This is an optimization exercise on Yosys and OpenROAD, whose aim is small area, not a production implementation. At most, simulation tests tie the RTL to the original design; equivalence was not proved. Not every run is shown, and edits may drop behaviour that the tests do not exercise. For runs 8 to 10, only the layout was checked, not whether the RTL still works. Power is estimated from default activity; no workload was simulated.

**design/flow/run.sh**
```bash
#!/bin/bash
# synth_recipe.tcl (not shown) runs the flow's synth.tcl, then flattens the netlist and writes it again
# the make line also repeats each setting of config.mk as NAME=value (left out here)
make -C /OpenROAD-flow-scripts/flow DESIGN_CONFIG=/design/flow/config.mk WORK_HOME=/design/flow/orfs CLKGATE_MAP_FILE= SYNTH_SCRIPT=/design/flow/synth_recipe.tcl finish
```
**design/flow/config.mk**
```make
export PLATFORM = sky130hd
export DESIGN_NAME = rv16_core
export DESIGN_NICKNAME = rv16_core
export VERILOG_FILES = /design/flow/design.v
export SDC_FILE = /design/flow/constraint.sdc
export NUM_CORES = 4
export LEC_CHECK = 0
export CAP_MARGIN = 20
export CORE_MARGIN = 2
export CORE_UTILIZATION = 40
export CTS_CLUSTER_DIAMETER = 100
export CTS_CLUSTER_SIZE = 30
export SLEW_MARGIN = 20
export SYNTH_HIERARCHICAL = 1
export SYNTH_MINIMUM_KEEP_SIZE = 0
```
**design/flow/constraint.sdc**
```tcl
create_clock -name core_clock -period 11.0 [get_ports {clk}]
set_input_delay 2.2000 -clock core_clock [delete_from_list [all_inputs] [get_ports {clk}]]
set_output_delay 2.2000 -clock core_clock [all_outputs]
set_load 0.01 [all_outputs]
```
**design/flow/design.v**
```verilog
module c_xor2  (input a, b, output y); assign y = a ^ b;     endmodule
module c_xnor2 (input a, b, output y); assign y = ~(a ^ b);  endmodule
module c_and2  (input a, b, output y); assign y = a & b;     endmodule
module c_nand2 (input a, b, output y); assign y = ~(a & b);  endmodule
module c_nor2  (input a, b, output y); assign y = ~(a | b);  endmodule
module c_aoi21 (input a1, a2, b1, output y); assign y = ~((a1 & a2) | b1); endmodule
module c_aoi222 (input a1, a2, b1, b2, c1, c2, output y);
    assign y = ~((a1 & a2) | (b1 & b2) | (c1 & c2));
endmodule
module alu (
    input  [15:0] a,
    input  [15:0] b,
    input         sub,       
    input         s_sum,     
    input         s_g,       
    input         s_p,       
    input         s_ltu,     
    input         ld,        
    input  [15:0] ld_data,
    output [15:0] sum,
    output [15:0] wd,        
    output        eq         
);
    wire [15:0] t, p, g, rn, ln;
    wire [16:0] c;           
    assign c[0] = sub;
    genvar k;
    generate
        for (k = 0; k < 16; k = k + 1) begin : bit_
            c_xor2  u_t (.a(b[k]), .b(sub), .y(t[k]));
            c_xor2  u_p (.a(a[k]), .b(t[k]), .y(p[k]));
            if (k % 2 == 0) begin : ev
                c_and2  u_g (.a(a[k]), .b(t[k]), .y(g[k]));
                c_aoi21 u_c (.a1(p[k]), .a2(c[k]), .b1(g[k]), .y(c[k+1]));
                c_xor2  u_s (.a(p[k]), .b(c[k]), .y(sum[k]));
            end else begin : od
                wire gn;   
                c_nor2  u_gn (.a(a[k]), .b(t[k]), .y(gn));
                c_nor2  u_g  (.a(p[k]), .b(gn), .y(g[k]));
                c_aoi21 u_c  (.a1(p[k]), .a2(c[k]), .b1(gn), .y(c[k+1]));
                c_xnor2 u_s  (.a(p[k]), .b(c[k]), .y(sum[k]));
            end
            c_aoi222 u_r (.a1(s_sum), .a2(sum[k]), .b1(s_g), .b2(g[k]),
                          .c1(s_p), .c2(p[k]), .y(rn[k]));
            c_nand2 u_l (.a(ld), .b(ld_data[k]), .y(ln[k]));
            if (k == 0) begin : b0
                wire ltn;
                assign ltn = ~(s_ltu & ~c[16]);
                assign wd[k] = ~(rn[k] & ln[k] & ltn);
            end else begin : bn
                c_nand2 u_w (.a(rn[k]), .b(ln[k]), .y(wd[k]));
            end
        end
    endgenerate
    assign eq = ~|p;
endmodule
module rf_aoi222 (
    input  a1, a2, b1, b2, c1, c2,
    output y
);
    assign y = ~((a1 & a2) | (b1 & b2) | (c1 & c2));
endmodule
module rf_nand2 (
    input  a, b,
    output y
);
    assign y = ~(a & b);
endmodule
module rf_read_bit (
    input  [31:0] sel,
    input  [31:0] d,
    output        y
);
    wire [11:0] n;
    genvar g;
    generate
        for (g = 0; g < 10; g = g + 1) begin : grp
            rf_aoi222 u (.a1(sel[3*g]),   .a2(d[3*g]),
                         .b1(sel[3*g+1]), .b2(d[3*g+1]),
                         .c1(sel[3*g+2]), .c2(d[3*g+2]), .y(n[g]));
        end
    endgenerate
    rf_nand2 u_30 (.a(sel[30]), .b(d[30]), .y(n[10]));
    rf_nand2 u_31 (.a(sel[31]), .b(d[31]), .y(n[11]));
    assign y = ~&n;
endmodule
module rv16_core (
    input         clk,
    input         rst,
    output [15:0] imem_addr,
    input  [31:0] imem_rdata,
    output [15:0] dmem_addr,
    output [15:0] dmem_wdata,
    output        dmem_we,
    output        dmem_re,
    input  [15:0] dmem_rdata
);
    wire [31:0] i = imem_rdata;
    wire [4:0]  rd  = i[11:7];
    wire [2:0]  f3  = i[14:12];
    wire [4:0]  rs1 = i[19:15];
    wire [4:0]  rs2 = i[24:20];
    wire op_r   = i[6:0] == 7'b0110011;
    wire op_i   = i[6:0] == 7'b0010011;
    wire op_ld  = i[6:0] == 7'b0000011;
    wire op_st  = i[6:0] == 7'b0100011;
    wire op_br  = i[6:0] == 7'b1100011;
    wire op_jal = i[6:0] == 7'b1101111;
    reg  [15:1] pc;
    reg  [15:0] rf [1:31];
    wire [15:0] a, b;
    wire [31:0] sel_a, sel_b;
    assign sel_a[0] = 1'b0;
    assign sel_b[0] = 1'b0;
    genvar gk, gj;
    generate
        for (gk = 1; gk < 32; gk = gk + 1) begin : dec
            assign sel_a[gk] = rs1 == gk && !op_jal;
            assign sel_b[gk] = rs2 == gk;
        end
        for (gj = 0; gj < 16; gj = gj + 1) begin : rbit
            wire [31:0] col_a, col_b;
            assign col_a[0] = 1'b0;
            assign col_b[0] = 1'b0;
            for (gk = 1; gk < 32; gk = gk + 1) begin : c
                assign col_a[gk] = rf[gk][gj];
                assign col_b[gk] = rf[gk][gj];
            end
            wire [31:0] da = {col_a[31:1], gj == 0 ? 1'b0 : pc[gj]};
            wire [31:0] sa = {sel_a[31:1], op_jal};
            rf_read_bit ua (.sel(sa), .d(da), .y(a[gj]));
            rf_read_bit ub (.sel(sel_b), .d(col_b), .y(b[gj]));
        end
    endgenerate
    wire [15:0] imm_i = {{4{i[31]}}, i[31:20]};
    wire [15:0] imm_s = {{4{i[31]}}, i[31:25], i[11:7]};
    wire [15:0] imm_b = {{4{i[31]}}, i[7], i[30:25], i[11:8], 1'b0};
    wire [15:0] imm_j = {i[15:12], i[20], i[30:21], 1'b0};
    wire [15:0] opb = (op_r | op_br) ? b :
                      op_st  ? imm_s :
                      op_jal ? 16'd4 : imm_i;
    wire        arith = op_r | op_i;
    wire        sub   = arith & f3[0] & ~f3[1];
    wire [15:0] sum, wd;
    wire        eq;
    wire        nl = ~op_ld;
    alu u_alu (
        .a(a), .b(opb), .sub(sub),
        .s_sum(nl & (op_jal | (f3[2:1] == 2'b00))),
        .s_g  (nl & !op_jal && (f3 == 3'd2 || f3 == 3'd3)),
        .s_p  (nl & !op_jal && (f3 == 3'd3 || f3 == 3'd4)),
        .s_ltu(nl & !op_jal && f3 == 3'd5),
        .ld(op_ld), .ld_data(dmem_rdata),
        .sum(sum), .wd(wd), .eq(eq)
    );
    wire        taken  = op_jal | (op_br & (eq ^ f3[0]));
    wire [15:1] offs   = taken ? (op_jal ? imm_j[15:1] : imm_b[15:1]) : 15'd2;
    wire [15:1] pc_nxt = pc + offs;
    wire        wen = (arith | op_ld | op_jal) & ~rst;
    integer k;
    always @(posedge clk) begin
        for (k = 1; k < 32; k = k + 1)
            if (wen && rd == k) rf[k] <= wd;
        pc <= rst ? 15'd0 : pc_nxt;
    end
    assign imem_addr  = {pc, 1'b0};
    assign dmem_addr  = sum;
    assign dmem_wdata = b;
    assign dmem_we    = op_st;
    assign dmem_re    = op_ld;
endmodule
```
Run 1, the clock network:
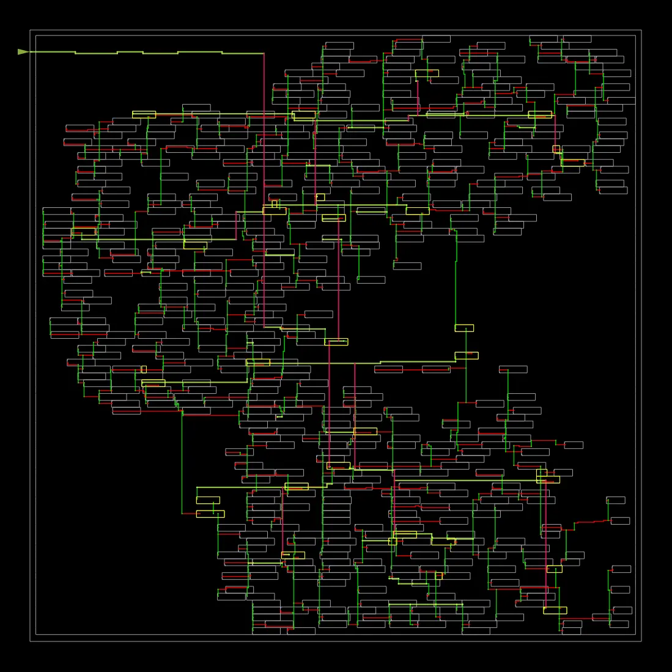
Clk Latency, worst-skew pair: 600 ps
# clock sinks: 511
Post-Route Skew: 32.75 ps

Run 1, cell classes on the final placement:
(1.5 px per um)
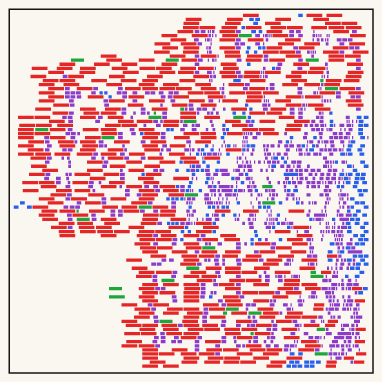
legend:
  other buffers and delay cells:
    color: blue
    cells: 218
    share_of_their_area: 7.5%
  flops:
    color: red
    cells: 511
    share_of_their_area: 60%
  combinational and other logic:
    color: purple
    cells: 1036
    share_of_their_area: 30%
  clock drivers and dummy loads:
    color: green
    cells: 33
    share_of_their_area: 2.7%
Core Util, Final: 0.4695
# rows: 87
Design Area, Final: 26320 sq um

Run 1, met1 routing:
(2 px per um) Supply wires on this layer in gray.
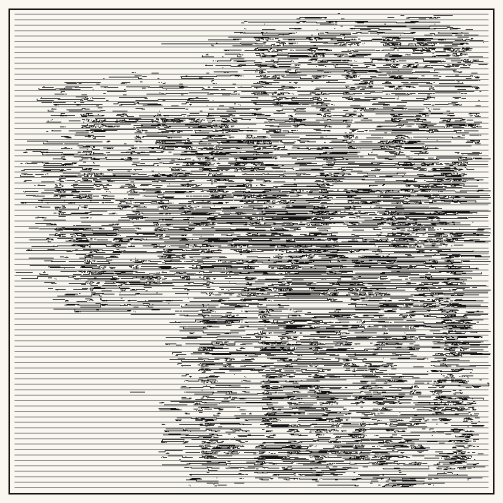
nets with wire on the layer: 1749
main direction: horizontal
via count: 17.78k
WL final: 82500 um
M1 GR Usage: 0.3891

Run 1, routed clock nets over the placement:
(2 px per um)
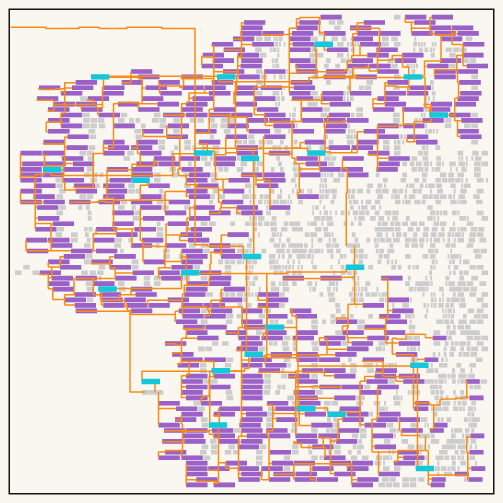
legend:
  clock wires:
    color: orange
    length: 5530 um
  clock drivers:
    color: cyan
    count: 23
  flip-flops:
    color: purple
    count: 511
routed clock nets: 24
flops lie: all over the die
Clock group: 1.03 mW
Clock Power Share: 0.263

## run 1: area by class of cell
cell class                      count  area, sq um
Timing Repair Buffer              218         1909
Clock inverter                     10        120.1
Antenna cell                        4        10.01
Multi-Input combinational cell   1027         7531
Tap cell                          756        945.9
Clock buffer                       23        575.6
Sequential cell                   511        15190
Inverter                            9        33.78
Fill cell                        4911        29740
## run 1: worst max-delay path, cell delays in order
cell             delay (ps)
clkdlybuf4s50_1         620
and3b_4                 270
nand2_2                 220
nand3_1                 450
nor2_1                 1020
buf_4                   320
nand2_1                  70
nand4_1                 120
or3_1                   160
xor2_1                  220
a21oi_2                 110
a21oi_2                 190
a21oi_2                 100
a21oi_2                 180
a21oi_2                 100
a21oi_2                 200
a21oi_2                  90
a21oi_2                 200
a21oi_2                 100
a21oi_2                 190
a21oi_2                  90
a21oi_2                 200
a21oi_2                 100
a21oi_2                 210
xnor2_1                 160
clkdlybuf4s50_1         570
## run 1: cell usage in the layout (no fill, tap or decap), drive strengths merged, types with 2 or more instances in the layout
cell | Yosys | routed
or3 | 36 | 36
nand2 | 149 | 149
a222oi | 336 | 336
nor3b | 7 | 7
xor2 | 45 | 45
dfxtp | 15 | 15
mux2 | 2 | 2
and2 | 14 | 14
o21ai | 13 | 13
conb | 1 | 34
xnor2 | 12 | 12
a211o | 2 | 2
a21oi | 40 | 40
inv | 8 | 11
clkdlybuf4s50 | 0 | 98
or2 | 2 | 2
nor4 | 10 | 10
nor2 | 106 | 106
nand2b | 9 | 9
nand4 | 102 | 102
nand3 | 11 | 11
diode | 0 | 4
edfxtp | 496 | 496
buf | 9 | 120
a21o | 15 | 15
clkinv | 1 | 6
nor2b | 8 | 8
nand3b | 6 | 6
clkinvlp | 0 | 2
nor3 | 28 | 28
o21a | 2 | 2
o211ai | 5 | 5
and4 | 2 | 2
and3 | 3 | 3
clkbuf | 13 | 23
ha | 14 | 14
## run 1: routing by layer
| layer | track usage | up-vias | share of wire |
|---|---|---|---|
| met5 | 0 | - | 0 |
| met4 | 0.09865 | 0 | 0.039 |
| met3 | 0.05294 | 129 | 0.13 |
| met2 | 0.4109 | 1362 | 0.44 |
| met1 | 0.3891 | 8909 | 0.39 |
| li1 | - | 7383 | - |
## run 1: state kept, by name, indices dropped and copies added, names as in the netlist
name / cells
rf: 496
pc: 15
==> run notes, run 1 <==
Crit path required time 8800 ps; compound-cell area share of the yosys netlist 0.1764; cts repair resizes 0; dominant cells by area after synthesis edfxtp_1 66%, a222oi_1 15%, nand4_1 2.8%; sequential power 2.25 mW; Hold Crit Start pc[15]; Sw Ratio 0.2744; port bufs 98; initial antenna violation count 6; Worst-Margin Slew 1151 ps; setup TNS 0 ps; CTS H-tree depth 1; hpwl dp 57450 um; Post-Synth Adder-Cell Area 0.008649; dpl cells 2519; area leader, netlist edfxtp_1; Yosys warning total 8; Core ar. 56060 sq um; WP data arrival 8470 ps; Final Total Pwr 3.929 mW; Final nets 1855; Setup crit end dmem_addr[15]; non-filler cells, final 2558; first-pass GRT wire length 117100 um; Post CTS Setup Buffer Count 0; Pint 2.851 mW; slew margin rel. 0.2296; final slew viol count 0; Area after DPL 25560 sq um; Power Dens Cells 149.3 nW/um^2; worst-path maximum fanout 13; die footprint 58340 sq um; WL per Instance 32.25 um; RSZ-0062 raised after global routing false; Fmax 93.75 MHz; top cells by count, synth 496 x edfxtp_1, 336 x a222oi_1, 148 x nand2_1; XOR/XNOR Fraction of Synth Area 0.02212; vias in the first global route 16.67k; post-route ant nets 0; fin crit period 10670 ps; Crit. Startpoint imem_rdata[4]; Num CTS Buffers 23; largest family of logic cells by synthesized area compound AO/OA/AOI/OAI gates; Synth Instances 1536; mux contribution to synthesized area 0.0009979; largest power group sequential cells; largest net degree at the start of global routing 35; hold depth 3; Startpoint Class input pin; area delta synth->final 16.63%; Hold-fix buffers, CTS 0; Setup CP Type input pin to primary output; die width 241.5 um; Vias/cell 6.952; Main synth FF type edfxtp_1; Async S/R FF share, synth 0; synthesized area 22570 sq um; Root Driver clkbuf_16; period utilization 0.9696; Fin. Hold Viols 0; Comb pwr share 0.163; worst min-delay path class flip-flop to flip-flop; count of flip-flops with a built-in enable after synthesis 496; gpl congestion 0.9963; Final setup viols 0; layout cell share with drive strength beyond 1 0.1229; reg2reg start rf[18][9]; sequential share of power 0.573; CTS tree done; Starting Density 0.4026; Comb power 0.642 mW; reg-to-reg slack, setup 5040 ps; Die Span Y 241.5 um; reg2reg end pc[13]; Worst-path clk slew 110 ps; register area share after synthesis 0.6733; Placement Setup Slack 466.8 ps; total track usage 0.2715; Worst Hold End pc[15]; Pleak 8.449 nW; Yosys reg bits 511; GRT overflow 0; Critical Path End Type primary output; DRT Pass-1 Iters 14; share of the synthesized area in the top cell type 0.6600; NetSw 1.078 mW; initial DRC count 4074; Setup WS post-layout 333.9 ps; R2R depth 21; post-route DRC violation count 0; Hold WS 680.9 ps; synth unique cells 61; Max Buffers Root-to-Sink 3; Peak VDD IR 0.0001297 V; top-count cell post-synth edfxtp_1; max-cap viol count 0; synthesized area per cell 14.69 sq um; simple-gate share of the synthesized area 0.1120; status timing/DRC/antenna clean; Ports 100
--- run 2 (diff from run 1) ---
--- a/design/flow/config.mk
+++ b/design/flow/config.mk
@@ -8,8 +8,6 @@
 export CAP_MARGIN = 20
 export CORE_MARGIN = 2
 export CORE_UTILIZATION = 40
-export CTS_CLUSTER_DIAMETER = 100
-export CTS_CLUSTER_SIZE = 30
 export SLEW_MARGIN = 20
 export SYNTH_HIERARCHICAL = 1
 export SYNTH_MINIMUM_KEEP_SIZE = 0
==> run 2 against run 1 <==
Combinational power barely moved. Core utilization rose by 1.8 points. Area after synthesis did not move. Largest power group unchanged.
==> run notes, run 2 <==
period utilization 0.9729; # fillers 4833; largest net degree at the start of global routing 35; flip-flop count of the largest register after layout 496; Clock Power Share 0.378; Power Dens Cells 170.8 nW/um^2; vias in the first global route 17.02k; worst min-delay path class flip-flop to flip-flop; area leader, netlist edfxtp_1; status timing/DRC/antenna clean; Final setup viols 0; dominant cells by area after synthesis edfxtp_1 66%, a222oi_1 15%, nand4_1 2.8%; fin crit period 10700 ps; Setup CP Type input pin to primary output; Fin. Hold Viols 0; Max Buffers Root-to-Sink 3; Sw Ratio 0.2551; top-count cell post-synth edfxtp_1; port bufs 98; GRT overflow 0; total track usage 0.2755; Post-Route Skew 23.94 ps; Worst-path clk slew 60 ps; Fmax 93.44 MHz; area delta synth->final 21.01%; register area share after synthesis 0.6733; first-pass GRT wire length 118300 um; most common cell after layout, fill and taps aside edfxtp_1; Pleak 8.945 nW; Peak VDD IR 0.0001162 V; top flop regs rf x496, pc x15; worst-path maximum fanout 13; Startpoint Class input pin; Comb pwr share 0.138; post-route DRC violation count 0; WP data arrival 8500 ps; largest power group sequential cells; most frequent cells in the layout 496 x edfxtp_1, 336 x a222oi_1, 142 x nand2_1; Synth Instances 1536; die footprint 58340 sq um; setup TNS 0 ps; WL final 83340 um; DRT Pass-1 Iters 11; initial antenna violation count 6; Hold-fix buffers, CTS 0; synth unique cells 61; Clock group 1.76 mW; gpl congestion 0.9963; Yosys warning total 8; Comb power 0.644 mW; WL per Instance 31.76 um; Largest Register rf; CTS tree done; via count 18.01k; Ports 100; post-route ant nets 0; synthesized area 22570 sq um; Starting Density 0.4026; Main synth FF type edfxtp_1; Final nets 1886; slew margin rel. 0.2060; layout cell share with drive strength beyond 1 0.1394; hpwl dp 57450 um; synthesized area per cell 14.69 sq um; RSZ-0062 raised after global routing false; final slew viol count 0; max-cap viol count 0; Core ar. 56060 sq um; CTS H-tree depth 2; Post CTS Setup Buffer Count 0; initial DRC count 4254; cts repair resizes 0; Critical Path End Type primary output; Async S/R FF share, synth 0; sequential power 2.26 mW; # clock sinks 511; Root Driver clkbuf_16; Num CTS Buffers 53; Vias/cell 6.865; sequential share of power 0.484; Clk Latency, worst-skew pair 600 ps; share of the synthesized area in the top cell type 0.6600; # rows 87; top cells by count, synth 496 x edfxtp_1, 336 x a222oi_1, 148 x nand2_1; Crit path required time 8800 ps; Worst-Margin Slew 1187 ps; Pint 3.475 mW; count of flip-flops with a built-in enable after synthesis 496; Yosys reg bits 511; NetSw 1.190 mW
## run 2: cell counts after synthesis
No cell type changed its count.
## run 2: cells by family after synthesis
| group | Yosys count | synth area share |
|---|---|---|
| AND/OR/NAND/NOR | 498 | 0.1120 |
| buffers and inverters | 31 | 0.006376 |
| adder cells (fa/ha/maj) | 15 | 0.008649 |
| flip-flops | 511 | 0.6733 |
| AO/OA/AOI/OAI | 421 | 0.1764 |
| multiplexers | 2 | 0.0009979 |
| XOR/XNOR | 57 | 0.02212 |
| other | 1 | 0.0001662 |
## run 2: through the flow
stage               instance area [sq um]  setup WS [ps]  power [mW]  hold slack, ps  std cells
finish                              27310          298.2       4.665           675.0       2624
global route                        27300          89.86       4.788           726.4       2621
CTS                                 27240          459.1       4.672           666.7       2618
detailed placement                  25560          466.8       2.924           653.0       2519
global placement                    25560          250.5       2.913           640.8       2519
floorplan                           22690           1646       2.575           642.4       1569
## run 2: critical path, stage by stage
cell	delay [ps]
clkdlybuf4s50_1	620
and3b_4	270
nand2_2	220
nand3_1	450
nor2_1	1020
buf_4	330
nand2_1	80
nand4_1	120
or3_1	160
xor2_1	220
a21oi_2	100
a21oi_2	200
a21oi_2	110
a21oi_2	190
a21oi_2	100
a21oi_2	200
a21oi_2	90
a21oi_2	200
a21oi_2	100
a21oi_2	190
a21oi_2	90
a21oi_2	200
a21oi_2	100
a21oi_2	200
xnor2_1	160
clkdlybuf4s50_1	570
## run 2: path summary, 6_finish.rpt
check | slack [ps] | end | depth (start not counted) | start
worst max-delay path | 300 | dmem_addr[15] | 26 | imem_rdata[4]
worst min-delay path | 670 | pc[15] | 3 | pc[15]
worst max register to register | 4960 | pc[13] | 21 | rf[21][7]
worst min register to register | 670 | pc[15] | 3 | pc[15]
## run 2: final cells by class
class / count / area [sq um] / area share
Antenna cell: 3 / 7.507 / 0.0002749
Timing Repair Buffer: 219 / 1917 / 0.07019
Inverter: 9 / 33.78 / 0.001237
Tap cell: 756 / 945.9 / 0.03464
Clock inverter: 35 / 315.3 / 0.01155
Multi-Input combinational cell: 1027 / 7528 / 0.2757
Clock buffer: 64 / 1368 / 0.05008
Sequential cell: 511 / 15190 / 0.5564
## run 2: metal layers
metal | share of wire | track usage
met5 | 0.00017 | 0
met1 | 0.39 | 0.3872
met4 | 0.039 | 0.1019
met3 | 0.13 | 0.06326
met2 | 0.44 | 0.4174
Run 2, pin map:
(2 px per um) Pins as bars across the die edge, other pins in gray.
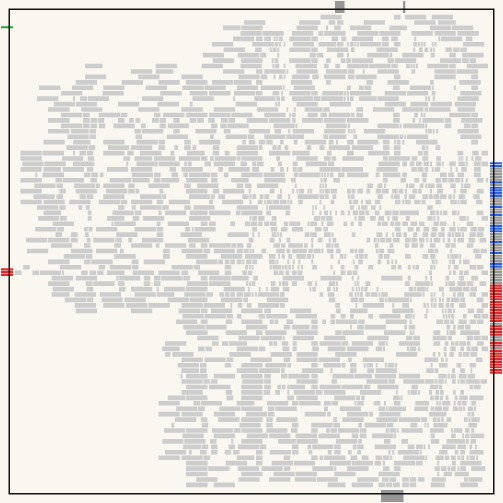
legend:
  imem_rdata:
    color: red
    pins: 32
    direction: input
    edge: 29 east, 3 west
  clk:
    color: green
    pins: 1
    direction: input
    edge: west
  dmem_rdata:
    color: blue
    pins: 16
    direction: input
    edge: east
all pins by edge: 78 east, 12 south, 6 north, 4 west
die width: 241.5 um
Die Span Y: 241.5 um

Run 2, cell classes on the final placement:
(1.5 px per um)
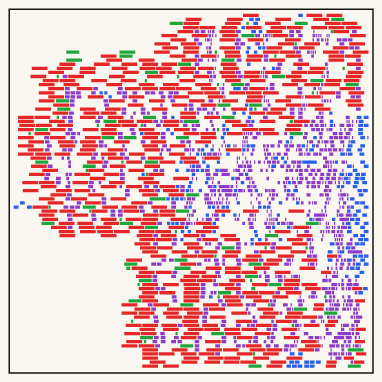
legend:
  clock drivers and dummy loads:
    color: green
    cells: 99
    share_of_their_area: 6.4%
  other buffers and delay cells:
    color: blue
    cells: 219
    share_of_their_area: 7.3%
  flops:
    color: red
    cells: 511
    share_of_their_area: 58%
  combinational and other logic:
    color: purple
    cells: 1036
    share_of_their_area: 29%
Design Area, Final: 27310 sq um
Core Util, Final: 0.4872
fraction of area in registers: 0.5564

--- run 3 (diff from run 2) ---
==> design/flow/flow/run.sh (new file) <==
#!/bin/bash
# The standard layout, with the smallest buffer on the ports.
set -euo pipefail
bash standard.sh BUFFER_PORTS_ARGS="-buffer_cell sky130_fd_sc_hd__buf_1" finish > make.log 2>&1
==> design/flow/standard.sh (new file) <==
#!/bin/bash
# synth_recipe.tcl (not shown) runs the flow's synth.tcl, then flattens the netlist and writes it again
# the make line also repeats each setting of config.mk as NAME=value (left out here)
make -C /OpenROAD-flow-scripts/flow DESIGN_CONFIG=/design/flow/config.mk WORK_HOME=/design/flow/orfs CLKGATE_MAP_FILE= SYNTH_SCRIPT=/design/flow/synth_recipe.tcl "${@:-finish}"
--- a/design/flow/config.mk
+++ b/design/flow/config.mk
@@ -8,6 +8,8 @@
 export CAP_MARGIN = 20
 export CORE_MARGIN = 2
 export CORE_UTILIZATION = 40
+export CTS_CLUSTER_DIAMETER = 100
+export CTS_CLUSTER_SIZE = 30
 export SLEW_MARGIN = 20
 export SYNTH_HIERARCHICAL = 1
 export SYNTH_MINIMUM_KEEP_SIZE = 0
removed: design/flow/run.sh
==> run 3 against run 2 <==
Area after synthesis did not move. Clock power fell by 42%. Wire length down 0.73%. Critical path type unchanged. Combinational power shrank 11%. Largest power group unchanged. Clock skew about the same. Sequential share of layout area increased by 3.9 points.
==> run notes, run 3 <==
initial antenna violation count 9; Yosys reg bits 511; gpl congestion 1.021; # clock sinks 511; Critical Path End Type primary output; NetSw 1.063 mW; Comb pwr share 0.149; most common cell after layout, fill and taps aside edfxtp_1; Clk Latency, worst-skew pair 590 ps; Synth Instances 1536; Yosys warning total 8; die footprint 58340 sq um; first-pass GRT wire length 116100 um; Placement Setup Slack 800.1 ps; Num CTS Buffers 23; Fmax 96.07 MHz; area delta synth->final 13.14%; Main synth FF type edfxtp_1; Startpoint Class input pin; most used routing layer met2; Hold-fix buffers, CTS 0; # fillers 4968; flip-flop count of the largest register after layout 496; # rows 87; count of flip-flops with a built-in enable after synthesis 496; Starting Density 0.4026; die width 241.5 um; initial DRC count 4235; Final setup viols 0; Worst path slowest cell a222oi_1; CTS H-tree depth 1; Post CTS Setup Buffer Count 0; Setup CP Type input pin to primary output; hpwl dp 57310 um; port bufs 98; synthesized area per cell 14.69 sq um; layout cell share with drive strength beyond 1 0.1118; Pint 2.784 mW; Vias/cell 6.943; Post-Route Skew 24.32 ps; via count 17.64k; Buf/Inv on CP 3; most frequent cells in the layout 496 x edfxtp_1, 336 x a222oi_1, 145 x nand2_1; non-filler cells, final 2540; Top Metal Used met5; Largest Register rf; metal3 WL 10640 um; top cells by count, synth 496 x edfxtp_1, 336 x a222oi_1, 148 x nand2_1; Crit path required time 8800 ps; simple-gate share of the synthesized area 0.1120; largest net degree at the start of global routing 35; Pleak 8.081 nW; Root Driver clkbuf_16; Peak VDD IR 0.0001051 V; sequential share of power 0.585; status timing/DRC/antenna clean; Ports 100; Async S/R FF share, synth 0; period utilization 0.9462; WL per Instance 32.57 um; final slew viol count 0; total track usage 0.2707; register area share after synthesis 0.6733; Worst-path clk slew 100 ps; Post-Synth Adder-Cell Area 0.008649; WL final 82730 um; slowest stage delay, CP 630 ps; largest family of logic cells by synthesized area compound AO/OA/AOI/OAI gates; synthesized area 22570 sq um; max-cap viol count 0; XOR/XNOR Fraction of Synth Area 0.02212; worst-path maximum fanout 16; dominant cells by area after synthesis edfxtp_1 66%, a222oi_1 15%, nand4_1 2.8%; CTS tree done; area leader, netlist edfxtp_1; met2 routed WL 36610 um; slew margin rel. 0.2016; synth unique cells 61; Setup WS post-layout 591.5 ps; Worst-Margin Slew 1193 ps; Final Total Pwr 3.848 mW; Top cell by count, worst path a21oi_2; share of the synthesized area in the top cell type 0.6600; RSZ-0062 raised after global routing false; met3 Track Usage GR 0.05461; met1 WL 32710 um; WP data arrival 8210 ps; mux contribution to synthesized area 0.0009979; Fin. Hold Viols 0; dpl cells 2504; setup TNS 0 ps; compound-cell area share of the yosys netlist 0.1764; Die Span Y 241.5 um; family with the most delay on the worst path compound AO/OA/AOI/OAI gates; Final nets 1838; post-route DRC violation count 0; vias in the first global route 16.17k; top-count cell post-synth edfxtp_1; GRT overflow 0; Power Dens Cells 150.7 nW/um^2; DRT Pass-1 Iters 11; Clock Power Share 0.266; Max Buffers Root-to-Sink 3; fin crit period 10410 ps; top flop regs rf x496, pc x15; Sw Ratio 0.2764; post-route ant nets 0; cts repair resizes 0; M1 GR Usage 0.3933; GR Layer Usage met2 0.4088; worst min-delay path class flip-flop to flip-flop
-- run 3: cell counts after synthesis --
Identical to the previous run, type by type.
-- run 3: final timing paths --
check	startpoint	to	slack (ps)	cells after the start
worst max-delay path	imem_rdata[6]	dmem_addr[15]	590	28
worst min-delay path	pc[15]	pc[15]	690	3
worst max register to register	rf[18][14]	pc[13]	4880	20
worst min register to register	pc[15]	pc[15]	690	3
-- run 3: final cells by class --
type | count | area, sq um | area share
inverter | 9 | 33.78 | 0.001323
multi-input combinational | 1027 | 7517 | 0.2944
tap | 756 | 945.9 | 0.03705
antenna | 4 | 10.01 | 0.0003920
clock buffer | 25 | 583.1 | 0.02284
timing repair buffer | 201 | 1141 | 0.04469
sequential | 511 | 15190 | 0.5951
clock inverter | 7 | 107.6 | 0.004214
-- run 3: modules after synthesis, one instance, submodules excluded --
module       flops+latches  area, sq um
c_aoi222                 0        10.01
alu                      0        45.04
c_nor2                   0        3.754
c_aoi21                  0        8.758
rf_read_bit              0        25.02
rf_aoi222                0        10.01
c_and2                   0        6.256
c_xor2                   0        8.758
rv16_core              511        17330
c_nand2                  0        3.754
rf_nand2                 0        3.754
c_xnor2                  0        8.758
-- run 3: metrics by stage --
| stage | hold WS [ps] | area [sq um] | util |
|---|---|---|---|
| floorplan | 642.4 | 22690 | - |
| global placement | 639.7 | 24810 | 0.4426 |
| detailed placement | 665.5 | 24820 | 0.4428 |
| CTS | 684.2 | 25510 | 0.4551 |
| global route | 752.9 | 25520 | 0.4553 |
| finish | 693.7 | 25530 | 0.4555 |
-- run 3: cells by family (layout without fill, tap and decap cells) --
family,after synthesis,count (layout)
DFF,511,511
adders and majority gates,15,15
other,1,38
and+or+nand+nor,498,498
muxes,2,2
xor gates and xnor gates,57,57
buffers and inverters,31,242
AOI/OAI and AO/OA,421,421
-- run 3: power groups by stage --
stage                     clock network (mW)  logic [mW]  registers [mW]
after floorplan                            0       0.278            2.30
after global placement                     0       0.553            2.30
after detailed placement                   0       0.562            2.30
after CTS                               1.04       0.562            2.25
after global routing                    1.10       0.601            2.25
final                                   1.02       0.572            2.25
-- run 3: worst min-delay path, stage by stage (launching register included) --
cell	delay, ps
dfxtp_1	370
nand3_1	100
a211o_1	130
a21oi_1	60
Run 3, met1 routing:
(2 px per um) Supply wires on this layer in gray.
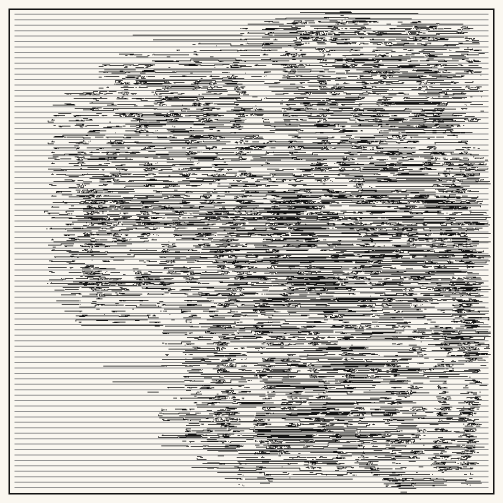
longest straight run: 72.2 um
main direction: horizontal
nets with wire on the layer: 1756
wire length on this layer: 32.7 mm
share of all routed wire: 40%

Run 3, cell classes on the final placement:
(1.5 px per um)
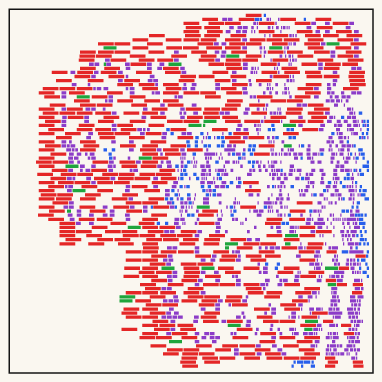
legend:
  flops:
    color: red
    cells: 511
    share_of_their_area: 62%
  clock drivers and dummy loads:
    color: green
    cells: 32
    share_of_their_area: 2.8%
  combinational and other logic:
    color: purple
    cells: 1036
    share_of_their_area: 31%
  other buffers and delay cells:
    color: blue
    cells: 201
    share_of_their_area: 4.6%
Core ar.: 56060 sq um
Design Area, Final: 25530 sq um
Core Util, Final: 0.4555
fraction of area in registers: 0.5951

--- run 4 (diff from run 3) ---
--- a/design/flow/config.mk
+++ b/design/flow/config.mk
@@ -10,6 +10,7 @@
 export CORE_UTILIZATION = 40
 export CTS_CLUSTER_DIAMETER = 100
 export CTS_CLUSTER_SIZE = 30
+export GPL_TIMING_DRIVEN = 0
 export SLEW_MARGIN = 20
 export SYNTH_HIERARCHICAL = 1
 export SYNTH_MINIMUM_KEEP_SIZE = 0
==> run 4 against run 3 <==
Sequential power barely moved. Sequential share of layout area fell by 0.74 points. Via count rose by 0.93%. Flip-flop and latch count did not move. Wire length fell by 2.8%. Area after synthesis did not move. Largest cell class unchanged.
==> run notes, run 4 <==
status timing/DRC/antenna clean; R2R depth 25; vias in the first global route 16.58k; non-filler cells, final 2534; reg2reg end rf[20][15]; share of the synthesized area in the top cell type 0.6600; Placement Setup Slack 364.9 ps; Worst-Margin Slew 1015 ps; Hold-fix buffers, CTS 0; Root Driver clkbuf_16; GRT overflow 0; max-cap viol count 0; # clock sinks 511; Setup WS post-layout 289.8 ps; Power Dens Cells 146.7 nW/um^2; fin crit period 10710 ps; WL final 80380 um; layout cell share with drive strength beyond 1 0.1480; top flop regs rf x496, pc x15; hpwl dp 57580 um; first-pass GRT wire length 113400 um; Pint 2.769 mW; most common cell after layout, fill and taps aside edfxtp_1; Comb pwr share 0.148; register area share after synthesis 0.6733; Worst-path clk slew 120 ps; Pleak 8.068 nW; dpl cells 2505; sequential share of power 0.595; die footprint 58340 sq um; dominant cells by area after synthesis edfxtp_1 66%, a222oi_1 15%, nand4_1 2.8%; cts repair resizes 0; Main synth FF type edfxtp_1; WP data arrival 8510 ps; count of flip-flops with a built-in enable after synthesis 496; Fin. Hold Viols 0; most frequent cells in the layout 496 x edfxtp_1, 336 x a222oi_1, 133 x nand2_1; Peak VDD IR 0.00009406 V; Core ar. 56060 sq um; gpl congestion 1.043; Design Area, Final 25860 sq um; Comb power 0.563 mW; DRT Pass-1 Iters 13; Ports 100; Critical Path End Type primary output; initial antenna violation count 6; synthesized area per cell 14.69 sq um; NetSw 1.025 mW; synthesized area 22570 sq um; Synth Instances 1536; # fillers 4922; # rows 87; Core Util, Final 0.4612; total track usage 0.2639; largest net degree at the start of global routing 32; Starting Density 0.4026; Yosys warning total 8; Post CTS Setup Buffer Count 0; Max Buffers Root-to-Sink 3; Fmax 93.37 MHz; Hold Crit Start pc[15]; Sw Ratio 0.2701; Final nets 1835; initial DRC count 4225; Setup CP Type input pin to primary output; Num CTS Buffers 21; Largest Register rf; WL per Instance 31.72 um; largest power group sequential cells; RSZ-0062 raised after global routing false; period utilization 0.9737; flip-flop count of the largest register after layout 496; setup TNS 0 ps; area delta synth->final 14.57%; Startpoint Class input pin; top cells by count, synth 496 x edfxtp_1, 336 x a222oi_1, 148 x nand2_1; via count 17.80k; post-route DRC violation count 0; worst min-delay path class flip-flop to flip-flop; Async S/R FF share, synth 0; Clk Latency, worst-skew pair 600 ps; CTS H-tree depth 1; worst-path maximum fanout 16; sequential power 2.26 mW; Final setup viols 0; die width 241.5 um; Hold WS 720.3 ps; hold depth 3; Yosys reg bits 511; post-route ant nets 0; reg-to-reg slack, setup 4360 ps; Die Span Y 241.5 um; synth unique cells 61; CTS tree done; final slew viol count 0; Crit path required time 8800 ps; Area after DPL 25220 sq um; slew margin rel. 0.3206; reg2reg start rf[18][0]; top-count cell post-synth edfxtp_1; Vias/cell 7.024; area leader, netlist edfxtp_1; Crit. Startpoint imem_rdata[4]; Final Total Pwr 3.794 mW; Setup crit end dmem_addr[15]
[run 4: cell counts after synthesis]
No cell type changed its count.
[run 4: critical path, cell delays in order]
cell	delay, ps
buf_1	150
and3b_4	360
nand2_2	90
inv_2	110
or3_1	500
nor2_2	320
a222oi_1	690
nand4_1	430
or3_1	570
xor2_1	370
a21oi_2	130
a21oi_2	190
a21oi_2	100
a21oi_2	240
a21oi_2	110
a21oi_2	200
a21oi_2	100
a21oi_2	210
a21oi_2	100
a21oi_2	230
a21oi_2	110
a21oi_2	190
a21oi_2	90
a21oi_2	180
a21oi_2	90
xnor2_1	230
buf_1	200
[run 4: worst min-delay path by stage]
stage / endpoint / slack (ps)
finish: pc[15] / 720
global route: pc[15] / 760
CTS: pc[15] / 710
detailed placement: pc[15] / 700
global placement: pc[15] / 670
floorplan: pc[15] / 640
[run 4: routing by layer]
metal | vias up | GRT usage | wire (um) | share of wire
li1 | 7335 | - | - | -
met3 | 178 | 0.06570 | 11650 | 0.14
met4 | 6 | 0.1034 | 3771 | 0.047
met1 | 8846 | 0.3544 | 28890 | 0.36
met5 | - | 0 | 36 | 0.00045
met2 | 1434 | 0.4126 | 36030 | 0.45
[run 4: cell families after synthesis]
logic type | count (synthesis) | share of synthesized area
flops | 511 | 0.6733
xor+xnor | 57 | 0.02212
mux | 2 | 0.0009979
other cells | 1 | 0.0001662
simple gates | 498 | 0.1120
compound gates | 421 | 0.1764
fa+ha+maj | 15 | 0.008649
buf+inv | 31 | 0.006376
[run 4: modules after synthesis (local to each module, per instance), a selection]
module	times used	flip-flops and latches
alu	1	0
c_and2	8	0
c_aoi21	16	0
c_nand2	31	0
c_nor2	16	0
c_xnor2	8	0
c_xor2	40	0
rf_nand2	64	0
rf_read_bit	32	0
[run 4: layout make-up]
cell class / instances / area, sq um / area share
Antenna cell: 1 / 2.502 / 0.00009678
Inverter: 9 / 33.78 / 0.001307
Multi-Input combinational cell: 1027 / 7737 / 0.2993
Timing Repair Buffer: 180 / 1225 / 0.04737
Sequential cell: 511 / 15190 / 0.5877
Clock buffer: 26 / 544.3 / 0.02105
Buffer: 20 / 105.1 / 0.004065
Clock inverter: 4 / 67.56 / 0.002613
Tap cell: 756 / 945.9 / 0.03658
Run 4, pin map:
(2 px per um) Pins as bars across the die edge, other pins in gray.
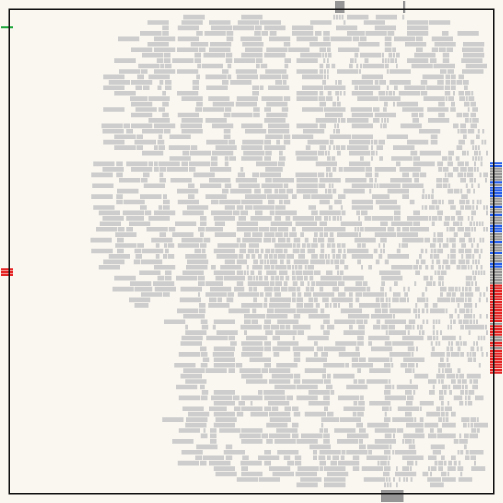
legend:
  imem_rdata:
    color: red
    pins: 32
    direction: input
    edge: 29 east, 3 west
  dmem_rdata:
    color: blue
    pins: 16
    direction: input
    edge: east
  clk:
    color: green
    pins: 1
    direction: input
    edge: west
all pins by edge: 78 east, 12 south, 6 north, 4 west
port bufs: 96

Run 4, routed clock nets over the placement:
(2 px per um)
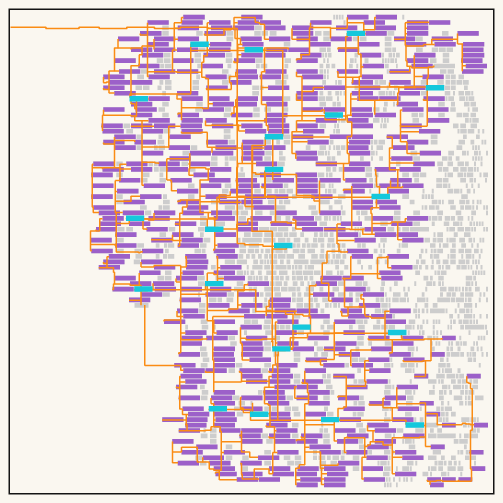
legend:
  clock wires:
    color: orange
    length: 5220 um
  clock drivers:
    color: cyan
    count: 21
  flip-flops:
    color: purple
    count: 511
routed clock nets: 22
Post-Route Skew: 48.77 ps
Clock Power Share: 0.257
Clock group: 0.975 mW

--- run 5 (diff from run 4) ---
--- a/design/flow/design.v
+++ b/design/flow/design.v
@@ -84,6 +84,23 @@
     rf_nand2 u_31 (.a(sel[31]), .b(d[31]), .y(n[11]));
     assign y = ~&n;
 endmodule
+module rf_read_bit31 (
+    input  [31:1] sel,
+    input  [31:1] d,
+    output        y
+);
+    wire [10:0] n;
+    genvar g;
+    generate
+        for (g = 0; g < 10; g = g + 1) begin : grp
+            rf_aoi222 u (.a1(sel[3*g+1]), .a2(d[3*g+1]),
+                         .b1(sel[3*g+2]), .b2(d[3*g+2]),
+                         .c1(sel[3*g+3]), .c2(d[3*g+3]), .y(n[g]));
+        end
+    endgenerate
+    rf_nand2 u_31 (.a(sel[31]), .b(d[31]), .y(n[10]));
+    assign y = ~&n;
+endmodule
 module rv16_core (
     input         clk,
     input         rst,
@@ -110,13 +127,28 @@
     reg  [15:0] rf [1:31];
     wire [15:0] a, b;
     wire [31:0] sel_a, sel_b;
+    wire [31:1] we;
     assign sel_a[0] = 1'b0;
     assign sel_b[0] = 1'b0;
+    wire [3:0] lo_a_n, lo_b_n, lo_w_n;
+    wire [7:0] hi_a_n, hi_b_n, hi_w_n;
+    wire       wen;
     genvar gk, gj;
     generate
+        for (gk = 0; gk < 4; gk = gk + 1) begin : pdl
+            assign lo_a_n[gk] = ~(rs1[1:0] == gk);
+            assign lo_b_n[gk] = ~(rs2[1:0] == gk);
+            assign lo_w_n[gk] = ~(rd[1:0] == gk);
+        end
+        for (gk = 0; gk < 8; gk = gk + 1) begin : pdh
+            assign hi_a_n[gk] = ~(rs1[4:2] == gk && !op_jal);
+            assign hi_b_n[gk] = ~(rs2[4:2] == gk);
+            assign hi_w_n[gk] = ~(rd[4:2] == gk && wen);
+        end
         for (gk = 1; gk < 32; gk = gk + 1) begin : dec
-            assign sel_a[gk] = rs1 == gk && !op_jal;
-            assign sel_b[gk] = rs2 == gk;
+            c_nor2 ua (.a(hi_a_n[gk/4]), .b(lo_a_n[gk%4]), .y(sel_a[gk]));
+            c_nor2 ub (.a(hi_b_n[gk/4]), .b(lo_b_n[gk%4]), .y(sel_b[gk]));
+            c_nor2 uw (.a(hi_w_n[gk/4]), .b(lo_w_n[gk%4]), .y(we[gk]));
         end
         for (gj = 0; gj < 16; gj = gj + 1) begin : rbit
             wire [31:0] col_a, col_b;
@@ -129,7 +161,7 @@
             wire [31:0] da = {col_a[31:1], gj == 0 ? 1'b0 : pc[gj]};
             wire [31:0] sa = {sel_a[31:1], op_jal};
             rf_read_bit ua (.sel(sa), .d(da), .y(a[gj]));
-            rf_read_bit ub (.sel(sel_b), .d(col_b), .y(b[gj]));
+            rf_read_bit31 ub (.sel(sel_b[31:1]), .d(col_b[31:1]), .y(b[gj]));
         end
     endgenerate
     wire [15:0] imm_i = {{4{i[31]}}, i[31:20]};
@@ -156,11 +188,11 @@
     wire        taken  = op_jal | (op_br & (eq ^ f3[0]));
     wire [15:1] offs   = taken ? (op_jal ? imm_j[15:1] : imm_b[15:1]) : 15'd2;
     wire [15:1] pc_nxt = pc + offs;
-    wire        wen = (arith | op_ld | op_jal) & ~rst;
+    assign      wen = (arith | op_ld | op_jal) & ~rst;
     integer k;
     always @(posedge clk) begin
         for (k = 1; k < 32; k = k + 1)
-            if (wen && rd == k) rf[k] <= wd;
+            if (we[k]) rf[k] <= wd;
         pc <= rst ? 15'd0 : pc_nxt;
     end
     assign imem_addr  = {pc, 1'b0};
==> design/flow/config.mk (replaced) <==
export PLATFORM = sky130hd
export DESIGN_NAME = rv16_core
export DESIGN_NICKNAME = rv16_core
export VERILOG_FILES = /design/flow/design.v
export SDC_FILE = /design/flow/constraint.sdc
export NUM_CORES = 4
export LEC_CHECK = 0
export CAP_MARGIN = 0
export CORE_MARGIN = 2
export CORE_UTILIZATION = 40
export CTS_CLUSTER_DIAMETER = 100
export CTS_CLUSTER_SIZE = 30
export SLEW_MARGIN = 0
export SYNTH_HIERARCHICAL = 1
export SYNTH_MINIMUM_KEEP_SIZE = 0
==> run 5 against run 4 <==
Still clean. Combinational power is 7.1% lower. Final cell count decreased by 2.1%. Core utilization down 0.63 points. Count of clock-buffer cells in the layout up 5. Critical endpoint unchanged. Largest cell class unchanged.
==> run notes, run 5 <==
status timing/DRC/antenna clean; synthesized area per cell 14.82 sq um; top cells by count, synth 496 x edfxtp_1, 336 x a222oi_1, 128 x nor2_1; Clk Latency, worst-skew pair 590 ps; Async S/R FF share, synth 0; slew margin rel. 0.08128; top-count cell post-synth edfxtp_1; vias in the first global route 16.82k; cts repair resizes 0; synth unique cells 51; Comb pwr share 0.138; Fmax 99.65 MHz; family with the most delay on the worst path compound AO/OA/AOI/OAI gates; WL per Instance 36.45 um; hold depth 2; reg2reg start rf[6][0]; Worst path slowest cell or2_2; Hold-fix buffers, CTS 0; sequential share of power 0.593; Vias/cell 7.125; Sw Ratio 0.2647; first-pass GRT wire length 123700 um; share of the synthesized area in the top cell type 0.6679; Clock group 1.03 mW; Comb power 0.523 mW; most frequent cells in the layout 496 x edfxtp_1, 336 x a222oi_1, 126 x nand2_1; layout cell share with drive strength beyond 1 0.09988; fin crit period 10040 ps; Yosys reg bits 511; CTS tree done; RSZ-0062 raised after global routing false; Crit path depth 29; WP data arrival 7840 ps; GRT overflow 0; synthesized area 22300 sq um; worst-path maximum fanout 20; register area share after synthesis 0.6813; initial antenna violation count 1; area leader, netlist edfxtp_1; Num CTS Buffers 22; Worst-path clk slew 120 ps; post-route ant nets 0; Startpoint Class input pin; Post CTS Setup Buffer Count 0; Largest Register rf; R2R depth 24; Yosys warning total 8; Main synth FF type edfxtp_1; die width 240.1 um; Pleak 8.057 nW; Pint 2.796 mW; Final setup viols 0; final slew viol count 0; Worst-Margin Slew 1375 ps; Hold WS 763.3 ps; Clock Power Share 0.270; gpl congestion 1.037; slowest stage delay, CP 490 ps; max-cap viol count 0; Crit. Startpoint imem_rdata[5]; Critical Path End Type primary output; Buf/Inv on CP 4; Final nets 1784; Core Util, Final 0.4549; Die Span Y 240.1 um; Ports 100; Hold Crit Start pc[1]; area delta synth->final 12.39%; Starting Density 0.4048; Max Buffers Root-to-Sink 3; CTS H-tree depth 1; largest power group sequential cells; setup TNS 0 ps; die footprint 57660 sq um; Top cell by count, worst path a21oi_2; Peak VDD IR 0.00009763 V; sequential power 2.25 mW; # clock sinks 511; flip-flop count of the largest register after layout 496; NetSw 1.007 mW; Synth Instances 1505; hpwl dp 65380 um; Post-Route Skew 23.76 ps; count of flip-flops with a built-in enable after synthesis 496; period utilization 0.9123; initial DRC count 4633; Setup CP Type input pin to primary output; Fin. Hold Viols 0; most common cell after layout, fill and taps aside edfxtp_1; Root Driver clkbuf_16; worst min-delay path class flip-flop to flip-flop; Crit path required time 8800 ps; largest net degree at the start of global routing 32; dominant cells by area after synthesis edfxtp_1 67%, a222oi_1 15%, nand4_1 2.4%; DRT Pass-1 Iters 13; Power Dens Cells 151.7 nW/um^2; total track usage 0.3074; top flop regs rf x496, pc x15; post-route DRC violation count 0; port bufs 98
-- run 5: cell count changes in the layout (fill, tap and decap cells not counted), moves of 12 or more --
cell / previous run / this run
buf_4: 36 / 103
nand2_2: 16 / 0
nand3_1: 11 / 32
nor3_2: 19 / 0
nor2_2: 65 / 7
buf_6: 28 / 0
buf_8: 15 / 0
buf_2: 12 / 0
nor2_1: 36 / 121
conb_1: 34 / 2
nand4_1: 102 / 85
-- run 5: routing by layer --
layer	up-vias	part of all wire	wire length, um	GRT usage
met4	2	0.070	6330	0.1865
met2	1451	0.45	40410	0.4802
met3	219	0.13	11440	0.06108
met5	-	0.00011	10	0
met1	8783	0.36	32240	0.3965
li1	7222	-	-	-
-- run 5: stage by stage --
step	setup slack, ps	area, sq um	total power, mW	std cells
final	964.7	25060	3.803	2481
after global routing	490.2	25060	3.910	2480
after CTS	1034	25060	3.804	2480
after global placement	1162	24360	2.804	2443
after detailed placement	1070	24360	2.811	2443
after floorplan	1892	22310	2.560	1506
-- run 5: path summary, 6_finish.rpt --
check,endpoint,slack [ps]
max,dmem_addr[15],960
min,pc[1],760
max reg2reg,rf[1][14],4530
min reg2reg,pc[1],760
-- run 5: cell families (layout without fill, tap and decap cells) --
family,after synthesis,after routing,share of synthesized area
adders and majority gates,15,15,0.008752
xor gates and xnor gates,56,56,0.02199
buffers and inverters,18,244,0.003254
DFF,511,511,0.6813
AOI/OAI and AO/OA,420,420,0.1771
and+or+nand+nor,482,482,0.1064
other,1,3,0.0001682
muxes,2,2,0.001010
-- run 5: layout make-up --
class	count	area, sq um
Sequential cell	511	15190
Antenna cell	1	2.502
Fill cell	4976	30030
Tap cell	748	935.9
Timing Repair Buffer	201	1141
Clock buffer	31	636.9
Inverter	6	22.52
Multi-Input combinational cell	977	7066
Clock inverter	6	65.06
-- run 5: worst register-to-register path: stages (launching register included) --
cell and delay [ps]:
edfxtp_1 520, a222oi_1 530, nand4_1 150, or3_1 450
nand2_1 80, o21ai_0 110, xor2_1 250, xor2_1 390
a21oi_2 130, a21oi_2 200, a21oi_2 100, a21oi_2 190
a21oi_2 90, a21oi_2 180, a21oi_2 90, a21oi_2 200
a21oi_2 100, a21oi_2 210, a21oi_2 100, a21oi_2 190
a21oi_2 90, a21oi_2 180, xor2_1 100, a222oi_1 350
nand2_1 850
Run 5, met1 routing:
(2 px per um) Supply wires on this layer in gray.
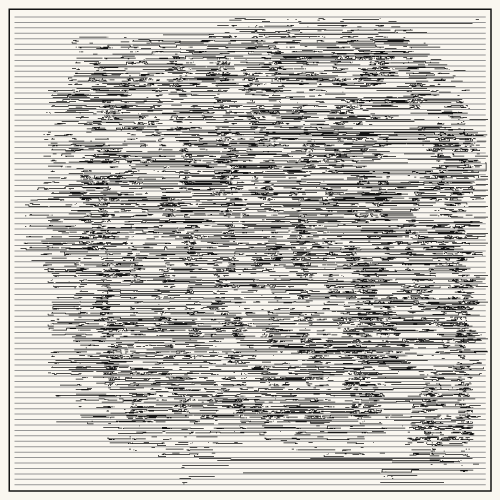
nets with wire on the layer: 1664
wire length on this layer: 32.2 mm
main direction: horizontal
share of all routed wire: 36%
longest straight run: 111 um
M1 GR Usage: 0.3965
via count: 17.68k
WL final: 90440 um

Run 5, cell classes on the final placement:
(1.5 px per um)
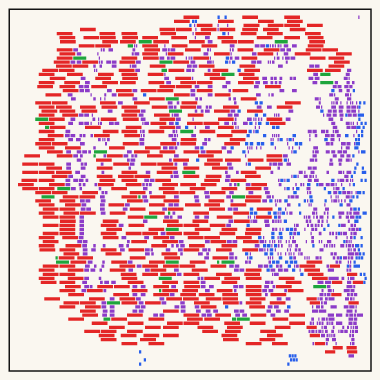
legend:
  other buffers and delay cells:
    color: blue
    cells: 201
    share_of_their_area: 4.7%
  flops:
    color: red
    cells: 511
    share_of_their_area: 63%
  clock drivers and dummy loads:
    color: green
    cells: 37
    share_of_their_area: 2.9%
  combinational and other logic:
    color: purple
    cells: 983
    share_of_their_area: 29%
# rows: 86
Core ar.: 55090 sq um

--- run 6 (diff from run 5) ---
--- a/design/flow/config.mk
+++ b/design/flow/config.mk
@@ -5,11 +5,11 @@
 export SDC_FILE = /design/flow/constraint.sdc
 export NUM_CORES = 4
 export LEC_CHECK = 0
-export CAP_MARGIN = 0
+export CAP_MARGIN = 20
 export CORE_MARGIN = 2
 export CORE_UTILIZATION = 40
 export CTS_CLUSTER_DIAMETER = 100
 export CTS_CLUSTER_SIZE = 30
-export SLEW_MARGIN = 0
+export SLEW_MARGIN = 20
 export SYNTH_HIERARCHICAL = 1
 export SYNTH_MINIMUM_KEEP_SIZE = 0
==> run 6 against run 5 <==
Still clean on timing, DRC and antenna. Area after synthesis unchanged. Maximum frequency is 0.27% lower. Flip-flop and latch count stayed put. Die area unchanged. Critical path depth unchanged. Non-clock buffer count up 2. Via count grew 0.70%. First-iteration DRC count down 1.6%. Final area is essentially flat. Worst setup slack got worse by 27 ps. Clock skew up 0.90 ps. Largest power group unchanged.
==> run notes, run 6 <==
fin crit period 10060 ps; register area share after synthesis 0.6813; Final nets 1785; port bufs 98; Fin. Hold Viols 0; Yosys warning total 8; Main synth FF type edfxtp_1; cts repair resizes 0; Async S/R FF share, synth 0; initial antenna violation count 2; max-cap viol count 0; Hold-fix buffers, CTS 0; Post CTS Setup Buffer Count 0; die width 240.1 um; # rows 86; WL per Instance 36.61 um; dominant cells by area after synthesis edfxtp_1 67%, a222oi_1 15%, nand4_1 2.4%; Startpoint Class input pin; total track usage 0.3071; share of the synthesized area in the top cell type 0.6679; Worst-path clk slew 120 ps; Setup WS post-layout 937.5 ps; Synth Instances 1505; Die Span Y 240.1 um; worst-path maximum fanout 20; initial DRC count 4557; top flop regs rf x496, pc x15; slowest stage delay, CP 490 ps; first-pass GRT wire length 123900 um; Peak VDD IR 0.00009183 V; post-route DRC violation count 0; count of flip-flops with a built-in enable after synthesis 496; Largest Register rf; period utilization 0.9148; CTS H-tree depth 1; Core ar. 55090 sq um; status timing/DRC/antenna clean; top-count cell post-synth edfxtp_1; Final Total Pwr 3.784 mW; CTS tree done; # clock sinks 511; Pleak 8.041 nW; layout cell share with drive strength beyond 1 0.1012; top cells by count, synth 496 x edfxtp_1, 336 x a222oi_1, 128 x nor2_1; Ports 100; setup TNS 0 ps; Worst-Margin Slew 1111 ps; Vias/cell 7.177; gpl congestion 1.037; most common cell after layout, fill and taps aside edfxtp_1; Power Dens Cells 151.0 nW/um^2; Post-Route Skew 24.66 ps; largest net degree at the start of global routing 32; Top cell by count, worst path a21oi_2; Worst path slowest cell or2_2; slew margin rel. 0.2589; Yosys reg bits 511; flip-flop count of the largest register after layout 496; synth unique cells 51; Crit path required time 8800 ps; Critical Path End Type primary output; most frequent cells in the layout 496 x edfxtp_1, 336 x a222oi_1, 123 x nand2_1; area leader, netlist edfxtp_1; area delta synth->final 12.34%; hpwl dp 65290 um; WP data arrival 7860 ps; vias in the first global route 16.83k; synthesized area per cell 14.82 sq um; synthesized area 22300 sq um; RSZ-0062 raised after global routing false; DRT Pass-1 Iters 13; Final setup viols 0; Placement Setup Slack 1092 ps; die footprint 57660 sq um; Max Buffers Root-to-Sink 3; final slew viol count 0; worst min-delay path class flip-flop to flip-flop; Starting Density 0.4048; Num CTS Buffers 21; Root Driver clkbuf_16; GRT overflow 0; Fmax 99.38 MHz; post-route ant nets 0; Clk Latency, worst-skew pair 600 ps; Setup CP Type input pin to primary output; Area after DPL 24360 sq um
==> run 6: cell types whose count changed in the layout (fill, tap and decap cells not counted), moves of 2 or more <==
cell       change
clkbuf_16      -2
nand2_1        -3
nand2_2        +3
nor2_2         -3
nor2_4         +3
==> run 6: kinds of logic after synthesis <==
kind of cell / synth area share
DFF: 0.6813
AOI/OAI and AO/OA: 0.1771
xor gates and xnor gates: 0.02199
other: 0.0001682
muxes: 0.001010
adders and majority gates: 0.008752
and+or+nand+nor: 0.1064
buffers and inverters: 0.003254
==> run 6: where the power goes <==
group | leakage (nW) | total, mW | switching (mW) | internal [mW]
clock network | 0.317 | 1.00 | 0.595 | 0.406
logic | 3.08 | 0.530 | 0.403 | 0.127
registers | 4.65 | 2.25 | 0.00405 | 2.25
total | 8.04 | 3.78 | 1.00 | 2.78
==> run 6: through the flow <==
step                cells  hold WS [ps]
finish               2480         755.8
detailed placement   2443         699.8
global placement     2443         708.2
CTS                  2476         728.3
global route         2478         818.7
floorplan            1506         648.1
==> run 6: per-module statistics from Yosys, one instance, submodules excluded, excerpt <==
module / times used / cells inside
rv16_core: 1 / 774
alu: 1 / 7
rf_read_bit: 16 / 4
rf_read_bit31: 16 / 4
rf_aoi222: 320 / 1
c_aoi21: 16 / 1
c_xnor2: 8 / 1
c_xor2: 40 / 1
c_and2: 8 / 1
==> run 6: worst max-delay path: cells and delay by family <==
family                 cells  cell delay (ps)
AND/OR/NAND/NOR            7             1820
XOR/XNOR                   2              580
buffers and inverters      4              670
AO/OA/AOI/OAI             16             2560
==> run 6: worst paths after layout <==
path / from / end / slack, ps / cells after the start
worst max-delay path: imem_rdata[4] / dmem_addr[15] / 940 / 29
worst min register to register: pc[1] / pc[1] / 760 / 2
worst max register to register: rf[1][0] / rf[21][11] / 4600 / 21
worst min-delay path: pc[1] / pc[1] / 760 / 2
==> run 6: final cells by class <==
cell class / count / area (sq um)
Inverter: 6 / 22.52
Multi-Input combinational cell: 977 / 7088
Antenna cell: 2 / 5.005
Fill cell: 4965 / 30040
Clock buffer: 28 / 583.1
Sequential cell: 511 / 15190
Clock inverter: 5 / 63.81
Tap cell: 748 / 935.9
Timing Repair Buffer: 203 / 1161
==> run 6: per-layer routing <==
layer	vias to the layer above	GRT usage	part of all wire
met5	-	0	0.00014
met4	2	0.1790	0.067
met3	228	0.06372	0.12
met2	1485	0.4826	0.45
met1	8863	0.3950	0.36
li1	7222	-	-
Run 6, cell classes on the final placement:
(1.5 px per um)
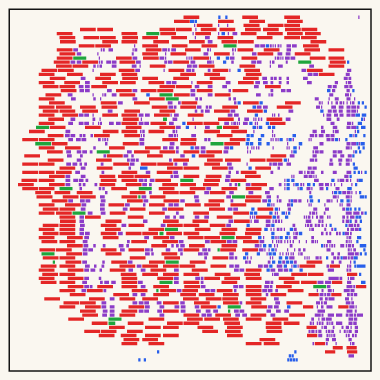
legend:
  combinational and other logic:
    color: purple
    cells: 983
    share_of_their_area: 29%
  other buffers and delay cells:
    color: blue
    cells: 203
    share_of_their_area: 4.8%
  clock drivers and dummy loads:
    color: green
    cells: 33
    share_of_their_area: 2.7%
  flops:
    color: red
    cells: 511
    share_of_their_area: 63%
fraction of area in registers: 0.6065
Design Area, Final: 25050 sq um
Core Util, Final: 0.4548

Run 6, met1 routing:
(2 px per um) Supply wires on this layer in gray.
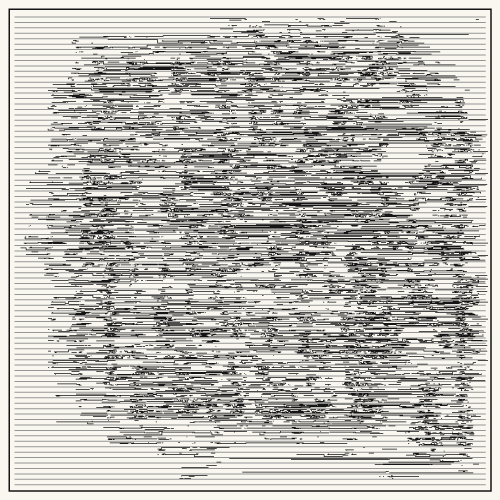
nets with wire on the layer: 1656
wire length on this layer: 32.4 mm
share of all routed wire: 36%
longest straight run: 101 um
via count: 17.80k
M1 GR Usage: 0.3950
WL final: 90800 um

--- run 7 (diff from run 6) ---
--- a/design/flow/config.mk
+++ b/design/flow/config.mk
@@ -7,7 +7,7 @@
 export LEC_CHECK = 0
 export CAP_MARGIN = 20
 export CORE_MARGIN = 2
-export CORE_UTILIZATION = 40
+export CORE_UTILIZATION = 55
 export CTS_CLUSTER_DIAMETER = 100
 export CTS_CLUSTER_SIZE = 30
 export SLEW_MARGIN = 20
==> run 7 against run 6 <==
Wire length down 3.7%. Critical endpoint unchanged. Sequential share of layout area up 0.90 points. Core utilization grew 16 points. Highest routed layer is now met4. Hold slack better by 21 ps. Via count up 2.4%. Clock skew increased by 6.5 ps. Still clean. Global-route usage increased by 10 points. Clock power shrank 5%. Final cell count decreased by 9.2%. Worst setup slack lost 340 ps.
==> run notes, run 7 <==
area delta synth->final 10.70%; setup TNS 0 ps; synthesized area 22300 sq um; Async S/R FF share, synth 0; port bufs 98; Yosys warning total 8; Fmax 96.13 MHz; period utilization 0.9456; Final setup viols 0; Placement Setup Slack 898.7 ps; Design Area, Final 24690 sq um; initial antenna violation count 1; Crit path required time 8800 ps; Worst-Margin Slew 1258 ps; Clock Power Share 0.256; hpwl dp 62710 um; Synth Instances 1505; count of flip-flops with a built-in enable after synthesis 496; dominant cells by area after synthesis edfxtp_1 67%, a222oi_1 15%, nand4_1 2.4%; Sw Ratio 0.2675; first-pass GRT wire length 119900 um; Final Total Pwr 3.736 mW; slew margin rel. 0.1615; die footprint 42170 sq um; Setup CP Type input pin to primary output; # clock sinks 511; final slew viol count 0; Hold-fix buffers, CTS 0; Critical Path End Type primary output; Fin. Hold Viols 0; Yosys reg bits 511; Power Dens Cells 151.3 nW/um^2; status timing/DRC/antenna clean; CTS H-tree depth 1; Worst path slowest cell nor2_1; synth unique cells 51; GRT overflow 0; Area after DPL 24060 sq um; share of the synthesized area in the top cell type 0.6679; Max Buffers Root-to-Sink 3; post-route ant nets 0; WP data arrival 8200 ps; max-cap viol count 0; Worst-path clk slew 130 ps; worst-path maximum fanout 20; NetSw 0.9992 mW; DRT Pass-1 Iters 14; top cells by count, synth 496 x edfxtp_1, 336 x a222oi_1, 128 x nor2_1; most common cell after layout, fill and taps aside edfxtp_1; top flop regs rf x496, pc x15; non-filler cells, final 2253; worst min-delay path class flip-flop to flip-flop; cts repair resizes 0; total track usage 0.4090; Comb pwr share 0.141; initial DRC count 5602; Ports 100; WL final 87440 um; Startpoint Class input pin; largest net degree at the start of global routing 32; Vias/cell 8.090; Peak VDD IR 0.0001232 V; most frequent cells in the layout 496 x edfxtp_1, 336 x a222oi_1, 126 x nor2_1; Root Driver clkbuf_16; area leader, netlist edfxtp_1; vias in the first global route 16.82k; layout cell share with drive strength beyond 1 0.09844; sequential share of power 0.603; dpl cells 2219; Starting Density 0.5587; gpl congestion 1.063
[run 7: final timing paths]
path / startpoint / to / slack, ps / cells after the start
worst min-delay path: pc[15] / pc[15] / 780 / 3
worst max-delay path: imem_rdata[4] / dmem_addr[15] / 600 / 29
worst min register to register: pc[15] / pc[15] / 780 / 3
worst max register to register: rf[28][0] / rf[3][11] / 4720 / 21
[run 7: area by class of cell]
cell class	instances	area (sq um)
fill	3022	15230
sequential	511	15190
multi-input combinational	977	7068
timing repair buffer	203	1156
tap	525	656.9
clock buffer	26	544.3
clock inverter	4	43.79
inverter	6	22.52
antenna	1	2.502
[run 7: kinds of logic after synthesis]
logic type / after synthesis / share of synthesized area
compound gates: 420 / 0.1771
xor+xnor: 56 / 0.02199
fa+ha+maj: 15 / 0.008752
buf+inv: 18 / 0.003254
flops: 511 / 0.6813
mux: 2 / 0.001010
other cells: 1 / 0.0001682
simple gates: 482 / 0.1064
[run 7: power by group through the flow]
stage          Clock (mW)  Combinational [mW]  Sequential (mW)
5_1_grt              1.01               0.544             2.25
3_5_place_dp            0               0.495             2.30
6_report            0.955               0.526             2.25
2_1_floorplan           0               0.266             2.29
4_1_cts             0.950               0.495             2.26
3_3_place_gp            0               0.486             2.30
[run 7: layer usage]
layer  track usage  part of all wire  vias up
met5             0                 0        -
met4        0.2318             0.074        0
met2        0.6298              0.44     1836
met3        0.1155              0.16      310
li1              -                 -     7215
met1        0.5236              0.33     8865
[run 7: modules after synthesis (local to each module, per instance), excerpt]
module / flops+latches / times used / cells inside
rf_aoi222: 0 / 320 / 1
alu: 0 / 1 / 7
c_aoi222: 0 / 16 / 1
rv16_core: 511 / 1 / 774
rf_nand2: 0 / 48 / 1
c_xor2: 0 / 40 / 1
[run 7: critical path, delay by kind of cell]
family / cells / cell delay [ps]
buffers and inverters: 4 / 780
AOI/OAI and AO/OA: 16 / 2310
and+or+nand+nor: 7 / 2270
xor gates and xnor gates: 2 / 640
Run 7, pin map:
(2 px per um) Pins as bars across the die edge, other pins in gray.
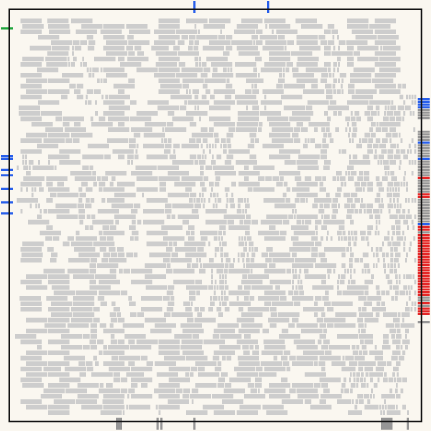
legend:
  imem_rdata:
    color: red
    pins: 32
    direction: input
    edge: east
  dmem_rdata:
    color: blue
    pins: 16
    direction: input
    edge: 7 east, 7 west, 2 north
  clk:
    color: green
    pins: 1
    direction: input
    edge: west
all pins by edge: 77 east, 13 south, 8 west, 2 north
Die Span Y: 205.4 um
die width: 205.4 um

Run 7, the clock network:
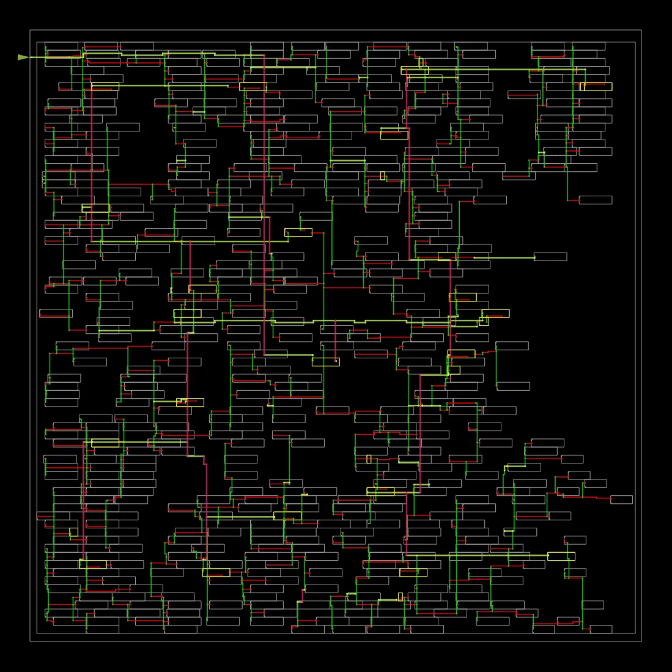
Clock group: 0.955 mW
Num CTS Buffers: 21
clock buffers: 26

--- run 8 (diff from run 7) ---
--- a/design/flow/design.v
+++ b/design/flow/design.v
@@ -100,6 +100,34 @@
     endgenerate
     rf_nand2 u_31 (.a(sel[31]), .b(d[31]), .y(n[10]));
     assign y = ~&n;
+endmodule
+module pc_add (
+    input  [15:1] pc,
+    input  [15:1] offs,
+    output [15:1] sum
+);
+    wire [15:1] p, g;
+    wire [16:1] c;           
+    assign c[1] = 1'b0;
+    genvar k;
+    generate
+        for (k = 1; k < 16; k = k + 1) begin : bit_
+            c_xor2 u_p (.a(pc[k]), .b(offs[k]), .y(p[k]));
+            if (k == 1) begin : first
+                c_nand2 u_c (.a(pc[k]), .b(offs[k]), .y(c[k+1]));
+                assign sum[k] = p[k];
+            end else if (k % 2 == 1) begin : od
+                c_and2  u_g (.a(pc[k]), .b(offs[k]), .y(g[k]));
+                c_aoi21 u_c (.a1(p[k]), .a2(c[k]), .b1(g[k]), .y(c[k+1]));
+                c_xor2  u_s (.a(p[k]), .b(c[k]), .y(sum[k]));
+            end else begin : ev
+                wire gn;
+                c_nor2  u_gn (.a(pc[k]), .b(offs[k]), .y(gn));
+                c_aoi21 u_c  (.a1(p[k]), .a2(c[k]), .b1(gn), .y(c[k+1]));
+                c_xnor2 u_s  (.a(p[k]), .b(c[k]), .y(sum[k]));
+            end
+        end
+    endgenerate
 endmodule
 module rv16_core (
     input         clk,
@@ -187,7 +215,8 @@
     );
     wire        taken  = op_jal | (op_br & (eq ^ f3[0]));
     wire [15:1] offs   = taken ? (op_jal ? imm_j[15:1] : imm_b[15:1]) : 15'd2;
-    wire [15:1] pc_nxt = pc + offs;
+    wire [15:1] pc_nxt;
+    pc_add u_pc_add (.pc(pc), .offs(offs), .sum(pc_nxt));
     assign      wen = (arith | op_ld | op_jal) & ~rst;
     integer k;
     always @(posedge clk) begin
==> design/flow/flow/run.sh (replaced) <==
#!/bin/bash
# The standard layout, with the smallest buffer on the ports, and without
# keeping the timing-driven placer's trial buffering.
set -euo pipefail
bash standard.sh BUFFER_PORTS_ARGS="-buffer_cell sky130_fd_sc_hd__buf_1" GPL_KEEP_OVERFLOW=0 finish > make.log 2>&1
--- a/design/flow/config.mk
+++ b/design/flow/config.mk
@@ -7,7 +7,7 @@
 export LEC_CHECK = 0
 export CAP_MARGIN = 20
 export CORE_MARGIN = 2
-export CORE_UTILIZATION = 55
+export CORE_UTILIZATION = 40
 export CTS_CLUSTER_DIAMETER = 100
 export CTS_CLUSTER_SIZE = 30
 export SLEW_MARGIN = 20
==> run 8 against run 7 <==
Critical path depth fell by 2. Power up 0.39%. Flip-flop and latch count unchanged. Worst setup slack improved by 75 ps. Sequential share of layout area shrank 2.0 points. Count of clock-buffer cells in the layout rose by 1. Final area increased by 3.3%. Hold slack worse by 8.3 ps. Maximum frequency up 0.73%. Synthesized cell count is 2.8% lower. Sequential power hardly changed.
==> run notes, run 8 <==
most common cell after layout, fill and taps aside edfxtp_1; Startpoint Class input pin; initial DRC count 4617; area delta synth->final 15.08%; share of the synthesized area in the top cell type 0.6720; family with the most delay on the worst path compound AO/OA/AOI/OAI gates; Pint 2.742 mW; Num CTS Buffers 21; Worst-path clk slew 120 ps; WP data arrival 8130 ps; most frequent cells in the layout 496 x edfxtp_1, 336 x a222oi_1, 98 x buf_1; Yosys warning total 8; Setup CP Type input pin to primary output; CTS tree done; Clock Power Share 0.254; vias in the first global route 16.42k; die width 239.4 um; Ports 100; slew margin rel. 0.2352; XOR/XNOR Fraction of Synth Area 0.03122; status timing/DRC/antenna clean; RSZ-0062 raised after global routing false; count of flip-flops with a built-in enable after synthesis 496; # fillers 4827; post-route DRC violation count 0; Power Dens Cells 147.0 nW/um^2; compound-cell area share of the yosys netlist 0.1716; total track usage 0.3267; Max Buffers Root-to-Sink 3; hpwl dp 70830 um; Hold WS 768.6 ps; worst-path maximum fanout 16; Fin. Hold Viols 0; sequential cell area 15190 sq um; largest family of logic cells by synthesized area compound AO/OA/AOI/OAI gates; Yosys reg bits 511; worst min-delay path class flip-flop to flip-flop; Root Driver clkbuf_16; period utilization 0.9388; Pleak 7.928 nW; Core ar. 54990 sq um; top-count cell post-synth edfxtp_1; NetSw 1.008 mW; Final setup viols 0; synthesized area per cell 15.15 sq um; footprint of the multi-input gates 7263 sq um; synth unique cells 46; Largest Register rf; Top cell by count, worst path a21oi_2; slowest stage delay, CP 500 ps; first-pass GRT wire length 129500 um; synthesized area 22170 sq um; register area share after synthesis 0.6855; post-route ant nets 0; Worst path slowest cell or3_1; Final nets 1705; Post-Synth Adder-Cell Area 0; Vias/cell 7.280; setup TNS 0 ps; max-cap viol count 0; Worst-Margin Slew 1144 ps; gpl congestion 0.9915; dominant cells by area after synthesis edfxtp_1 67%, a222oi_1 15%, xor2_1 2.5%; via count 17.57k; simple-gate share of the synthesized area 0.1072; Crit path required time 8800 ps; port bufs 98; fin crit period 10330 ps; sequential share of power 0.602; initial antenna violation count 2; Async S/R FF share, synth 0; GRT overflow 0; Critical Path End Type primary output; top cells by count, synth 496 x edfxtp_1, 336 x a222oi_1, 131 x nor2_1; Peak VDD IR 0.0001068 V; # clock sinks 511; CTS H-tree depth 1; Fmax 96.83 MHz; Die Span Y 239.4 um; top flop regs rf x496, pc x15; Buf/Inv on CP 2; DRT Pass-1 Iters 10; Sw Ratio 0.2689; Synth Instances 1463; mux contribution to synthesized area 0.0004516; area leader, netlist edfxtp_1; die footprint 57310 sq um; Starting Density 0.4031
run 8: cell types whose count changed after synthesis, moves of 10 or more:
cell     before  now
nand2_1     126  104
ha_1         14    0
xor2_1       45   63
a21oi_2      16   29
o21ai_0      10    0
a21oi_1      24    9
run 8: per-stage QoR:
step	setup WS [ps]	instance area (sq um)	utilization	total power [mW]	instances
2_1_floorplan	1510	22170	-	2.566	1464
4_1_cts	501.8	25490	0.4635	3.739	2412
5_1_grt	303.4	25500	0.4638	3.848	2412
6_report	673.0	25510	0.4639	3.750	2414
3_3_place_gp	-12.26	23400	0.4255	2.801	2299
3_5_place_dp	507.4	24890	0.4527	2.828	2380
run 8: layout make-up:
cell class	instances	area share
inverter	3	0.0004415
clock buffer	27	0.02148
clock inverter	5	0.001815
multi-input combinational	939	0.2847
tap	748	0.03669
antenna	2	0.0001962
timing repair buffer	179	0.05896
sequential	511	0.5957
run 8: path summary, 6_finish.rpt:
kind,end,from,depth (start not counted),slack (ps)
max,dmem_addr[15],imem_rdata[5],27,670
min,pc[1],pc[1],2,770
max reg2reg,pc[15],rf[24][7],28,4050
min reg2reg,pc[1],pc[1],2,770
run 8: tightest hold or removal path, stage by stage, from the launching register on:
cell and delay (ps):
dfxtp_1 450, xor2_1 170, nor2b_1 120
run 8: routing by layer:
layer  routed length [um]  part of all wire  GRT usage
met5                    0                 0          0
met4                 7419             0.078     0.2019
met3                13920              0.15    0.09012
met2                41210              0.44     0.4971
met1                32080              0.34     0.4151
run 8: repair_timing:
item / 4_1_cts / 5_1_grt
hold buffers: 0 / 0
endpoints found under the setup margin: 0 / 1
resized for setup: 0 / 1
setup buffers: 0 / 0
run 8: power by group through the flow:
| stage | combinational, mW | sequential [mW] | clock (mW) |
|---|---|---|---|
| global route | 0.566 | 2.26 | 1.02 |
| floorplan | 0.270 | 2.30 | 0 |
| CTS | 0.525 | 2.26 | 0.956 |
| detailed placement | 0.525 | 2.30 | 0 |
| global placement | 0.494 | 2.31 | 0 |
| finish | 0.541 | 2.26 | 0.951 |
run 8: logic make-up after synthesis:
kind of cell / Yosys count
AOI/OAI and AO/OA: 392
buffers and inverters: 14
and+or+nand+nor: 465
DFF: 511
other: 1
muxes: 1
xor gates and xnor gates: 79
Run 8, the clock network:
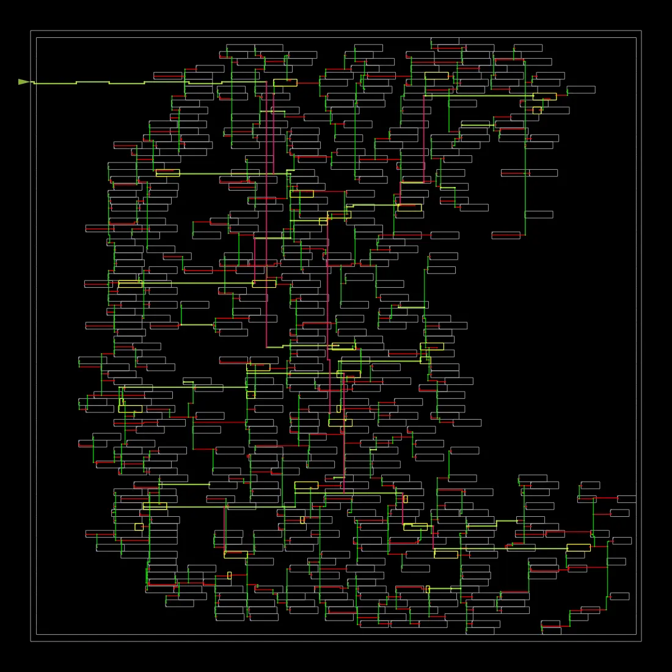
Post-Route Skew: 30.15 ps
sequential cells: 511
Clk Latency, worst-skew pair: 590 ps
Clock group: 0.951 mW

Run 8, pin map:
(2 px per um) Pins as bars across the die edge, other pins in gray.
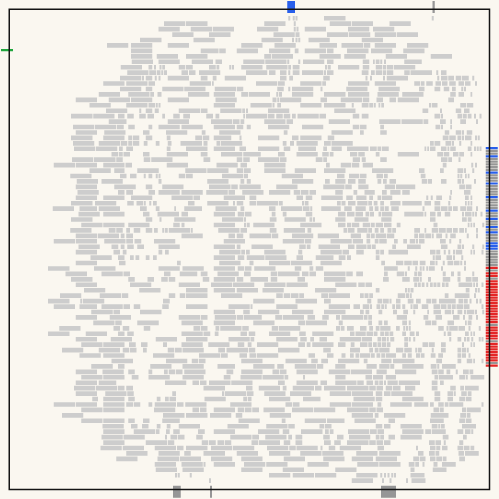
legend:
  dmem_rdata:
    color: blue
    pins: 16
    direction: input
    edge: 12 east, 4 north
  clk:
    color: green
    pins: 1
    direction: input
    edge: west
  imem_rdata:
    color: red
    pins: 32
    direction: input
    edge: east

--- run 9 (diff from run 8) ---
--- a/design/flow/design.v
+++ b/design/flow/design.v
@@ -154,10 +154,7 @@
     reg  [15:1] pc;
     reg  [15:0] rf [1:31];
     wire [15:0] a, b;
-    wire [31:0] sel_a, sel_b;
-    wire [31:1] we;
-    assign sel_a[0] = 1'b0;
-    assign sel_b[0] = 1'b0;
+    wire [31:1] sel_a0, sel_a1, sel_b0, sel_b1, we0, we1;
     wire [3:0] lo_a_n, lo_b_n, lo_w_n;
     wire [7:0] hi_a_n, hi_b_n, hi_w_n;
     wire       wen;
@@ -174,9 +171,12 @@
             assign hi_w_n[gk] = ~(rd[4:2] == gk && wen);
         end
         for (gk = 1; gk < 32; gk = gk + 1) begin : dec
-            c_nor2 ua (.a(hi_a_n[gk/4]), .b(lo_a_n[gk%4]), .y(sel_a[gk]));
-            c_nor2 ub (.a(hi_b_n[gk/4]), .b(lo_b_n[gk%4]), .y(sel_b[gk]));
-            c_nor2 uw (.a(hi_w_n[gk/4]), .b(lo_w_n[gk%4]), .y(we[gk]));
+            c_nor2 ua0 (.a(hi_a_n[gk/4]), .b(lo_a_n[gk%4]), .y(sel_a0[gk]));
+            c_nor2 ua1 (.a(hi_a_n[gk/4]), .b(lo_a_n[gk%4]), .y(sel_a1[gk]));
+            c_nor2 ub0 (.a(hi_b_n[gk/4]), .b(lo_b_n[gk%4]), .y(sel_b0[gk]));
+            c_nor2 ub1 (.a(hi_b_n[gk/4]), .b(lo_b_n[gk%4]), .y(sel_b1[gk]));
+            c_nor2 uw0 (.a(hi_w_n[gk/4]), .b(lo_w_n[gk%4]), .y(we0[gk]));
+            c_nor2 uw1 (.a(hi_w_n[gk/4]), .b(lo_w_n[gk%4]), .y(we1[gk]));
         end
         for (gj = 0; gj < 16; gj = gj + 1) begin : rbit
             wire [31:0] col_a, col_b;
@@ -187,9 +187,9 @@
                 assign col_b[gk] = rf[gk][gj];
             end
             wire [31:0] da = {col_a[31:1], gj == 0 ? 1'b0 : pc[gj]};
-            wire [31:0] sa = {sel_a[31:1], op_jal};
+            wire [31:0] sa = {gj < 8 ? sel_a0 : sel_a1, op_jal};
             rf_read_bit ua (.sel(sa), .d(da), .y(a[gj]));
-            rf_read_bit31 ub (.sel(sel_b[31:1]), .d(col_b[31:1]), .y(b[gj]));
+            rf_read_bit31 ub (.sel(gj < 8 ? sel_b0 : sel_b1), .d(col_b[31:1]), .y(b[gj]));
         end
     endgenerate
     wire [15:0] imm_i = {{4{i[31]}}, i[31:20]};
@@ -220,8 +220,10 @@
     assign      wen = (arith | op_ld | op_jal) & ~rst;
     integer k;
     always @(posedge clk) begin
-        for (k = 1; k < 32; k = k + 1)
-            if (we[k]) rf[k] <= wd;
+        for (k = 1; k < 32; k = k + 1) begin
+            if (we0[k]) rf[k][7:0]  <= wd[7:0];
+            if (we1[k]) rf[k][15:8] <= wd[15:8];
+        end
         pc <= rst ? 15'd0 : pc_nxt;
     end
     assign imem_addr  = {pc, 1'b0};
==> design/flow/flow/run.sh (replaced) <==
#!/bin/bash
# The standard layout, with the smallest buffer on the ports.
set -euo pipefail
bash standard.sh BUFFER_PORTS_ARGS="-buffer_cell sky130_fd_sc_hd__buf_1" finish > make.log 2>&1
==> run 9 against run 8 <==
Combinational power is 15% higher. Wire length up 0.48%. Worst setup slack lost 430 ps. First-iteration DRC count grew 15%. Non-clock buffer count decreased by 41. Sequential power is essentially flat. Area after synthesis up 1.6%. Clock skew fell by 8.5 ps. Final cell count rose by 2.3%. Die area up 1.5%.
==> run notes, run 9 <==
CTS tree done; Setup CP Type input pin to primary output; worst-path maximum fanout 8; Crit path required time 8800 ps; Num CTS Buffers 21; fin crit period 10750 ps; Main synth FF type edfxtp_1; hpwl dp 69140 um; total track usage 0.3179; initial DRC count 5293; Synth Instances 1556; die footprint 58200 sq um; Power Dens Cells 155.7 nW/um^2; gpl congestion 1.027; Worst path slowest cell a222oi_1; most common cell after layout, fill and taps aside edfxtp_1; Final nets 1757; status timing/DRC/antenna clean; Final setup viols 0; slew margin rel. 0.3045; # clock sinks 511; post-route DRC violation count 0; Yosys warning total 8; # rows 86; layout cell share with drive strength beyond 1 0.06798; Worst-Margin Slew 1043 ps; reg2reg end pc[15]; Crit path depth 26; Async S/R FF share, synth 0; Placement Setup Slack 537.4 ps; Clk Latency, worst-skew pair 590 ps; first-pass GRT wire length 128200 um; share of the synthesized area in the top cell type 0.6616; Worst-path clk slew 110 ps; vias in the first global route 16.46k; WL per Instance 38.51 um; Peak VDD IR 0.0001143 V; dominant cells by area after synthesis edfxtp_1 66%, a222oi_1 15%, nor2_1 3.7%; DRT Pass-1 Iters 13; synthesized area 22510 sq um; Critical Path End Type primary output; reg-to-reg slack, setup 3870 ps; Setup WS post-layout 247.8 ps; area delta synth->final 9.770%; period utilization 0.9775; area leader, netlist edfxtp_1; Startpoint Class input pin; n_diodes 0; synthesized area per cell 14.47 sq um; WL final 95090 um; WP data arrival 8550 ps; top cells by count, synth 496 x edfxtp_1, 336 x a222oi_1, 224 x nor2_1; max-cap viol count 0; setup TNS 0 ps; Pleak 7.710 nW; most frequent cells in the layout 496 x edfxtp_1, 336 x a222oi_1, 223 x nor2_1; die width 241.2 um; Fin. Hold Viols 0; post-route ant nets 0; GRT overflow 0; R2R depth 27; register area share after synthesis 0.6749; Yosys reg bits 511
-- run 9: cell count changes after synthesis --
cell / before / now
nor2_1: 131 / 224
-- run 9: cell type report --
class | count | area, sq um
Fill cell | 4985 | 30700
Sequential cell | 511 | 15190
Multi-Input combinational cell | 1032 | 7277
Tap cell | 748 | 935.9
Timing Repair Buffer | 138 | 668.1
Clock buffer | 34 | 594.3
Clock inverter | 3 | 32.53
Inverter | 3 | 11.26
-- run 9: worst max-delay path by stage --
stage | from | endpoint | slack, ps
floorplan | imem_rdata[6] | dmem_addr[15] | 1510
global placement | imem_rdata[5] | dmem_addr[15] | 760
detailed placement | imem_rdata[5] | dmem_addr[15] | 540
CTS | imem_rdata[5] | dmem_addr[15] | 510
global route | imem_rdata[5] | dmem_addr[15] | 7
finish | imem_rdata[5] | dmem_addr[15] | 250
-- run 9: logic make-up after synthesis --
| group | count (synthesis) | synth area share |
|---|---|---|
| flops | 511 | 0.6749 |
| buf+inv | 14 | 0.003779 |
| compound gates | 392 | 0.1689 |
| simple gates | 558 | 0.1210 |
| other cells | 1 | 0.0001666 |
| mux | 1 | 0.0004446 |
| xor+xnor | 79 | 0.03073 |
-- run 9: routing by layer --
metal | share of wire | track usage | vias to the layer above
met5 | 0.000095 | 0 | -
met4 | 0.041 | 0.1038 | 2
met3 | 0.16 | 0.1016 | 232
met2 | 0.41 | 0.4500 | 1807
met1 | 0.39 | 0.4618 | 9117
li1 | - | - | 7199
-- run 9: worst min-delay path, stage by stage (launching register included) --
cell     delay [ps]
dfxtp_1         390
xor2_1          140
nor2b_1         120
-- run 9: metrics by stage --
| step | instances | instance area (sq um) | hold WS, ps | power, mW |
|---|---|---|---|---|
| 2_1_floorplan | 1557 | 22520 | 689.1 | 2.572 |
| 4_1_cts | 2469 | 24710 | 686.2 | 3.843 |
| 6_report | 2469 | 24710 | 679.3 | 3.848 |
| 3_3_place_gp | 2432 | 24090 | 628.8 | 2.893 |
| 5_1_grt | 2469 | 24710 | 736.8 | 3.945 |
| 3_5_place_dp | 2432 | 24090 | 659.7 | 2.896 |
-- run 9: power by group --
group | switching, mW | total [mW] | internal (mW)
clock network | 0.593 | 0.974 | 0.382
logic | 0.490 | 0.622 | 0.132
registers | 0.00393 | 2.25 | 2.25
total | 1.09 | 3.85 | 2.76
Run 9, cell classes on the final placement:
(1.5 px per um)
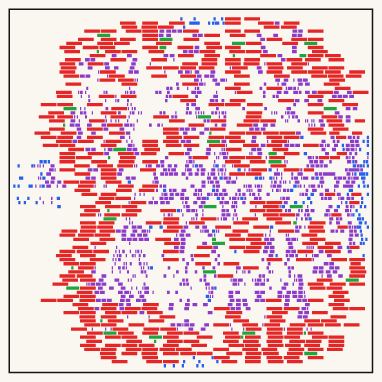
legend:
  combinational and other logic:
    color: purple
    cells: 1035
    share_of_their_area: 31%
  other buffers and delay cells:
    color: blue
    cells: 138
    share_of_their_area: 2.8%
  clock drivers and dummy loads:
    color: green
    cells: 37
    share_of_their_area: 2.6%
  flops:
    color: red
    cells: 511
    share_of_their_area: 64%
fraction of area in registers: 0.6148
Core Util, Final: 0.4460
Design Area, Final: 24710 sq um
Core ar.: 55420 sq um

Run 9, the clock network:
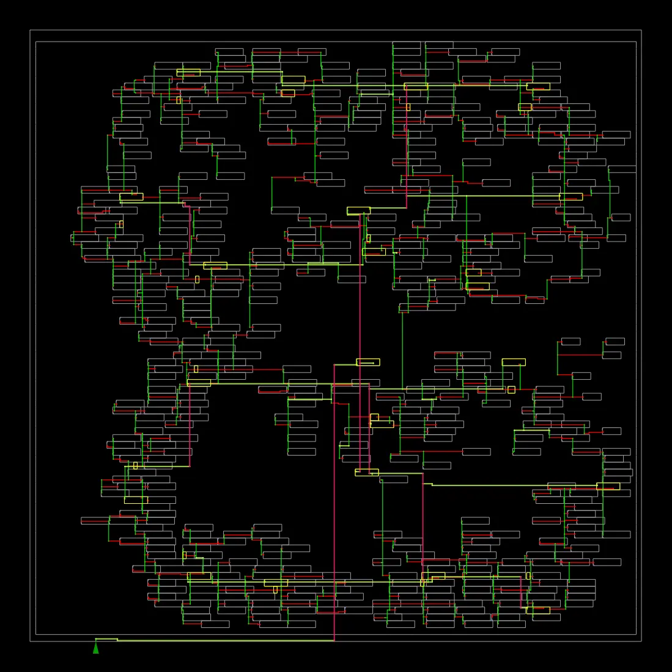
clock buffers: 34
Post-Route Skew: 21.63 ps
Clock group: 0.974 mW

--- run 10 (diff from run 9) ---
--- a/design/flow/design.v
+++ b/design/flow/design.v
@@ -101,34 +101,6 @@
     rf_nand2 u_31 (.a(sel[31]), .b(d[31]), .y(n[10]));
     assign y = ~&n;
 endmodule
-module pc_add (
-    input  [15:1] pc,
-    input  [15:1] offs,
-    output [15:1] sum
-);
-    wire [15:1] p, g;
-    wire [16:1] c;           
-    assign c[1] = 1'b0;
-    genvar k;
-    generate
-        for (k = 1; k < 16; k = k + 1) begin : bit_
-            c_xor2 u_p (.a(pc[k]), .b(offs[k]), .y(p[k]));
-            if (k == 1) begin : first
-                c_nand2 u_c (.a(pc[k]), .b(offs[k]), .y(c[k+1]));
-                assign sum[k] = p[k];
-            end else if (k % 2 == 1) begin : od
-                c_and2  u_g (.a(pc[k]), .b(offs[k]), .y(g[k]));
-                c_aoi21 u_c (.a1(p[k]), .a2(c[k]), .b1(g[k]), .y(c[k+1]));
-                c_xor2  u_s (.a(p[k]), .b(c[k]), .y(sum[k]));
-            end else begin : ev
-                wire gn;
-                c_nor2  u_gn (.a(pc[k]), .b(offs[k]), .y(gn));
-                c_aoi21 u_c  (.a1(p[k]), .a2(c[k]), .b1(gn), .y(c[k+1]));
-                c_xnor2 u_s  (.a(p[k]), .b(c[k]), .y(sum[k]));
-            end
-        end
-    endgenerate
-endmodule
 module rv16_core (
     input         clk,
     input         rst,
@@ -215,8 +187,7 @@
     );
     wire        taken  = op_jal | (op_br & (eq ^ f3[0]));
     wire [15:1] offs   = taken ? (op_jal ? imm_j[15:1] : imm_b[15:1]) : 15'd2;
-    wire [15:1] pc_nxt;
-    pc_add u_pc_add (.pc(pc), .offs(offs), .sum(pc_nxt));
+    wire [15:1] pc_nxt = pc + offs;
     assign      wen = (arith | op_ld | op_jal) & ~rst;
     integer k;
     always @(posedge clk) begin
==> run 10 against run 9 <==
Register-to-register slack improved by 660 ps. Largest cell class unchanged. Final area rose by 0.49%. Combinational power fell by 3%. Synthesized cell count rose by 3.0%. Via count rose by 1.1%. Still clean on timing, DRC and antenna. Sequential power barely moved. Die area rose by 0.83%. Hold slack got worse by 13 ps.
==> run notes, run 10 <==
Num CTS Buffers 21; Sw Ratio 0.2780; WL final 95370 um; reg2reg start rf[24][15]; NetSw 1.063 mW; max-cap viol count 0; top flop regs rf x496, pc x15; via count 18.56k; Worst-Margin Slew 1151 ps; slew margin rel. 0.2330; hold depth 2; port bufs 98; synth unique cells 60; count of flip-flops with a built-in enable after synthesis 496; flip-flop count of the largest register after layout 496; initial DRC count 4983; fin crit period 10560 ps; CTS tree done; Main synth FF type edfxtp_1; dominant cells by area after synthesis edfxtp_1 66%, a222oi_1 15%, nor2_1 3.7%; Setup WS post-layout 444.4 ps; DRT Pass-1 Iters 14; first-pass GRT wire length 130800 um; Async S/R FF share, synth 0; reg-to-reg slack, setup 4530 ps; worst min-delay path class flip-flop to flip-flop; Peak VDD IR 0.0001141 V; top-count cell post-synth edfxtp_1; Vias/cell 7.407; # fillers 5099; initial antenna violation count 3; Worst path slowest cell nand3_1; vias in the first global route 16.57k; Hold Crit Start pc[1]; Final setup viols 0; WL per Instance 38.06 um; total track usage 0.3144; post-route DRC violation count 0; setup TNS 0 ps; cts repair resizes 0; Hold-fix buffers, CTS 0; Placement Setup Slack 745.5 ps; Core Util, Final 0.4413; Worst-path clk slew 110 ps; reg2reg end pc[9]; sequential share of power 0.589; GRT overflow 0; RSZ-0062 raised after global routing false; worst-path maximum fanout 8; dpl cells 2474; R2R depth 19; layout cell share with drive strength beyond 1 0.06003; final slew viol count 0; Core ar. 56280 sq um; Root Driver clkbuf_16; family with the most delay on the worst path compound AO/OA/AOI/OAI gates; synthesized area 22700 sq um; Final nets 1806; Max Buffers Root-to-Sink 3; area delta synth->final 9.379%; Post CTS Setup Buffer Count 0; Fmax 94.74 MHz; Crit path required time 8800 ps; Hold WS 665.9 ps; # clock sinks 511; gpl congestion 1.015; die width 242.2 um; hpwl dp 70710 um; Worst Hold End pc[1]; Critical Path End Type primary output; status timing/DRC/antenna clean; Startpoint Class input pin; top cells by count, synth 496 x edfxtp_1, 336 x a222oi_1, 223 x nor2_1; post-route ant nets 0; Setup CP Type input pin to primary output; Power Dens Cells 154.0 nW/um^2; register area share after synthesis 0.6692; most common cell after layout, fill and taps aside edfxtp_1; die footprint 58680 sq um; Ports 100; Yosys warning total 8; Clk Latency, worst-skew pair 590 ps; WP data arrival 8360 ps; Starting Density 0.4034; Fin. Hold Viols 0; Buf/Inv on CP 2; CTS H-tree depth 1; Yosys reg bits 511; Top cell by count, worst path a21oi_2; Comb pwr share 0.158; Pleak 7.659 nW; largest net degree at the start of global routing 32; synthesized area per cell 14.16 sq um; Die Span Y 242.2 um; # rows 87; most frequent cells in the layout 496 x edfxtp_1, 336 x a222oi_1, 223 x nor2_1; Largest Register rf; Pint 2.761 mW; non-filler cells, final 2506; Synth Instances 1603; period utilization 0.9596; slowest stage delay, CP 590 ps; share of the synthesized area in the top cell type 0.6560; area leader, netlist edfxtp_1
run 10: worst min-delay path, cell delays in order (launching register included):
cell     delay (ps)
dfxtp_1         380
ha_1            150
nor2b_1         110
run 10: power groups by stage:
stage / registers [mW] / logic [mW] / clock network, mW
after global placement: 2.30 / 0.579 / 0
after CTS: 2.25 / 0.583 / 0.979
after global routing: 2.25 / 0.620 / 1.04
after floorplan: 2.29 / 0.273 / 0
final: 2.25 / 0.603 / 0.970
after detailed placement: 2.30 / 0.584 / 0
run 10: how the worst max path moves through the flow:
stage	cells after the start	from	end	slack [ps]
after floorplan	26	imem_rdata[23]	dmem_addr[15]	2140
after global placement	26	imem_rdata[6]	dmem_addr[15]	970
after detailed placement	26	imem_rdata[6]	dmem_addr[15]	750
after CTS	26	imem_rdata[6]	dmem_addr[15]	750
after global routing	27	imem_rdata[22]	dmem_addr[15]	240
final	26	imem_rdata[6]	dmem_addr[15]	440
run 10: layer usage:
metal / global-route usage / up-vias / part of all wire
met4: 0.1015 / 2 / 0.038
met1: 0.4702 / 9240 / 0.41
met5: 0 / - / 0.00014
met3: 0.07810 / 211 / 0.14
li1: - / 7358 / -
met2: 0.4468 / 1752 / 0.41
run 10: cell families after synthesis:
kind of cell,share of synthesized area
buffers and inverters,0.004298
other,0.0001652
and+or+nand+nor,0.1212
xor gates and xnor gates,0.02116
adders and majority gates,0.008597
muxes,0.002480
DFF,0.6692
AOI/OAI and AO/OA,0.1728
run 10: layout make-up:
cell class / count / area (sq um) / share of cell area
Inverter: 9 / 33.78 / 0.001360
Clock inverter: 3 / 30.03 / 0.001209
Timing Repair Buffer: 126 / 578.1 / 0.02328
Sequential cell: 511 / 15190 / 0.6119
Clock buffer: 28 / 594.3 / 0.02393
Tap cell: 756 / 945.9 / 0.03809
Multi-Input combinational cell: 1072 / 7455 / 0.3002
Antenna cell: 1 / 2.502 / 0.0001008
run 10: per-stage QoR:
step | cell area (sq um) | power [mW]
6_report | 24830 | 3.824
5_1_grt | 24830 | 3.915
4_1_cts | 24830 | 3.812
3_5_place_dp | 24210 | 2.879
3_3_place_gp | 24210 | 2.874
2_1_floorplan | 22710 | 2.567
Run 10, pin map:
(2 px per um) Pins as bars across the die edge, other pins in gray.
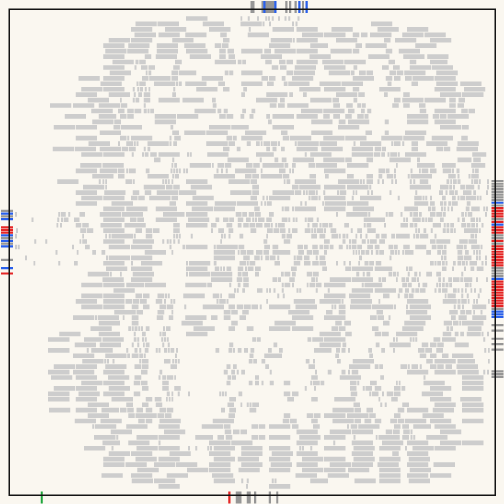
legend:
  imem_rdata:
    color: red
    pins: 32
    direction: input
    edge: 27 east, 4 west, 1 south
  clk:
    color: green
    pins: 1
    direction: input
    edge: south
  dmem_rdata:
    color: blue
    pins: 16
    direction: input
    edge: 6 west, 6 east, 4 north

Run 10, routed clock nets over the placement:
(2 px per um)
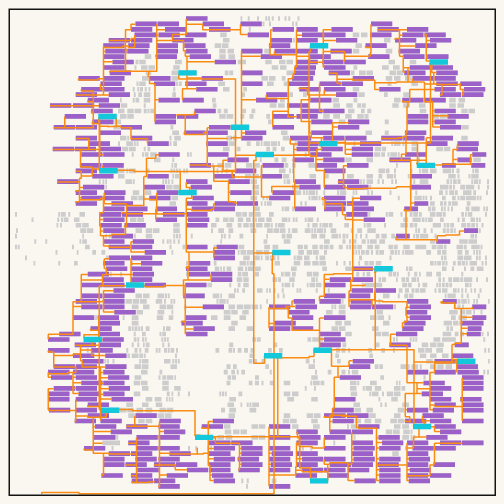
legend:
  flip-flops:
    color: purple
    count: 511
  clock wires:
    color: orange
    length: 5090 um
  clock drivers:
    color: cyan
    count: 21
flops lie: all over the die
routed clock nets: 22
Post-Route Skew: 17.63 ps
Clock group: 0.970 mW
Clock Power Share: 0.254

--- run 11 (diff from run 10) ---
--- a/design/flow/design.v
+++ b/design/flow/design.v
@@ -19,6 +19,7 @@
     input  [15:0] ld_data,
     output [15:0] sum,
     output [15:0] wd,        
+    output [15:0] wd2,       
     output        eq         
 );
     wire [15:0] t, p, g, rn, ln;
@@ -46,9 +47,11 @@
             if (k == 0) begin : b0
                 wire ltn;
                 assign ltn = ~(s_ltu & ~c[16]);
-                assign wd[k] = ~(rn[k] & ln[k] & ltn);
+                assign wd[k]  = ~(rn[k] & ln[k] & ltn);
+                assign wd2[k] = ~(rn[k] & ln[k] & ltn);
             end else begin : bn
-                c_nand2 u_w (.a(rn[k]), .b(ln[k]), .y(wd[k]));
+                c_nand2 u_w  (.a(rn[k]), .b(ln[k]), .y(wd[k]));
+                c_nand2 u_w2 (.a(rn[k]), .b(ln[k]), .y(wd2[k]));
             end
         end
     endgenerate
@@ -100,6 +103,34 @@
     endgenerate
     rf_nand2 u_31 (.a(sel[31]), .b(d[31]), .y(n[10]));
     assign y = ~&n;
+endmodule
+module pc_add (
+    input  [15:1] pc,
+    input  [15:1] offs,
+    output [15:1] sum
+);
+    wire [15:1] p, g;
+    wire [16:1] c;           
+    assign c[1] = 1'b0;
+    genvar k;
+    generate
+        for (k = 1; k < 16; k = k + 1) begin : bit_
+            c_xor2 u_p (.a(pc[k]), .b(offs[k]), .y(p[k]));
+            if (k == 1) begin : first
+                c_nand2 u_c (.a(pc[k]), .b(offs[k]), .y(c[k+1]));
+                assign sum[k] = p[k];
+            end else if (k % 2 == 1) begin : od
+                c_and2  u_g (.a(pc[k]), .b(offs[k]), .y(g[k]));
+                c_aoi21 u_c (.a1(p[k]), .a2(c[k]), .b1(g[k]), .y(c[k+1]));
+                c_xor2  u_s (.a(p[k]), .b(c[k]), .y(sum[k]));
+            end else begin : ev
+                wire gn;
+                c_nor2  u_gn (.a(pc[k]), .b(offs[k]), .y(gn));
+                c_aoi21 u_c  (.a1(p[k]), .a2(c[k]), .b1(gn), .y(c[k+1]));
+                c_xnor2 u_s  (.a(p[k]), .b(c[k]), .y(sum[k]));
+            end
+        end
+    endgenerate
 endmodule
 module rv16_core (
     input         clk,
@@ -173,7 +204,7 @@
                       op_jal ? 16'd4 : imm_i;
     wire        arith = op_r | op_i;
     wire        sub   = arith & f3[0] & ~f3[1];
-    wire [15:0] sum, wd;
+    wire [15:0] sum, wd, wd2;
     wire        eq;
     wire        nl = ~op_ld;
     alu u_alu (
@@ -183,17 +214,18 @@
         .s_p  (nl & !op_jal && (f3 == 3'd3 || f3 == 3'd4)),
         .s_ltu(nl & !op_jal && f3 == 3'd5),
         .ld(op_ld), .ld_data(dmem_rdata),
-        .sum(sum), .wd(wd), .eq(eq)
+        .sum(sum), .wd(wd), .wd2(wd2), .eq(eq)
     );
     wire        taken  = op_jal | (op_br & (eq ^ f3[0]));
     wire [15:1] offs   = taken ? (op_jal ? imm_j[15:1] : imm_b[15:1]) : 15'd2;
-    wire [15:1] pc_nxt = pc + offs;
+    wire [15:1] pc_nxt;
+    pc_add u_pc_add (.pc(pc), .offs(offs), .sum(pc_nxt));
     assign      wen = (arith | op_ld | op_jal) & ~rst;
     integer k;
     always @(posedge clk) begin
         for (k = 1; k < 32; k = k + 1) begin
-            if (we0[k]) rf[k][7:0]  <= wd[7:0];
-            if (we1[k]) rf[k][15:8] <= wd[15:8];
+            if (we0[k]) rf[k][7:0]  <= k < 16 ? wd[7:0]  : wd2[7:0];
+            if (we1[k]) rf[k][15:8] <= k < 16 ? wd[15:8] : wd2[15:8];
         end
         pc <= rst ? 15'd0 : pc_nxt;
     end
--- a/design/flow/config.mk
+++ b/design/flow/config.mk
@@ -7,7 +7,7 @@
 export LEC_CHECK = 0
 export CAP_MARGIN = 20
 export CORE_MARGIN = 2
-export CORE_UTILIZATION = 40
+export CORE_UTILIZATION = 60
 export CTS_CLUSTER_DIAMETER = 100
 export CTS_CLUSTER_SIZE = 30
 export SLEW_MARGIN = 20
==> run 11 against run 10 <==
First-iteration DRC count is 18% higher. Hold slack improved by 22 ps. Clock power down 3.5%. Clock skew up 13 ps. Area after synthesis is 0.56% lower. Power shrank 1.1%. Final area decreased by 2.2%. Register-to-register slack lost 730 ps. Via count about the same. Maximum frequency fell by 0.60%. Wire length decreased by 7.7%. Largest power group unchanged.
==> run notes, run 11 <==
Crit path required time 8800 ps; Worst-path clk slew 110 ps; Largest Register rf; Vias/cell 8.364; layout cell share with drive strength beyond 1 0.05380; Root Driver clkbuf_16; Final setup viols 0; Post-Route Skew 31.07 ps; cts repair resizes 0; area delta synth->final 7.548%; Worst Hold End pc[1]; slew margin rel. 0.2495; hpwl dp 65750 um; first-pass GRT wire length 121600 um; non-filler cells, final 2221; Peak VDD IR 0.0002093 V; Power Dens Cells 155.7 nW/um^2; fin crit period 10620 ps; period utilization 0.9654; reg2reg start rf[22][15]; flip-flop count of the largest register after layout 496; Post CTS Setup Buffer Count 0; reg-to-reg slack, setup 3800 ps; Starting Density 0.6037; top flop regs rf x496, pc x15; Num CTS Buffers 21; WL per Instance 39.65 um; worst min-delay path class flip-flop to flip-flop; dpl cells 2190; share of the synthesized area in the top cell type 0.6597; # clock sinks 511; n_diodes 0; Critical Path End Type primary output; dominant cells by area after synthesis edfxtp_1 66%, a222oi_1 15%, nor2_1 3.7%; WP data arrival 8420 ps; max-cap viol count 0; Clk Latency, worst-skew pair 590 ps; top cells by count, synth 496 x edfxtp_1, 336 x a222oi_1, 224 x nor2_1; post-route ant nets 0; Design Area, Final 24280 sq um; CTS H-tree depth 1; R2R depth 27; hold depth 2; Synth Instances 1572; Hold-fix buffers, CTS 0; initial DRC count 5903; Worst path slowest cell a222oi_1; Final nets 1753; gpl congestion 1.131; DRT Pass-1 Iters 17; slowest stage delay, CP 710 ps; CTS tree done; die footprint 39200 sq um; final slew viol count 0; initial antenna violation count 2; die width 198.0 um; # rows 71; post-route DRC violation count 0; Yosys warning total 8; top-count cell post-synth edfxtp_1; setup TNS 0 ps; register area share after synthesis 0.6730; Yosys reg bits 511; count of flip-flops with a built-in enable after synthesis 496; synthesized area 22580 sq um; Async S/R FF share, synth 0; Startpoint Class input pin; total track usage 0.4453; Area after DPL 23680 sq um; reg2reg end pc[15]; Top cell by count, worst path a21oi_2; Pleak 7.689 nW; largest net degree at the start of global routing 32; worst-path maximum fanout 8; port bufs 98; synth unique cells 46; most frequent cells in the layout 496 x edfxtp_1, 336 x a222oi_1, 224 x nor2_1; Core ar. 37400 sq um; RSZ-0062 raised after global routing false; status timing/DRC/antenna clean; vias in the first global route 16.53k; Max Buffers Root-to-Sink 3; Ports 100; most common cell after layout, fill and taps aside edfxtp_1; synthesized area per cell 14.36 sq um; Setup CP Type input pin to primary output; Main synth FF type edfxtp_1; area leader, netlist edfxtp_1; GRT overflow 0; Die Span Y 198.0 um; Worst-Margin Slew 1122 ps; Fin. Hold Viols 0; Hold Crit Start pc[1]; Fmax 94.16 MHz
[run 11: worst max-delay path by stage]
stage,slack [ps],from,cells past startpoint,endpoint
after global routing,210,imem_rdata[5],27,dmem_addr[15]
after CTS,710,imem_rdata[5],27,dmem_addr[15]
after detailed placement,710,imem_rdata[5],27,dmem_addr[15]
after floorplan,1510,imem_rdata[6],20,dmem_addr[15]
after global placement,930,imem_rdata[5],27,dmem_addr[15]
final,380,imem_rdata[5],27,dmem_addr[15]
[run 11: report_power, final]
| group | switching (mW) | leakage (nW) | internal (mW) | total, mW |
|---|---|---|---|---|
| clock | 0.575 | 0.287 | 0.361 | 0.936 |
| sequential | 0.00344 | 4.65 | 2.25 | 2.26 |
| combinational | 0.470 | 2.76 | 0.118 | 0.588 |
| total | 1.05 | 7.69 | 2.73 | 3.78 |
[run 11: critical path, delay by kind of cell]
| family | cells | cell delay [ps] |
|---|---|---|
| AO/OA/AOI/OAI | 16 | 3000 |
| XOR/XNOR | 2 | 640 |
| buffers and inverters | 2 | 460 |
| AND/OR/NAND/NOR | 7 | 2110 |
[run 11: layer usage]
layer	wire length, um	track usage	vias up
li1	-	-	7192
met1	30740	0.6461	8805
met2	36070	0.6369	2240
met3	17020	0.1485	336
met4	4165	0.1454	4
met5	46	0	-
[run 11: area by class of cell]
class                   count  area (sq um)
flip-flops and latches    511         15190
fillers                  2746         13120
multi-input cells        1047          7321
well taps                 511         639.4
clock buffers              26         544.3
repair buffers            119         525.5
clock inverters             4         46.29
inverters                   3         11.26
[run 11: cells by family (layout without fill, tap and decap cells)]
| family | count (synthesis) | in the layout | share of synthesized area |
|---|---|---|---|
| flops | 511 | 511 | 0.6730 |
| simple gates | 573 | 573 | 0.1232 |
| mux | 1 | 1 | 0.0004434 |
| compound gates | 392 | 392 | 0.1685 |
| buf+inv | 15 | 152 | 0.004100 |
| other cells | 1 | 2 | 0.0001661 |
| xor+xnor | 79 | 79 | 0.03065 |
[run 11: per-stage QoR]
step / hold WS, ps / total power, mW / setup slack (ps) / utilization
floorplan: 689.1 / 2.576 / 1510 / -
global placement: 629.4 / 2.838 / 933.3 / 0.6333
detailed placement: 692.6 / 2.849 / 710.5 / 0.6333
CTS: 703.8 / 3.745 / 709.6 / 0.6491
global route: 715.1 / 3.849 / 211.2 / 0.6493
finish: 688.4 / 3.781 / 380.3 / 0.6493
Run 11, cell classes on the final placement:
(2 px per um)
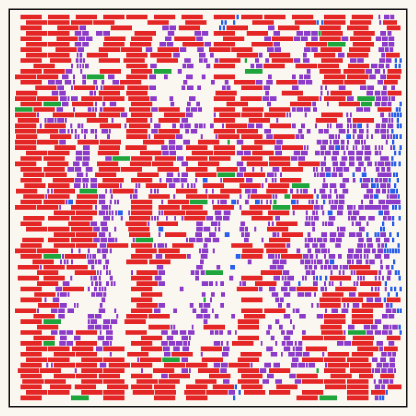
legend:
  combinational and other logic:
    color: purple
    cells: 1050
    share_of_their_area: 31%
  other buffers and delay cells:
    color: blue
    cells: 119
    share_of_their_area: 2.2%
  flops:
    color: red
    cells: 511
    share_of_their_area: 64%
  clock drivers and dummy loads:
    color: green
    cells: 30
    share_of_their_area: 2.5%

Run 11, met1 routing:
(2 px per um) Supply wires on this layer in gray.
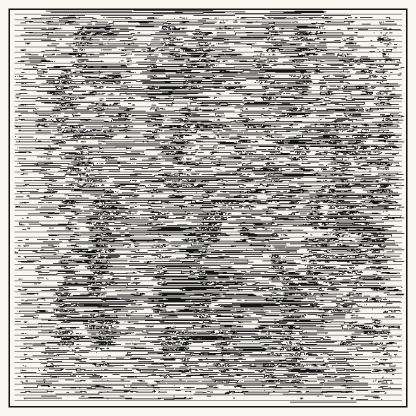
longest straight run: 68.1 um
main direction: horizontal
wire length on this layer: 30.7 mm
share of all routed wire: 35%
nets with wire on the layer: 1651
via count: 18.58k
M1 GR Usage: 0.6461
WL final: 88050 um

--- run 12 (diff from run 11) ---
--- a/design/flow/config.mk
+++ b/design/flow/config.mk
@@ -7,7 +7,7 @@
 export LEC_CHECK = 0
 export CAP_MARGIN = 20
 export CORE_MARGIN = 2
-export CORE_UTILIZATION = 60
+export CORE_UTILIZATION = 50
 export CTS_CLUSTER_DIAMETER = 100
 export CTS_CLUSTER_SIZE = 30
 export SLEW_MARGIN = 20
==> run 12 against run 11 <==
Still clean. Combinational power hardly changed. Final cell count increased by 4.1%. Wire length increased by 1.7%. Register-to-register slack better by 270 ps. Worst setup slack improved by 6.1 ps. Clock skew increased by 21 ps. Maximum frequency about the same. Critical path type unchanged. Critical endpoint unchanged. Highest routed layer is now met4.
==> run notes, run 12 <==
status timing/DRC/antenna clean; largest family of logic cells by synthesized area compound AO/OA/AOI/OAI gates; area leader, netlist edfxtp_1; simple-gate share of the synthesized area 0.1232; n_diodes 0; fin crit period 10610 ps; sequential share of power 0.588; Power Dens Cells 156.6 nW/um^2; top-count cell post-synth edfxtp_1; count of flip-flops with a built-in enable after synthesis 496; Num CTS Buffers 22; WP data arrival 8410 ps; synth unique cells 46; slowest stage delay, CP 700 ps; met3 Track Usage GR 0.1001; Worst-path clk slew 110 ps; Post CTS Setup Buffer Count 0; cts repair resizes 0; Root Driver clkbuf_16; Post-Synth Adder-Cell Area 0; Max Buffers Root-to-Sink 3; worst-path maximum fanout 8; post-route ant nets 0; synthesized area 22580 sq um; gpl congestion 1.029; RSZ-0062 raised after global routing false; synthesized area per cell 14.36 sq um; Core ar. 44410 sq um; Top Metal Used met4; Hold WS 694.1 ps; Startpoint Class input pin; dpl cells 2280; Vias/cell 7.841; max-cap viol count 0; Design Area, Final 24500 sq um; WL per Instance 38.73 um; Final nets 1762; met2 routed WL 37620 um; dominant cells by area after synthesis edfxtp_1 66%, a222oi_1 15%, nor2_1 3.7%; via count 18.13k; die width 216.5 um; top cells by count, synth 496 x edfxtp_1, 336 x a222oi_1, 224 x nor2_1; WL final 89540 um; Starting Density 0.5084; CTS tree done; XOR/XNOR Fraction of Synth Area 0.03065; flip-flop count of the largest register after layout 496; layout cell share with drive strength beyond 1 0.05930; Final Total Pwr 3.836 mW; period utilization 0.9649; largest net degree at the start of global routing 32; Yosys reg bits 511; # clock sinks 511; vias in the first global route 16.20k; M1 GR Usage 0.5599; Hold-fix buffers, CTS 0; Ports 100; GR Layer Usage met2 0.5452; family with the most delay on the worst path compound AO/OA/AOI/OAI gates; non-filler cells, final 2312; top flop regs rf x496, pc x15; GRT overflow 0; NetSw 1.075 mW; Worst-Margin Slew 1020 ps; most common cell after layout, fill and taps aside edfxtp_1; most used routing layer met1; metal3 WL 14820 um; Final setup viols 0; Pint 2.761 mW; met1 WL 34300 um; Buf/Inv on CP 2; DRT Pass-1 Iters 14; compound-cell area share of the yosys netlist 0.1685; Fin. Hold Viols 0; initial DRC count 5481; Top cell by count, worst path a21oi_2; hpwl dp 68330 um; share of the synthesized area in the top cell type 0.6597; mux contribution to synthesized area 0.0004433; Async S/R FF share, synth 0; Yosys warning total 8; Critical Path End Type primary output; Worst path slowest cell a222oi_1; die footprint 46870 sq um; Comb pwr share 0.153; total track usage 0.3740; area delta synth->final 8.518%; Sw Ratio 0.2803; Peak VDD IR 0.0001435 V; Largest Register rf; first-pass GRT wire length 123700 um; initial antenna violation count 5; final slew viol count 0; Area after DPL 23850 sq um; post-route DRC violation count 0; setup TNS 0 ps; Setup CP Type input pin to primary output; port bufs 98; register area share after synthesis 0.6730; Synth Instances 1572; worst min-delay path class flip-flop to flip-flop; Main synth FF type edfxtp_1; most frequent cells in the layout 496 x edfxtp_1, 336 x a222oi_1, 224 x nor2_1; Pleak 7.759 nW; # rows 77; CTS H-tree depth 1; slew margin rel. 0.3181; Crit path required time 8800 ps; Fmax 94.22 MHz; Die Span Y 216.5 um
## run 12: cell count changes in the layout (fill, tap and decap cells not counted), sizes merged
cell	change
buf	+8
clkinv	-2
inv	+4
## run 12: power groups by stage
stage | combinational (mW) | sequential [mW] | clock, mW
floorplan | 0.282 | 2.29 | 0
global placement | 0.554 | 2.30 | 0
detailed placement | 0.561 | 2.30 | 0
CTS | 0.562 | 2.26 | 1.00
global route | 0.602 | 2.26 | 1.07
finish | 0.586 | 2.26 | 0.994
## run 12: modules after synthesis (local to each module, per instance)
module         times used  area (sq um)  flops+latches  cells inside
rf_read_bit31          16         23.77              0             4
c_nor2                209         3.754              0             1
c_aoi222               16         10.01              0             1
rv16_core               1         16220            511           675
c_and2                 14         6.256              0             1
rf_aoi222             320         10.01              0             1
alu                     1         52.55              0             8
pc_add                  1         7.507              0             1
c_aoi21                29         8.758              0             1
c_nand2                47         3.754              0             1
c_xor2                 62         8.758              0             1
rf_read_bit            16         25.02              0             4
c_xnor2                15         8.758              0             1
rf_nand2               48         3.754              0             1
## run 12: cell families (layout without fill, tap and decap cells)
logic type | after synthesis | in the layout
AND/OR/NAND/NOR | 573 | 573
flip-flops | 511 | 511
AO/OA/AOI/OAI | 392 | 392
XOR/XNOR | 79 | 79
buffers and inverters | 15 | 162
other | 1 | 2
multiplexers | 1 | 1
## run 12: layout make-up
| class | instances | area [sq um] |
|---|---|---|
| Fill cell | 3701 | 19910 |
| Sequential cell | 511 | 15190 |
| Multi-Input combinational cell | 1047 | 7318 |
| Tap cell | 592 | 740.7 |
| Timing Repair Buffer | 127 | 585.6 |
| Clock buffer | 26 | 565.5 |
| Clock inverter | 6 | 85.08 |
| Inverter | 3 | 11.26 |
## run 12: path summary, 6_finish.rpt
kind | start | endpoint | slack, ps | cells past startpoint
worst max-delay path | imem_rdata[5] | dmem_addr[15] | 390 | 26
worst min-delay path | pc[1] | pc[1] | 690 | 2
worst max register to register | rf[27][12] | pc[15] | 4070 | 27
worst min register to register | pc[1] | pc[1] | 690 | 2
## run 12: per-stage QoR
stage / util / setup WS, ps
CTS: 0.5517 / 599.9
floorplan: - / 1510
global route: 0.5517 / 158.0
finish: 0.5517 / 386.4
global placement: 0.5370 / 823.8
detailed placement: 0.5370 / 603.1
Run 12, routed clock nets over the placement:
(2 px per um)
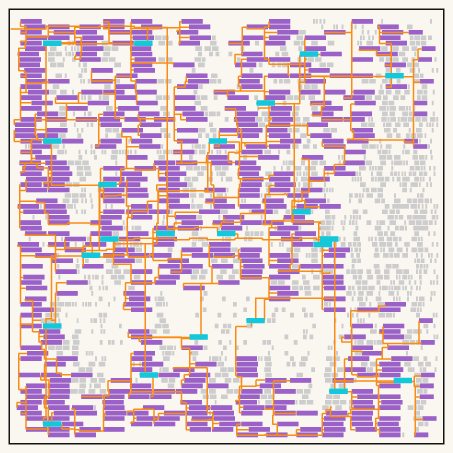
legend:
  clock drivers:
    color: cyan
    count: 22
  clock wires:
    color: orange
    length: 5030 um
  flip-flops:
    color: purple
    count: 511
routed clock nets: 23
flops lie: all over the die
Clock Power Share: 0.259
Clk Latency, worst-skew pair: 610 ps
Post-Route Skew: 52.14 ps
Clock group: 0.994 mW

Run 12, cell classes on the final placement:
(1.5 px per um)
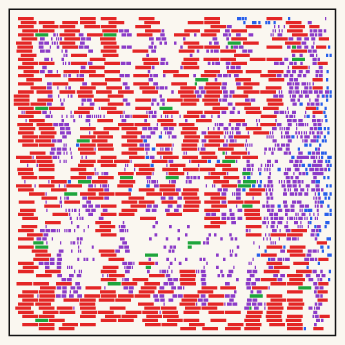
legend:
  flops:
    color: red
    cells: 511
    share_of_their_area: 64%
  other buffers and delay cells:
    color: blue
    cells: 127
    share_of_their_area: 2.5%
  combinational and other logic:
    color: purple
    cells: 1050
    share_of_their_area: 31%
  clock drivers and dummy loads:
    color: green
    cells: 32
    share_of_their_area: 2.7%

--- run 13 (diff from run 12) ---
==> design/flow/flow/run.sh (replaced) <==
#!/bin/bash
# The standard layout, with the smallest buffer on the ports and no dummy
# loads in the clock tree.
set -euo pipefail
bash standard.sh BUFFER_PORTS_ARGS="-buffer_cell sky130_fd_sc_hd__buf_1" \
  CTS_ARGS="-sink_clustering_enable -repair_clock_nets -sink_clustering_size 30 -sink_clustering_max_diameter 100 -dont_use_dummy_load" \
  finish > make.log 2>&1
==> run 13 against run 12 <==
Flip-flop and latch count unchanged. Register-to-register slack got worse by 70 ps. Wire length increased by 0.42%. Core utilization is 0.23 points lower. Still clean on timing, DRC and antenna. Worst setup slack got worse by 43 ps. Final cell count down 0.43%. Critical endpoint unchanged. Power fell by 1.8%. Non-clock buffer count stayed put. Final area shrank 0.41%. Maximum frequency is 0.41% lower. Critical path type unchanged.
==> run notes, run 13 <==
most common cell after layout, fill and taps aside edfxtp_1; Fin. Hold Viols 0; Power Dens Cells 154.4 nW/um^2; initial DRC count 5484; CTS H-tree depth 1; max-cap viol count 0; Worst-Margin Slew 1016 ps; Starting Density 0.5084; WL final 89920 um; Clock Power Share 0.246; NetSw 1.034 mW; cts repair resizes 0; Synth Instances 1572; via count 18.25k; Crit path depth 26; Sw Ratio 0.2743; Setup WS post-layout 343.1 ps; Peak VDD IR 0.0001435 V; # clock sinks 511; Yosys warning total 8; slowest stage delay, CP 750 ps; Post CTS Setup Buffer Count 0; Yosys reg bits 511; port bufs 98; Main synth FF type edfxtp_1; synthesized area 22580 sq um; layout cell share with drive strength beyond 1 0.05614; RSZ-0062 raised after global routing false; worst min-delay path class flip-flop to flip-flop; Crit path required time 8800 ps; hold depth 2; Pleak 7.712 nW; total track usage 0.3736; Top cell by count, worst path a21oi_2; Startpoint Class input pin; top flop regs rf x496, pc x15; post-route ant nets 0; post-route DRC violation count 0; GRT overflow 0; Clk Latency, worst-skew pair 610 ps; Placement Setup Slack 603.1 ps; final slew viol count 0; vias in the first global route 16.13k; Setup CP Type input pin to primary output; Fmax 93.84 MHz; setup TNS 0 ps; Final nets 1762; largest net degree at the start of global routing 32; initial antenna violation count 4; Buf/Inv on CP 2; Ports 100; worst-path maximum fanout 8; DRT Pass-1 Iters 13; Largest Register rf; footprint of the multi-input gates 7318 sq um; period utilization 0.9688; slew margin rel. 0.3209; Core ar. 44410 sq um; Worst-path clk slew 110 ps; Hold-fix buffers, CTS 0; sequential cell area 15190 sq um; top-count cell post-synth edfxtp_1; hpwl dp 68330 um; status timing/DRC/antenna clean; Comb pwr share 0.156; Critical Path End Type primary output; n_diodes 0; Hold WS 692.6 ps; most frequent cells in the layout 496 x edfxtp_1, 336 x a222oi_1, 224 x nor2_1
[run 13: power by group through the flow]
stage / logic [mW] / registers (mW) / clock network (mW)
floorplan: 0.282 / 2.29 / 0
global placement: 0.554 / 2.30 / 0
detailed placement: 0.561 / 2.30 / 0
CTS: 0.562 / 2.26 / 0.933
global route: 0.602 / 2.26 / 0.996
finish: 0.587 / 2.26 / 0.925
[run 13: final cells by class]
cell class                 instances  area share
sequential                       511      0.6227
multi-input combinational       1047      0.2999
tap                              592     0.03036
timing repair buffer             127     0.02400
clock buffer                      22     0.02256
inverter                           3   0.0004615
[run 13: cell families after synthesis]
family	after synthesis	share of synthesized area
multiplexers	1	0.0004434
other	1	0.0001661
AO/OA/AOI/OAI	392	0.1685
XOR/XNOR	79	0.03065
buffers and inverters	15	0.004100
AND/OR/NAND/NOR	573	0.1232
flip-flops	511	0.6730
[run 13: final timing paths]
path	startpoint	end	slack, ps
min	pc[1]	pc[1]	690
max	imem_rdata[5]	dmem_addr[15]	340
min reg2reg	pc[1]	pc[1]	690
max reg2reg	rf[27][12]	pc[15]	4000
[run 13: tightest hold or removal path, stage by stage (launching register included)]
cell and delay [ps]:
dfxtp_1 390, xor2_1 150, nor2b_1 130
[run 13: modules after synthesis (local to each module, per instance), excerpt]
module       cell area (sq um)  times used
rf_nand2                 3.754          48
c_aoi21                  8.758          29
c_and2                   6.256          14
alu                      52.55           1
rv16_core                16220           1
rf_read_bit              25.02          16
c_xnor2                  8.758          15
rf_aoi222                10.01         320
[run 13: layer usage]
layer	share of wire	GRT usage
met1	0.39	0.5582
met2	0.42	0.5438
met3	0.16	0.1020
met4	0.032	0.09110
met5	0	0
[run 13: metrics by stage]
| step | cells | cell area (sq um) |
|---|---|---|
| 6_report | 2302 | 24400 |
| 2_1_floorplan | 1573 | 22580 |
| 3_5_place_dp | 2280 | 23850 |
| 5_1_grt | 2302 | 24400 |
| 4_1_cts | 2302 | 24400 |
| 3_3_place_gp | 2280 | 23850 |
Run 13, the clock network:
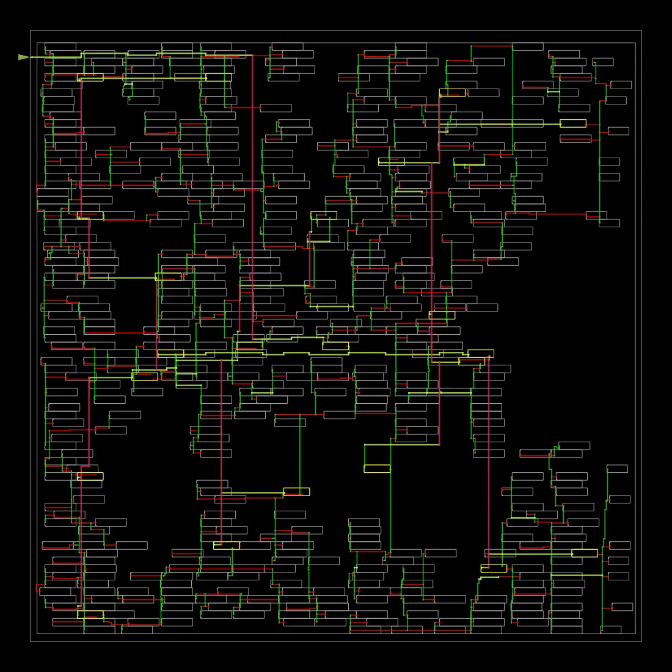
Post-Route Skew: 94.76 ps
Num CTS Buffers: 22

Run 13, cell classes on the final placement:
(1.5 px per um)
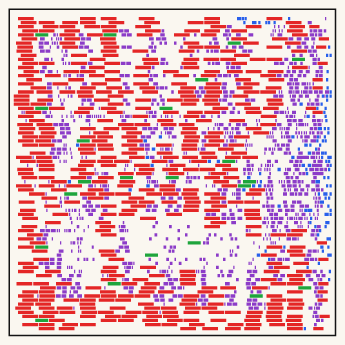
legend:
  clock drivers:
    color: green
    cells: 22
    share_of_their_area: 2.3%
  other buffers and delay cells:
    color: blue
    cells: 127
    share_of_their_area: 2.5%
  combinational and other logic:
    color: purple
    cells: 1050
    share_of_their_area: 31%
  flops:
    color: red
    cells: 511
    share_of_their_area: 64%
fraction of area in registers: 0.6227
# rows: 77


==> notes/layouts.md <==
Pictures saved along the way, in no particular order.

Cell classes on the final placement.
(a)
(1.5 px per um)
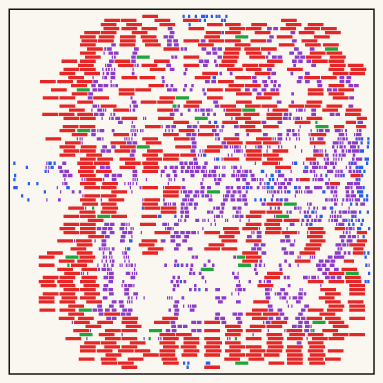
(b)
(1.5 px per um)
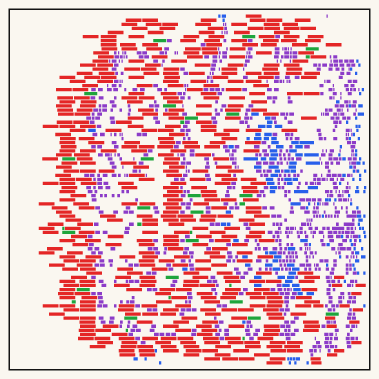
(c)
(2 px per um)
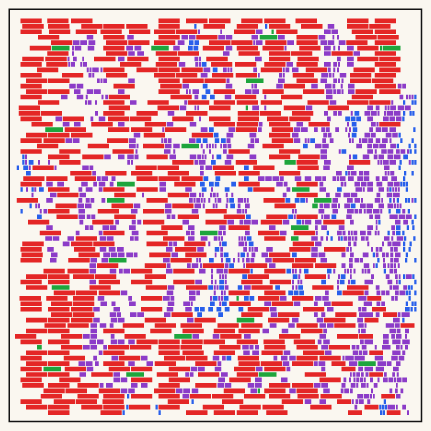
(d)
(1.5 px per um)
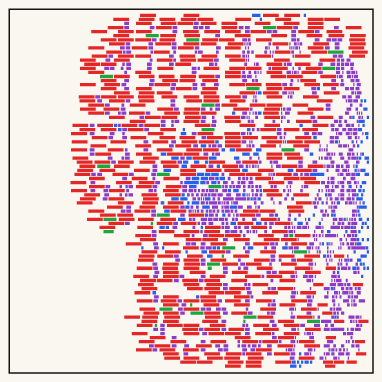
| picture | from |
|---|---|
| (b) | run 8 |
| (d) | run 4 |
| (a) | run 10 |
| (c) | run 7 |

Key to (d):
legend:
  clock drivers and dummy loads:
    color: green
    cells: 30
    share_of_their_area: 2.5%
  flops:
    color: red
    cells: 511
    share_of_their_area: 61%
  combinational and other logic:
    color: purple
    cells: 1036
    share_of_their_area: 31%
  other buffers and delay cells:
    color: blue
    cells: 200
    share_of_their_area: 5.3%

[re-timing with driven ports]
How much do the figures lean on ideal ports? The routed layouts below were timed once more, with nothing changed but the port constraints.
Step 1 assumes that a clkbuf_16 drives the clock port and a buf_2 every other input.
Step 2, shift: input delay + t, output delay - t, t = (earliest + latest rising clock arrival at the registers) / 2. This alone moves slack from input paths to output paths.
Three values: ideal, step 1, step 2; two values: the first two.
run	t, ns	setup WS [ns]	worst hold slack (ns)	worst setup path after step 2
run 1	0.637	0.334 / 0.307 / 0.307	0.681 / 0.681 / 0.681	input to output
run 2	0.651	0.298 / 0.270 / 0.270	0.675 / 0.675 / 0.675	input to output
run 3	0.639	0.591 / 0.563 / 0.563	0.694 / 0.694 / 0.694	input to output
run 4	0.637	0.290 / 0.269 / 0.269	0.720 / 0.720 / 0.720	input to output
run 5	0.635	0.965 / 0.942 / 0.942	0.763 / 0.763 / 0.763	input to output
run 6	0.653	0.938 / 0.904 / 0.904	0.756 / 0.756 / 0.756	input to output
run 7	0.643	0.598 / 0.572 / 0.572	0.777 / 0.777 / 0.777	input to output
run 8	0.635	0.673 / 0.648 / 0.648	0.769 / 0.769 / 0.769	input to output
run 9	0.638	0.248 / 0.223 / 0.223	0.679 / 0.679 / 0.679	input to output
run 10	0.635	0.444 / 0.380 / 0.380	0.666 / 0.666 / 0.666	input to output
run 11	0.633	0.380 / 0.340 / 0.340	0.688 / 0.688 / 0.688	input to output
run 12	0.646	0.386 / 0.359 / 0.359	0.694 / 0.694 / 0.694	input to output
run 13	0.625	0.343 / 0.316 / 0.316	0.693 / 0.693 / 0.693	input to output
After both steps setup and hold are still met in every run listed. The setup slack of run 10, which loses most, moves by -0.064 ns with the drivers and by -0.064 ns with both steps.
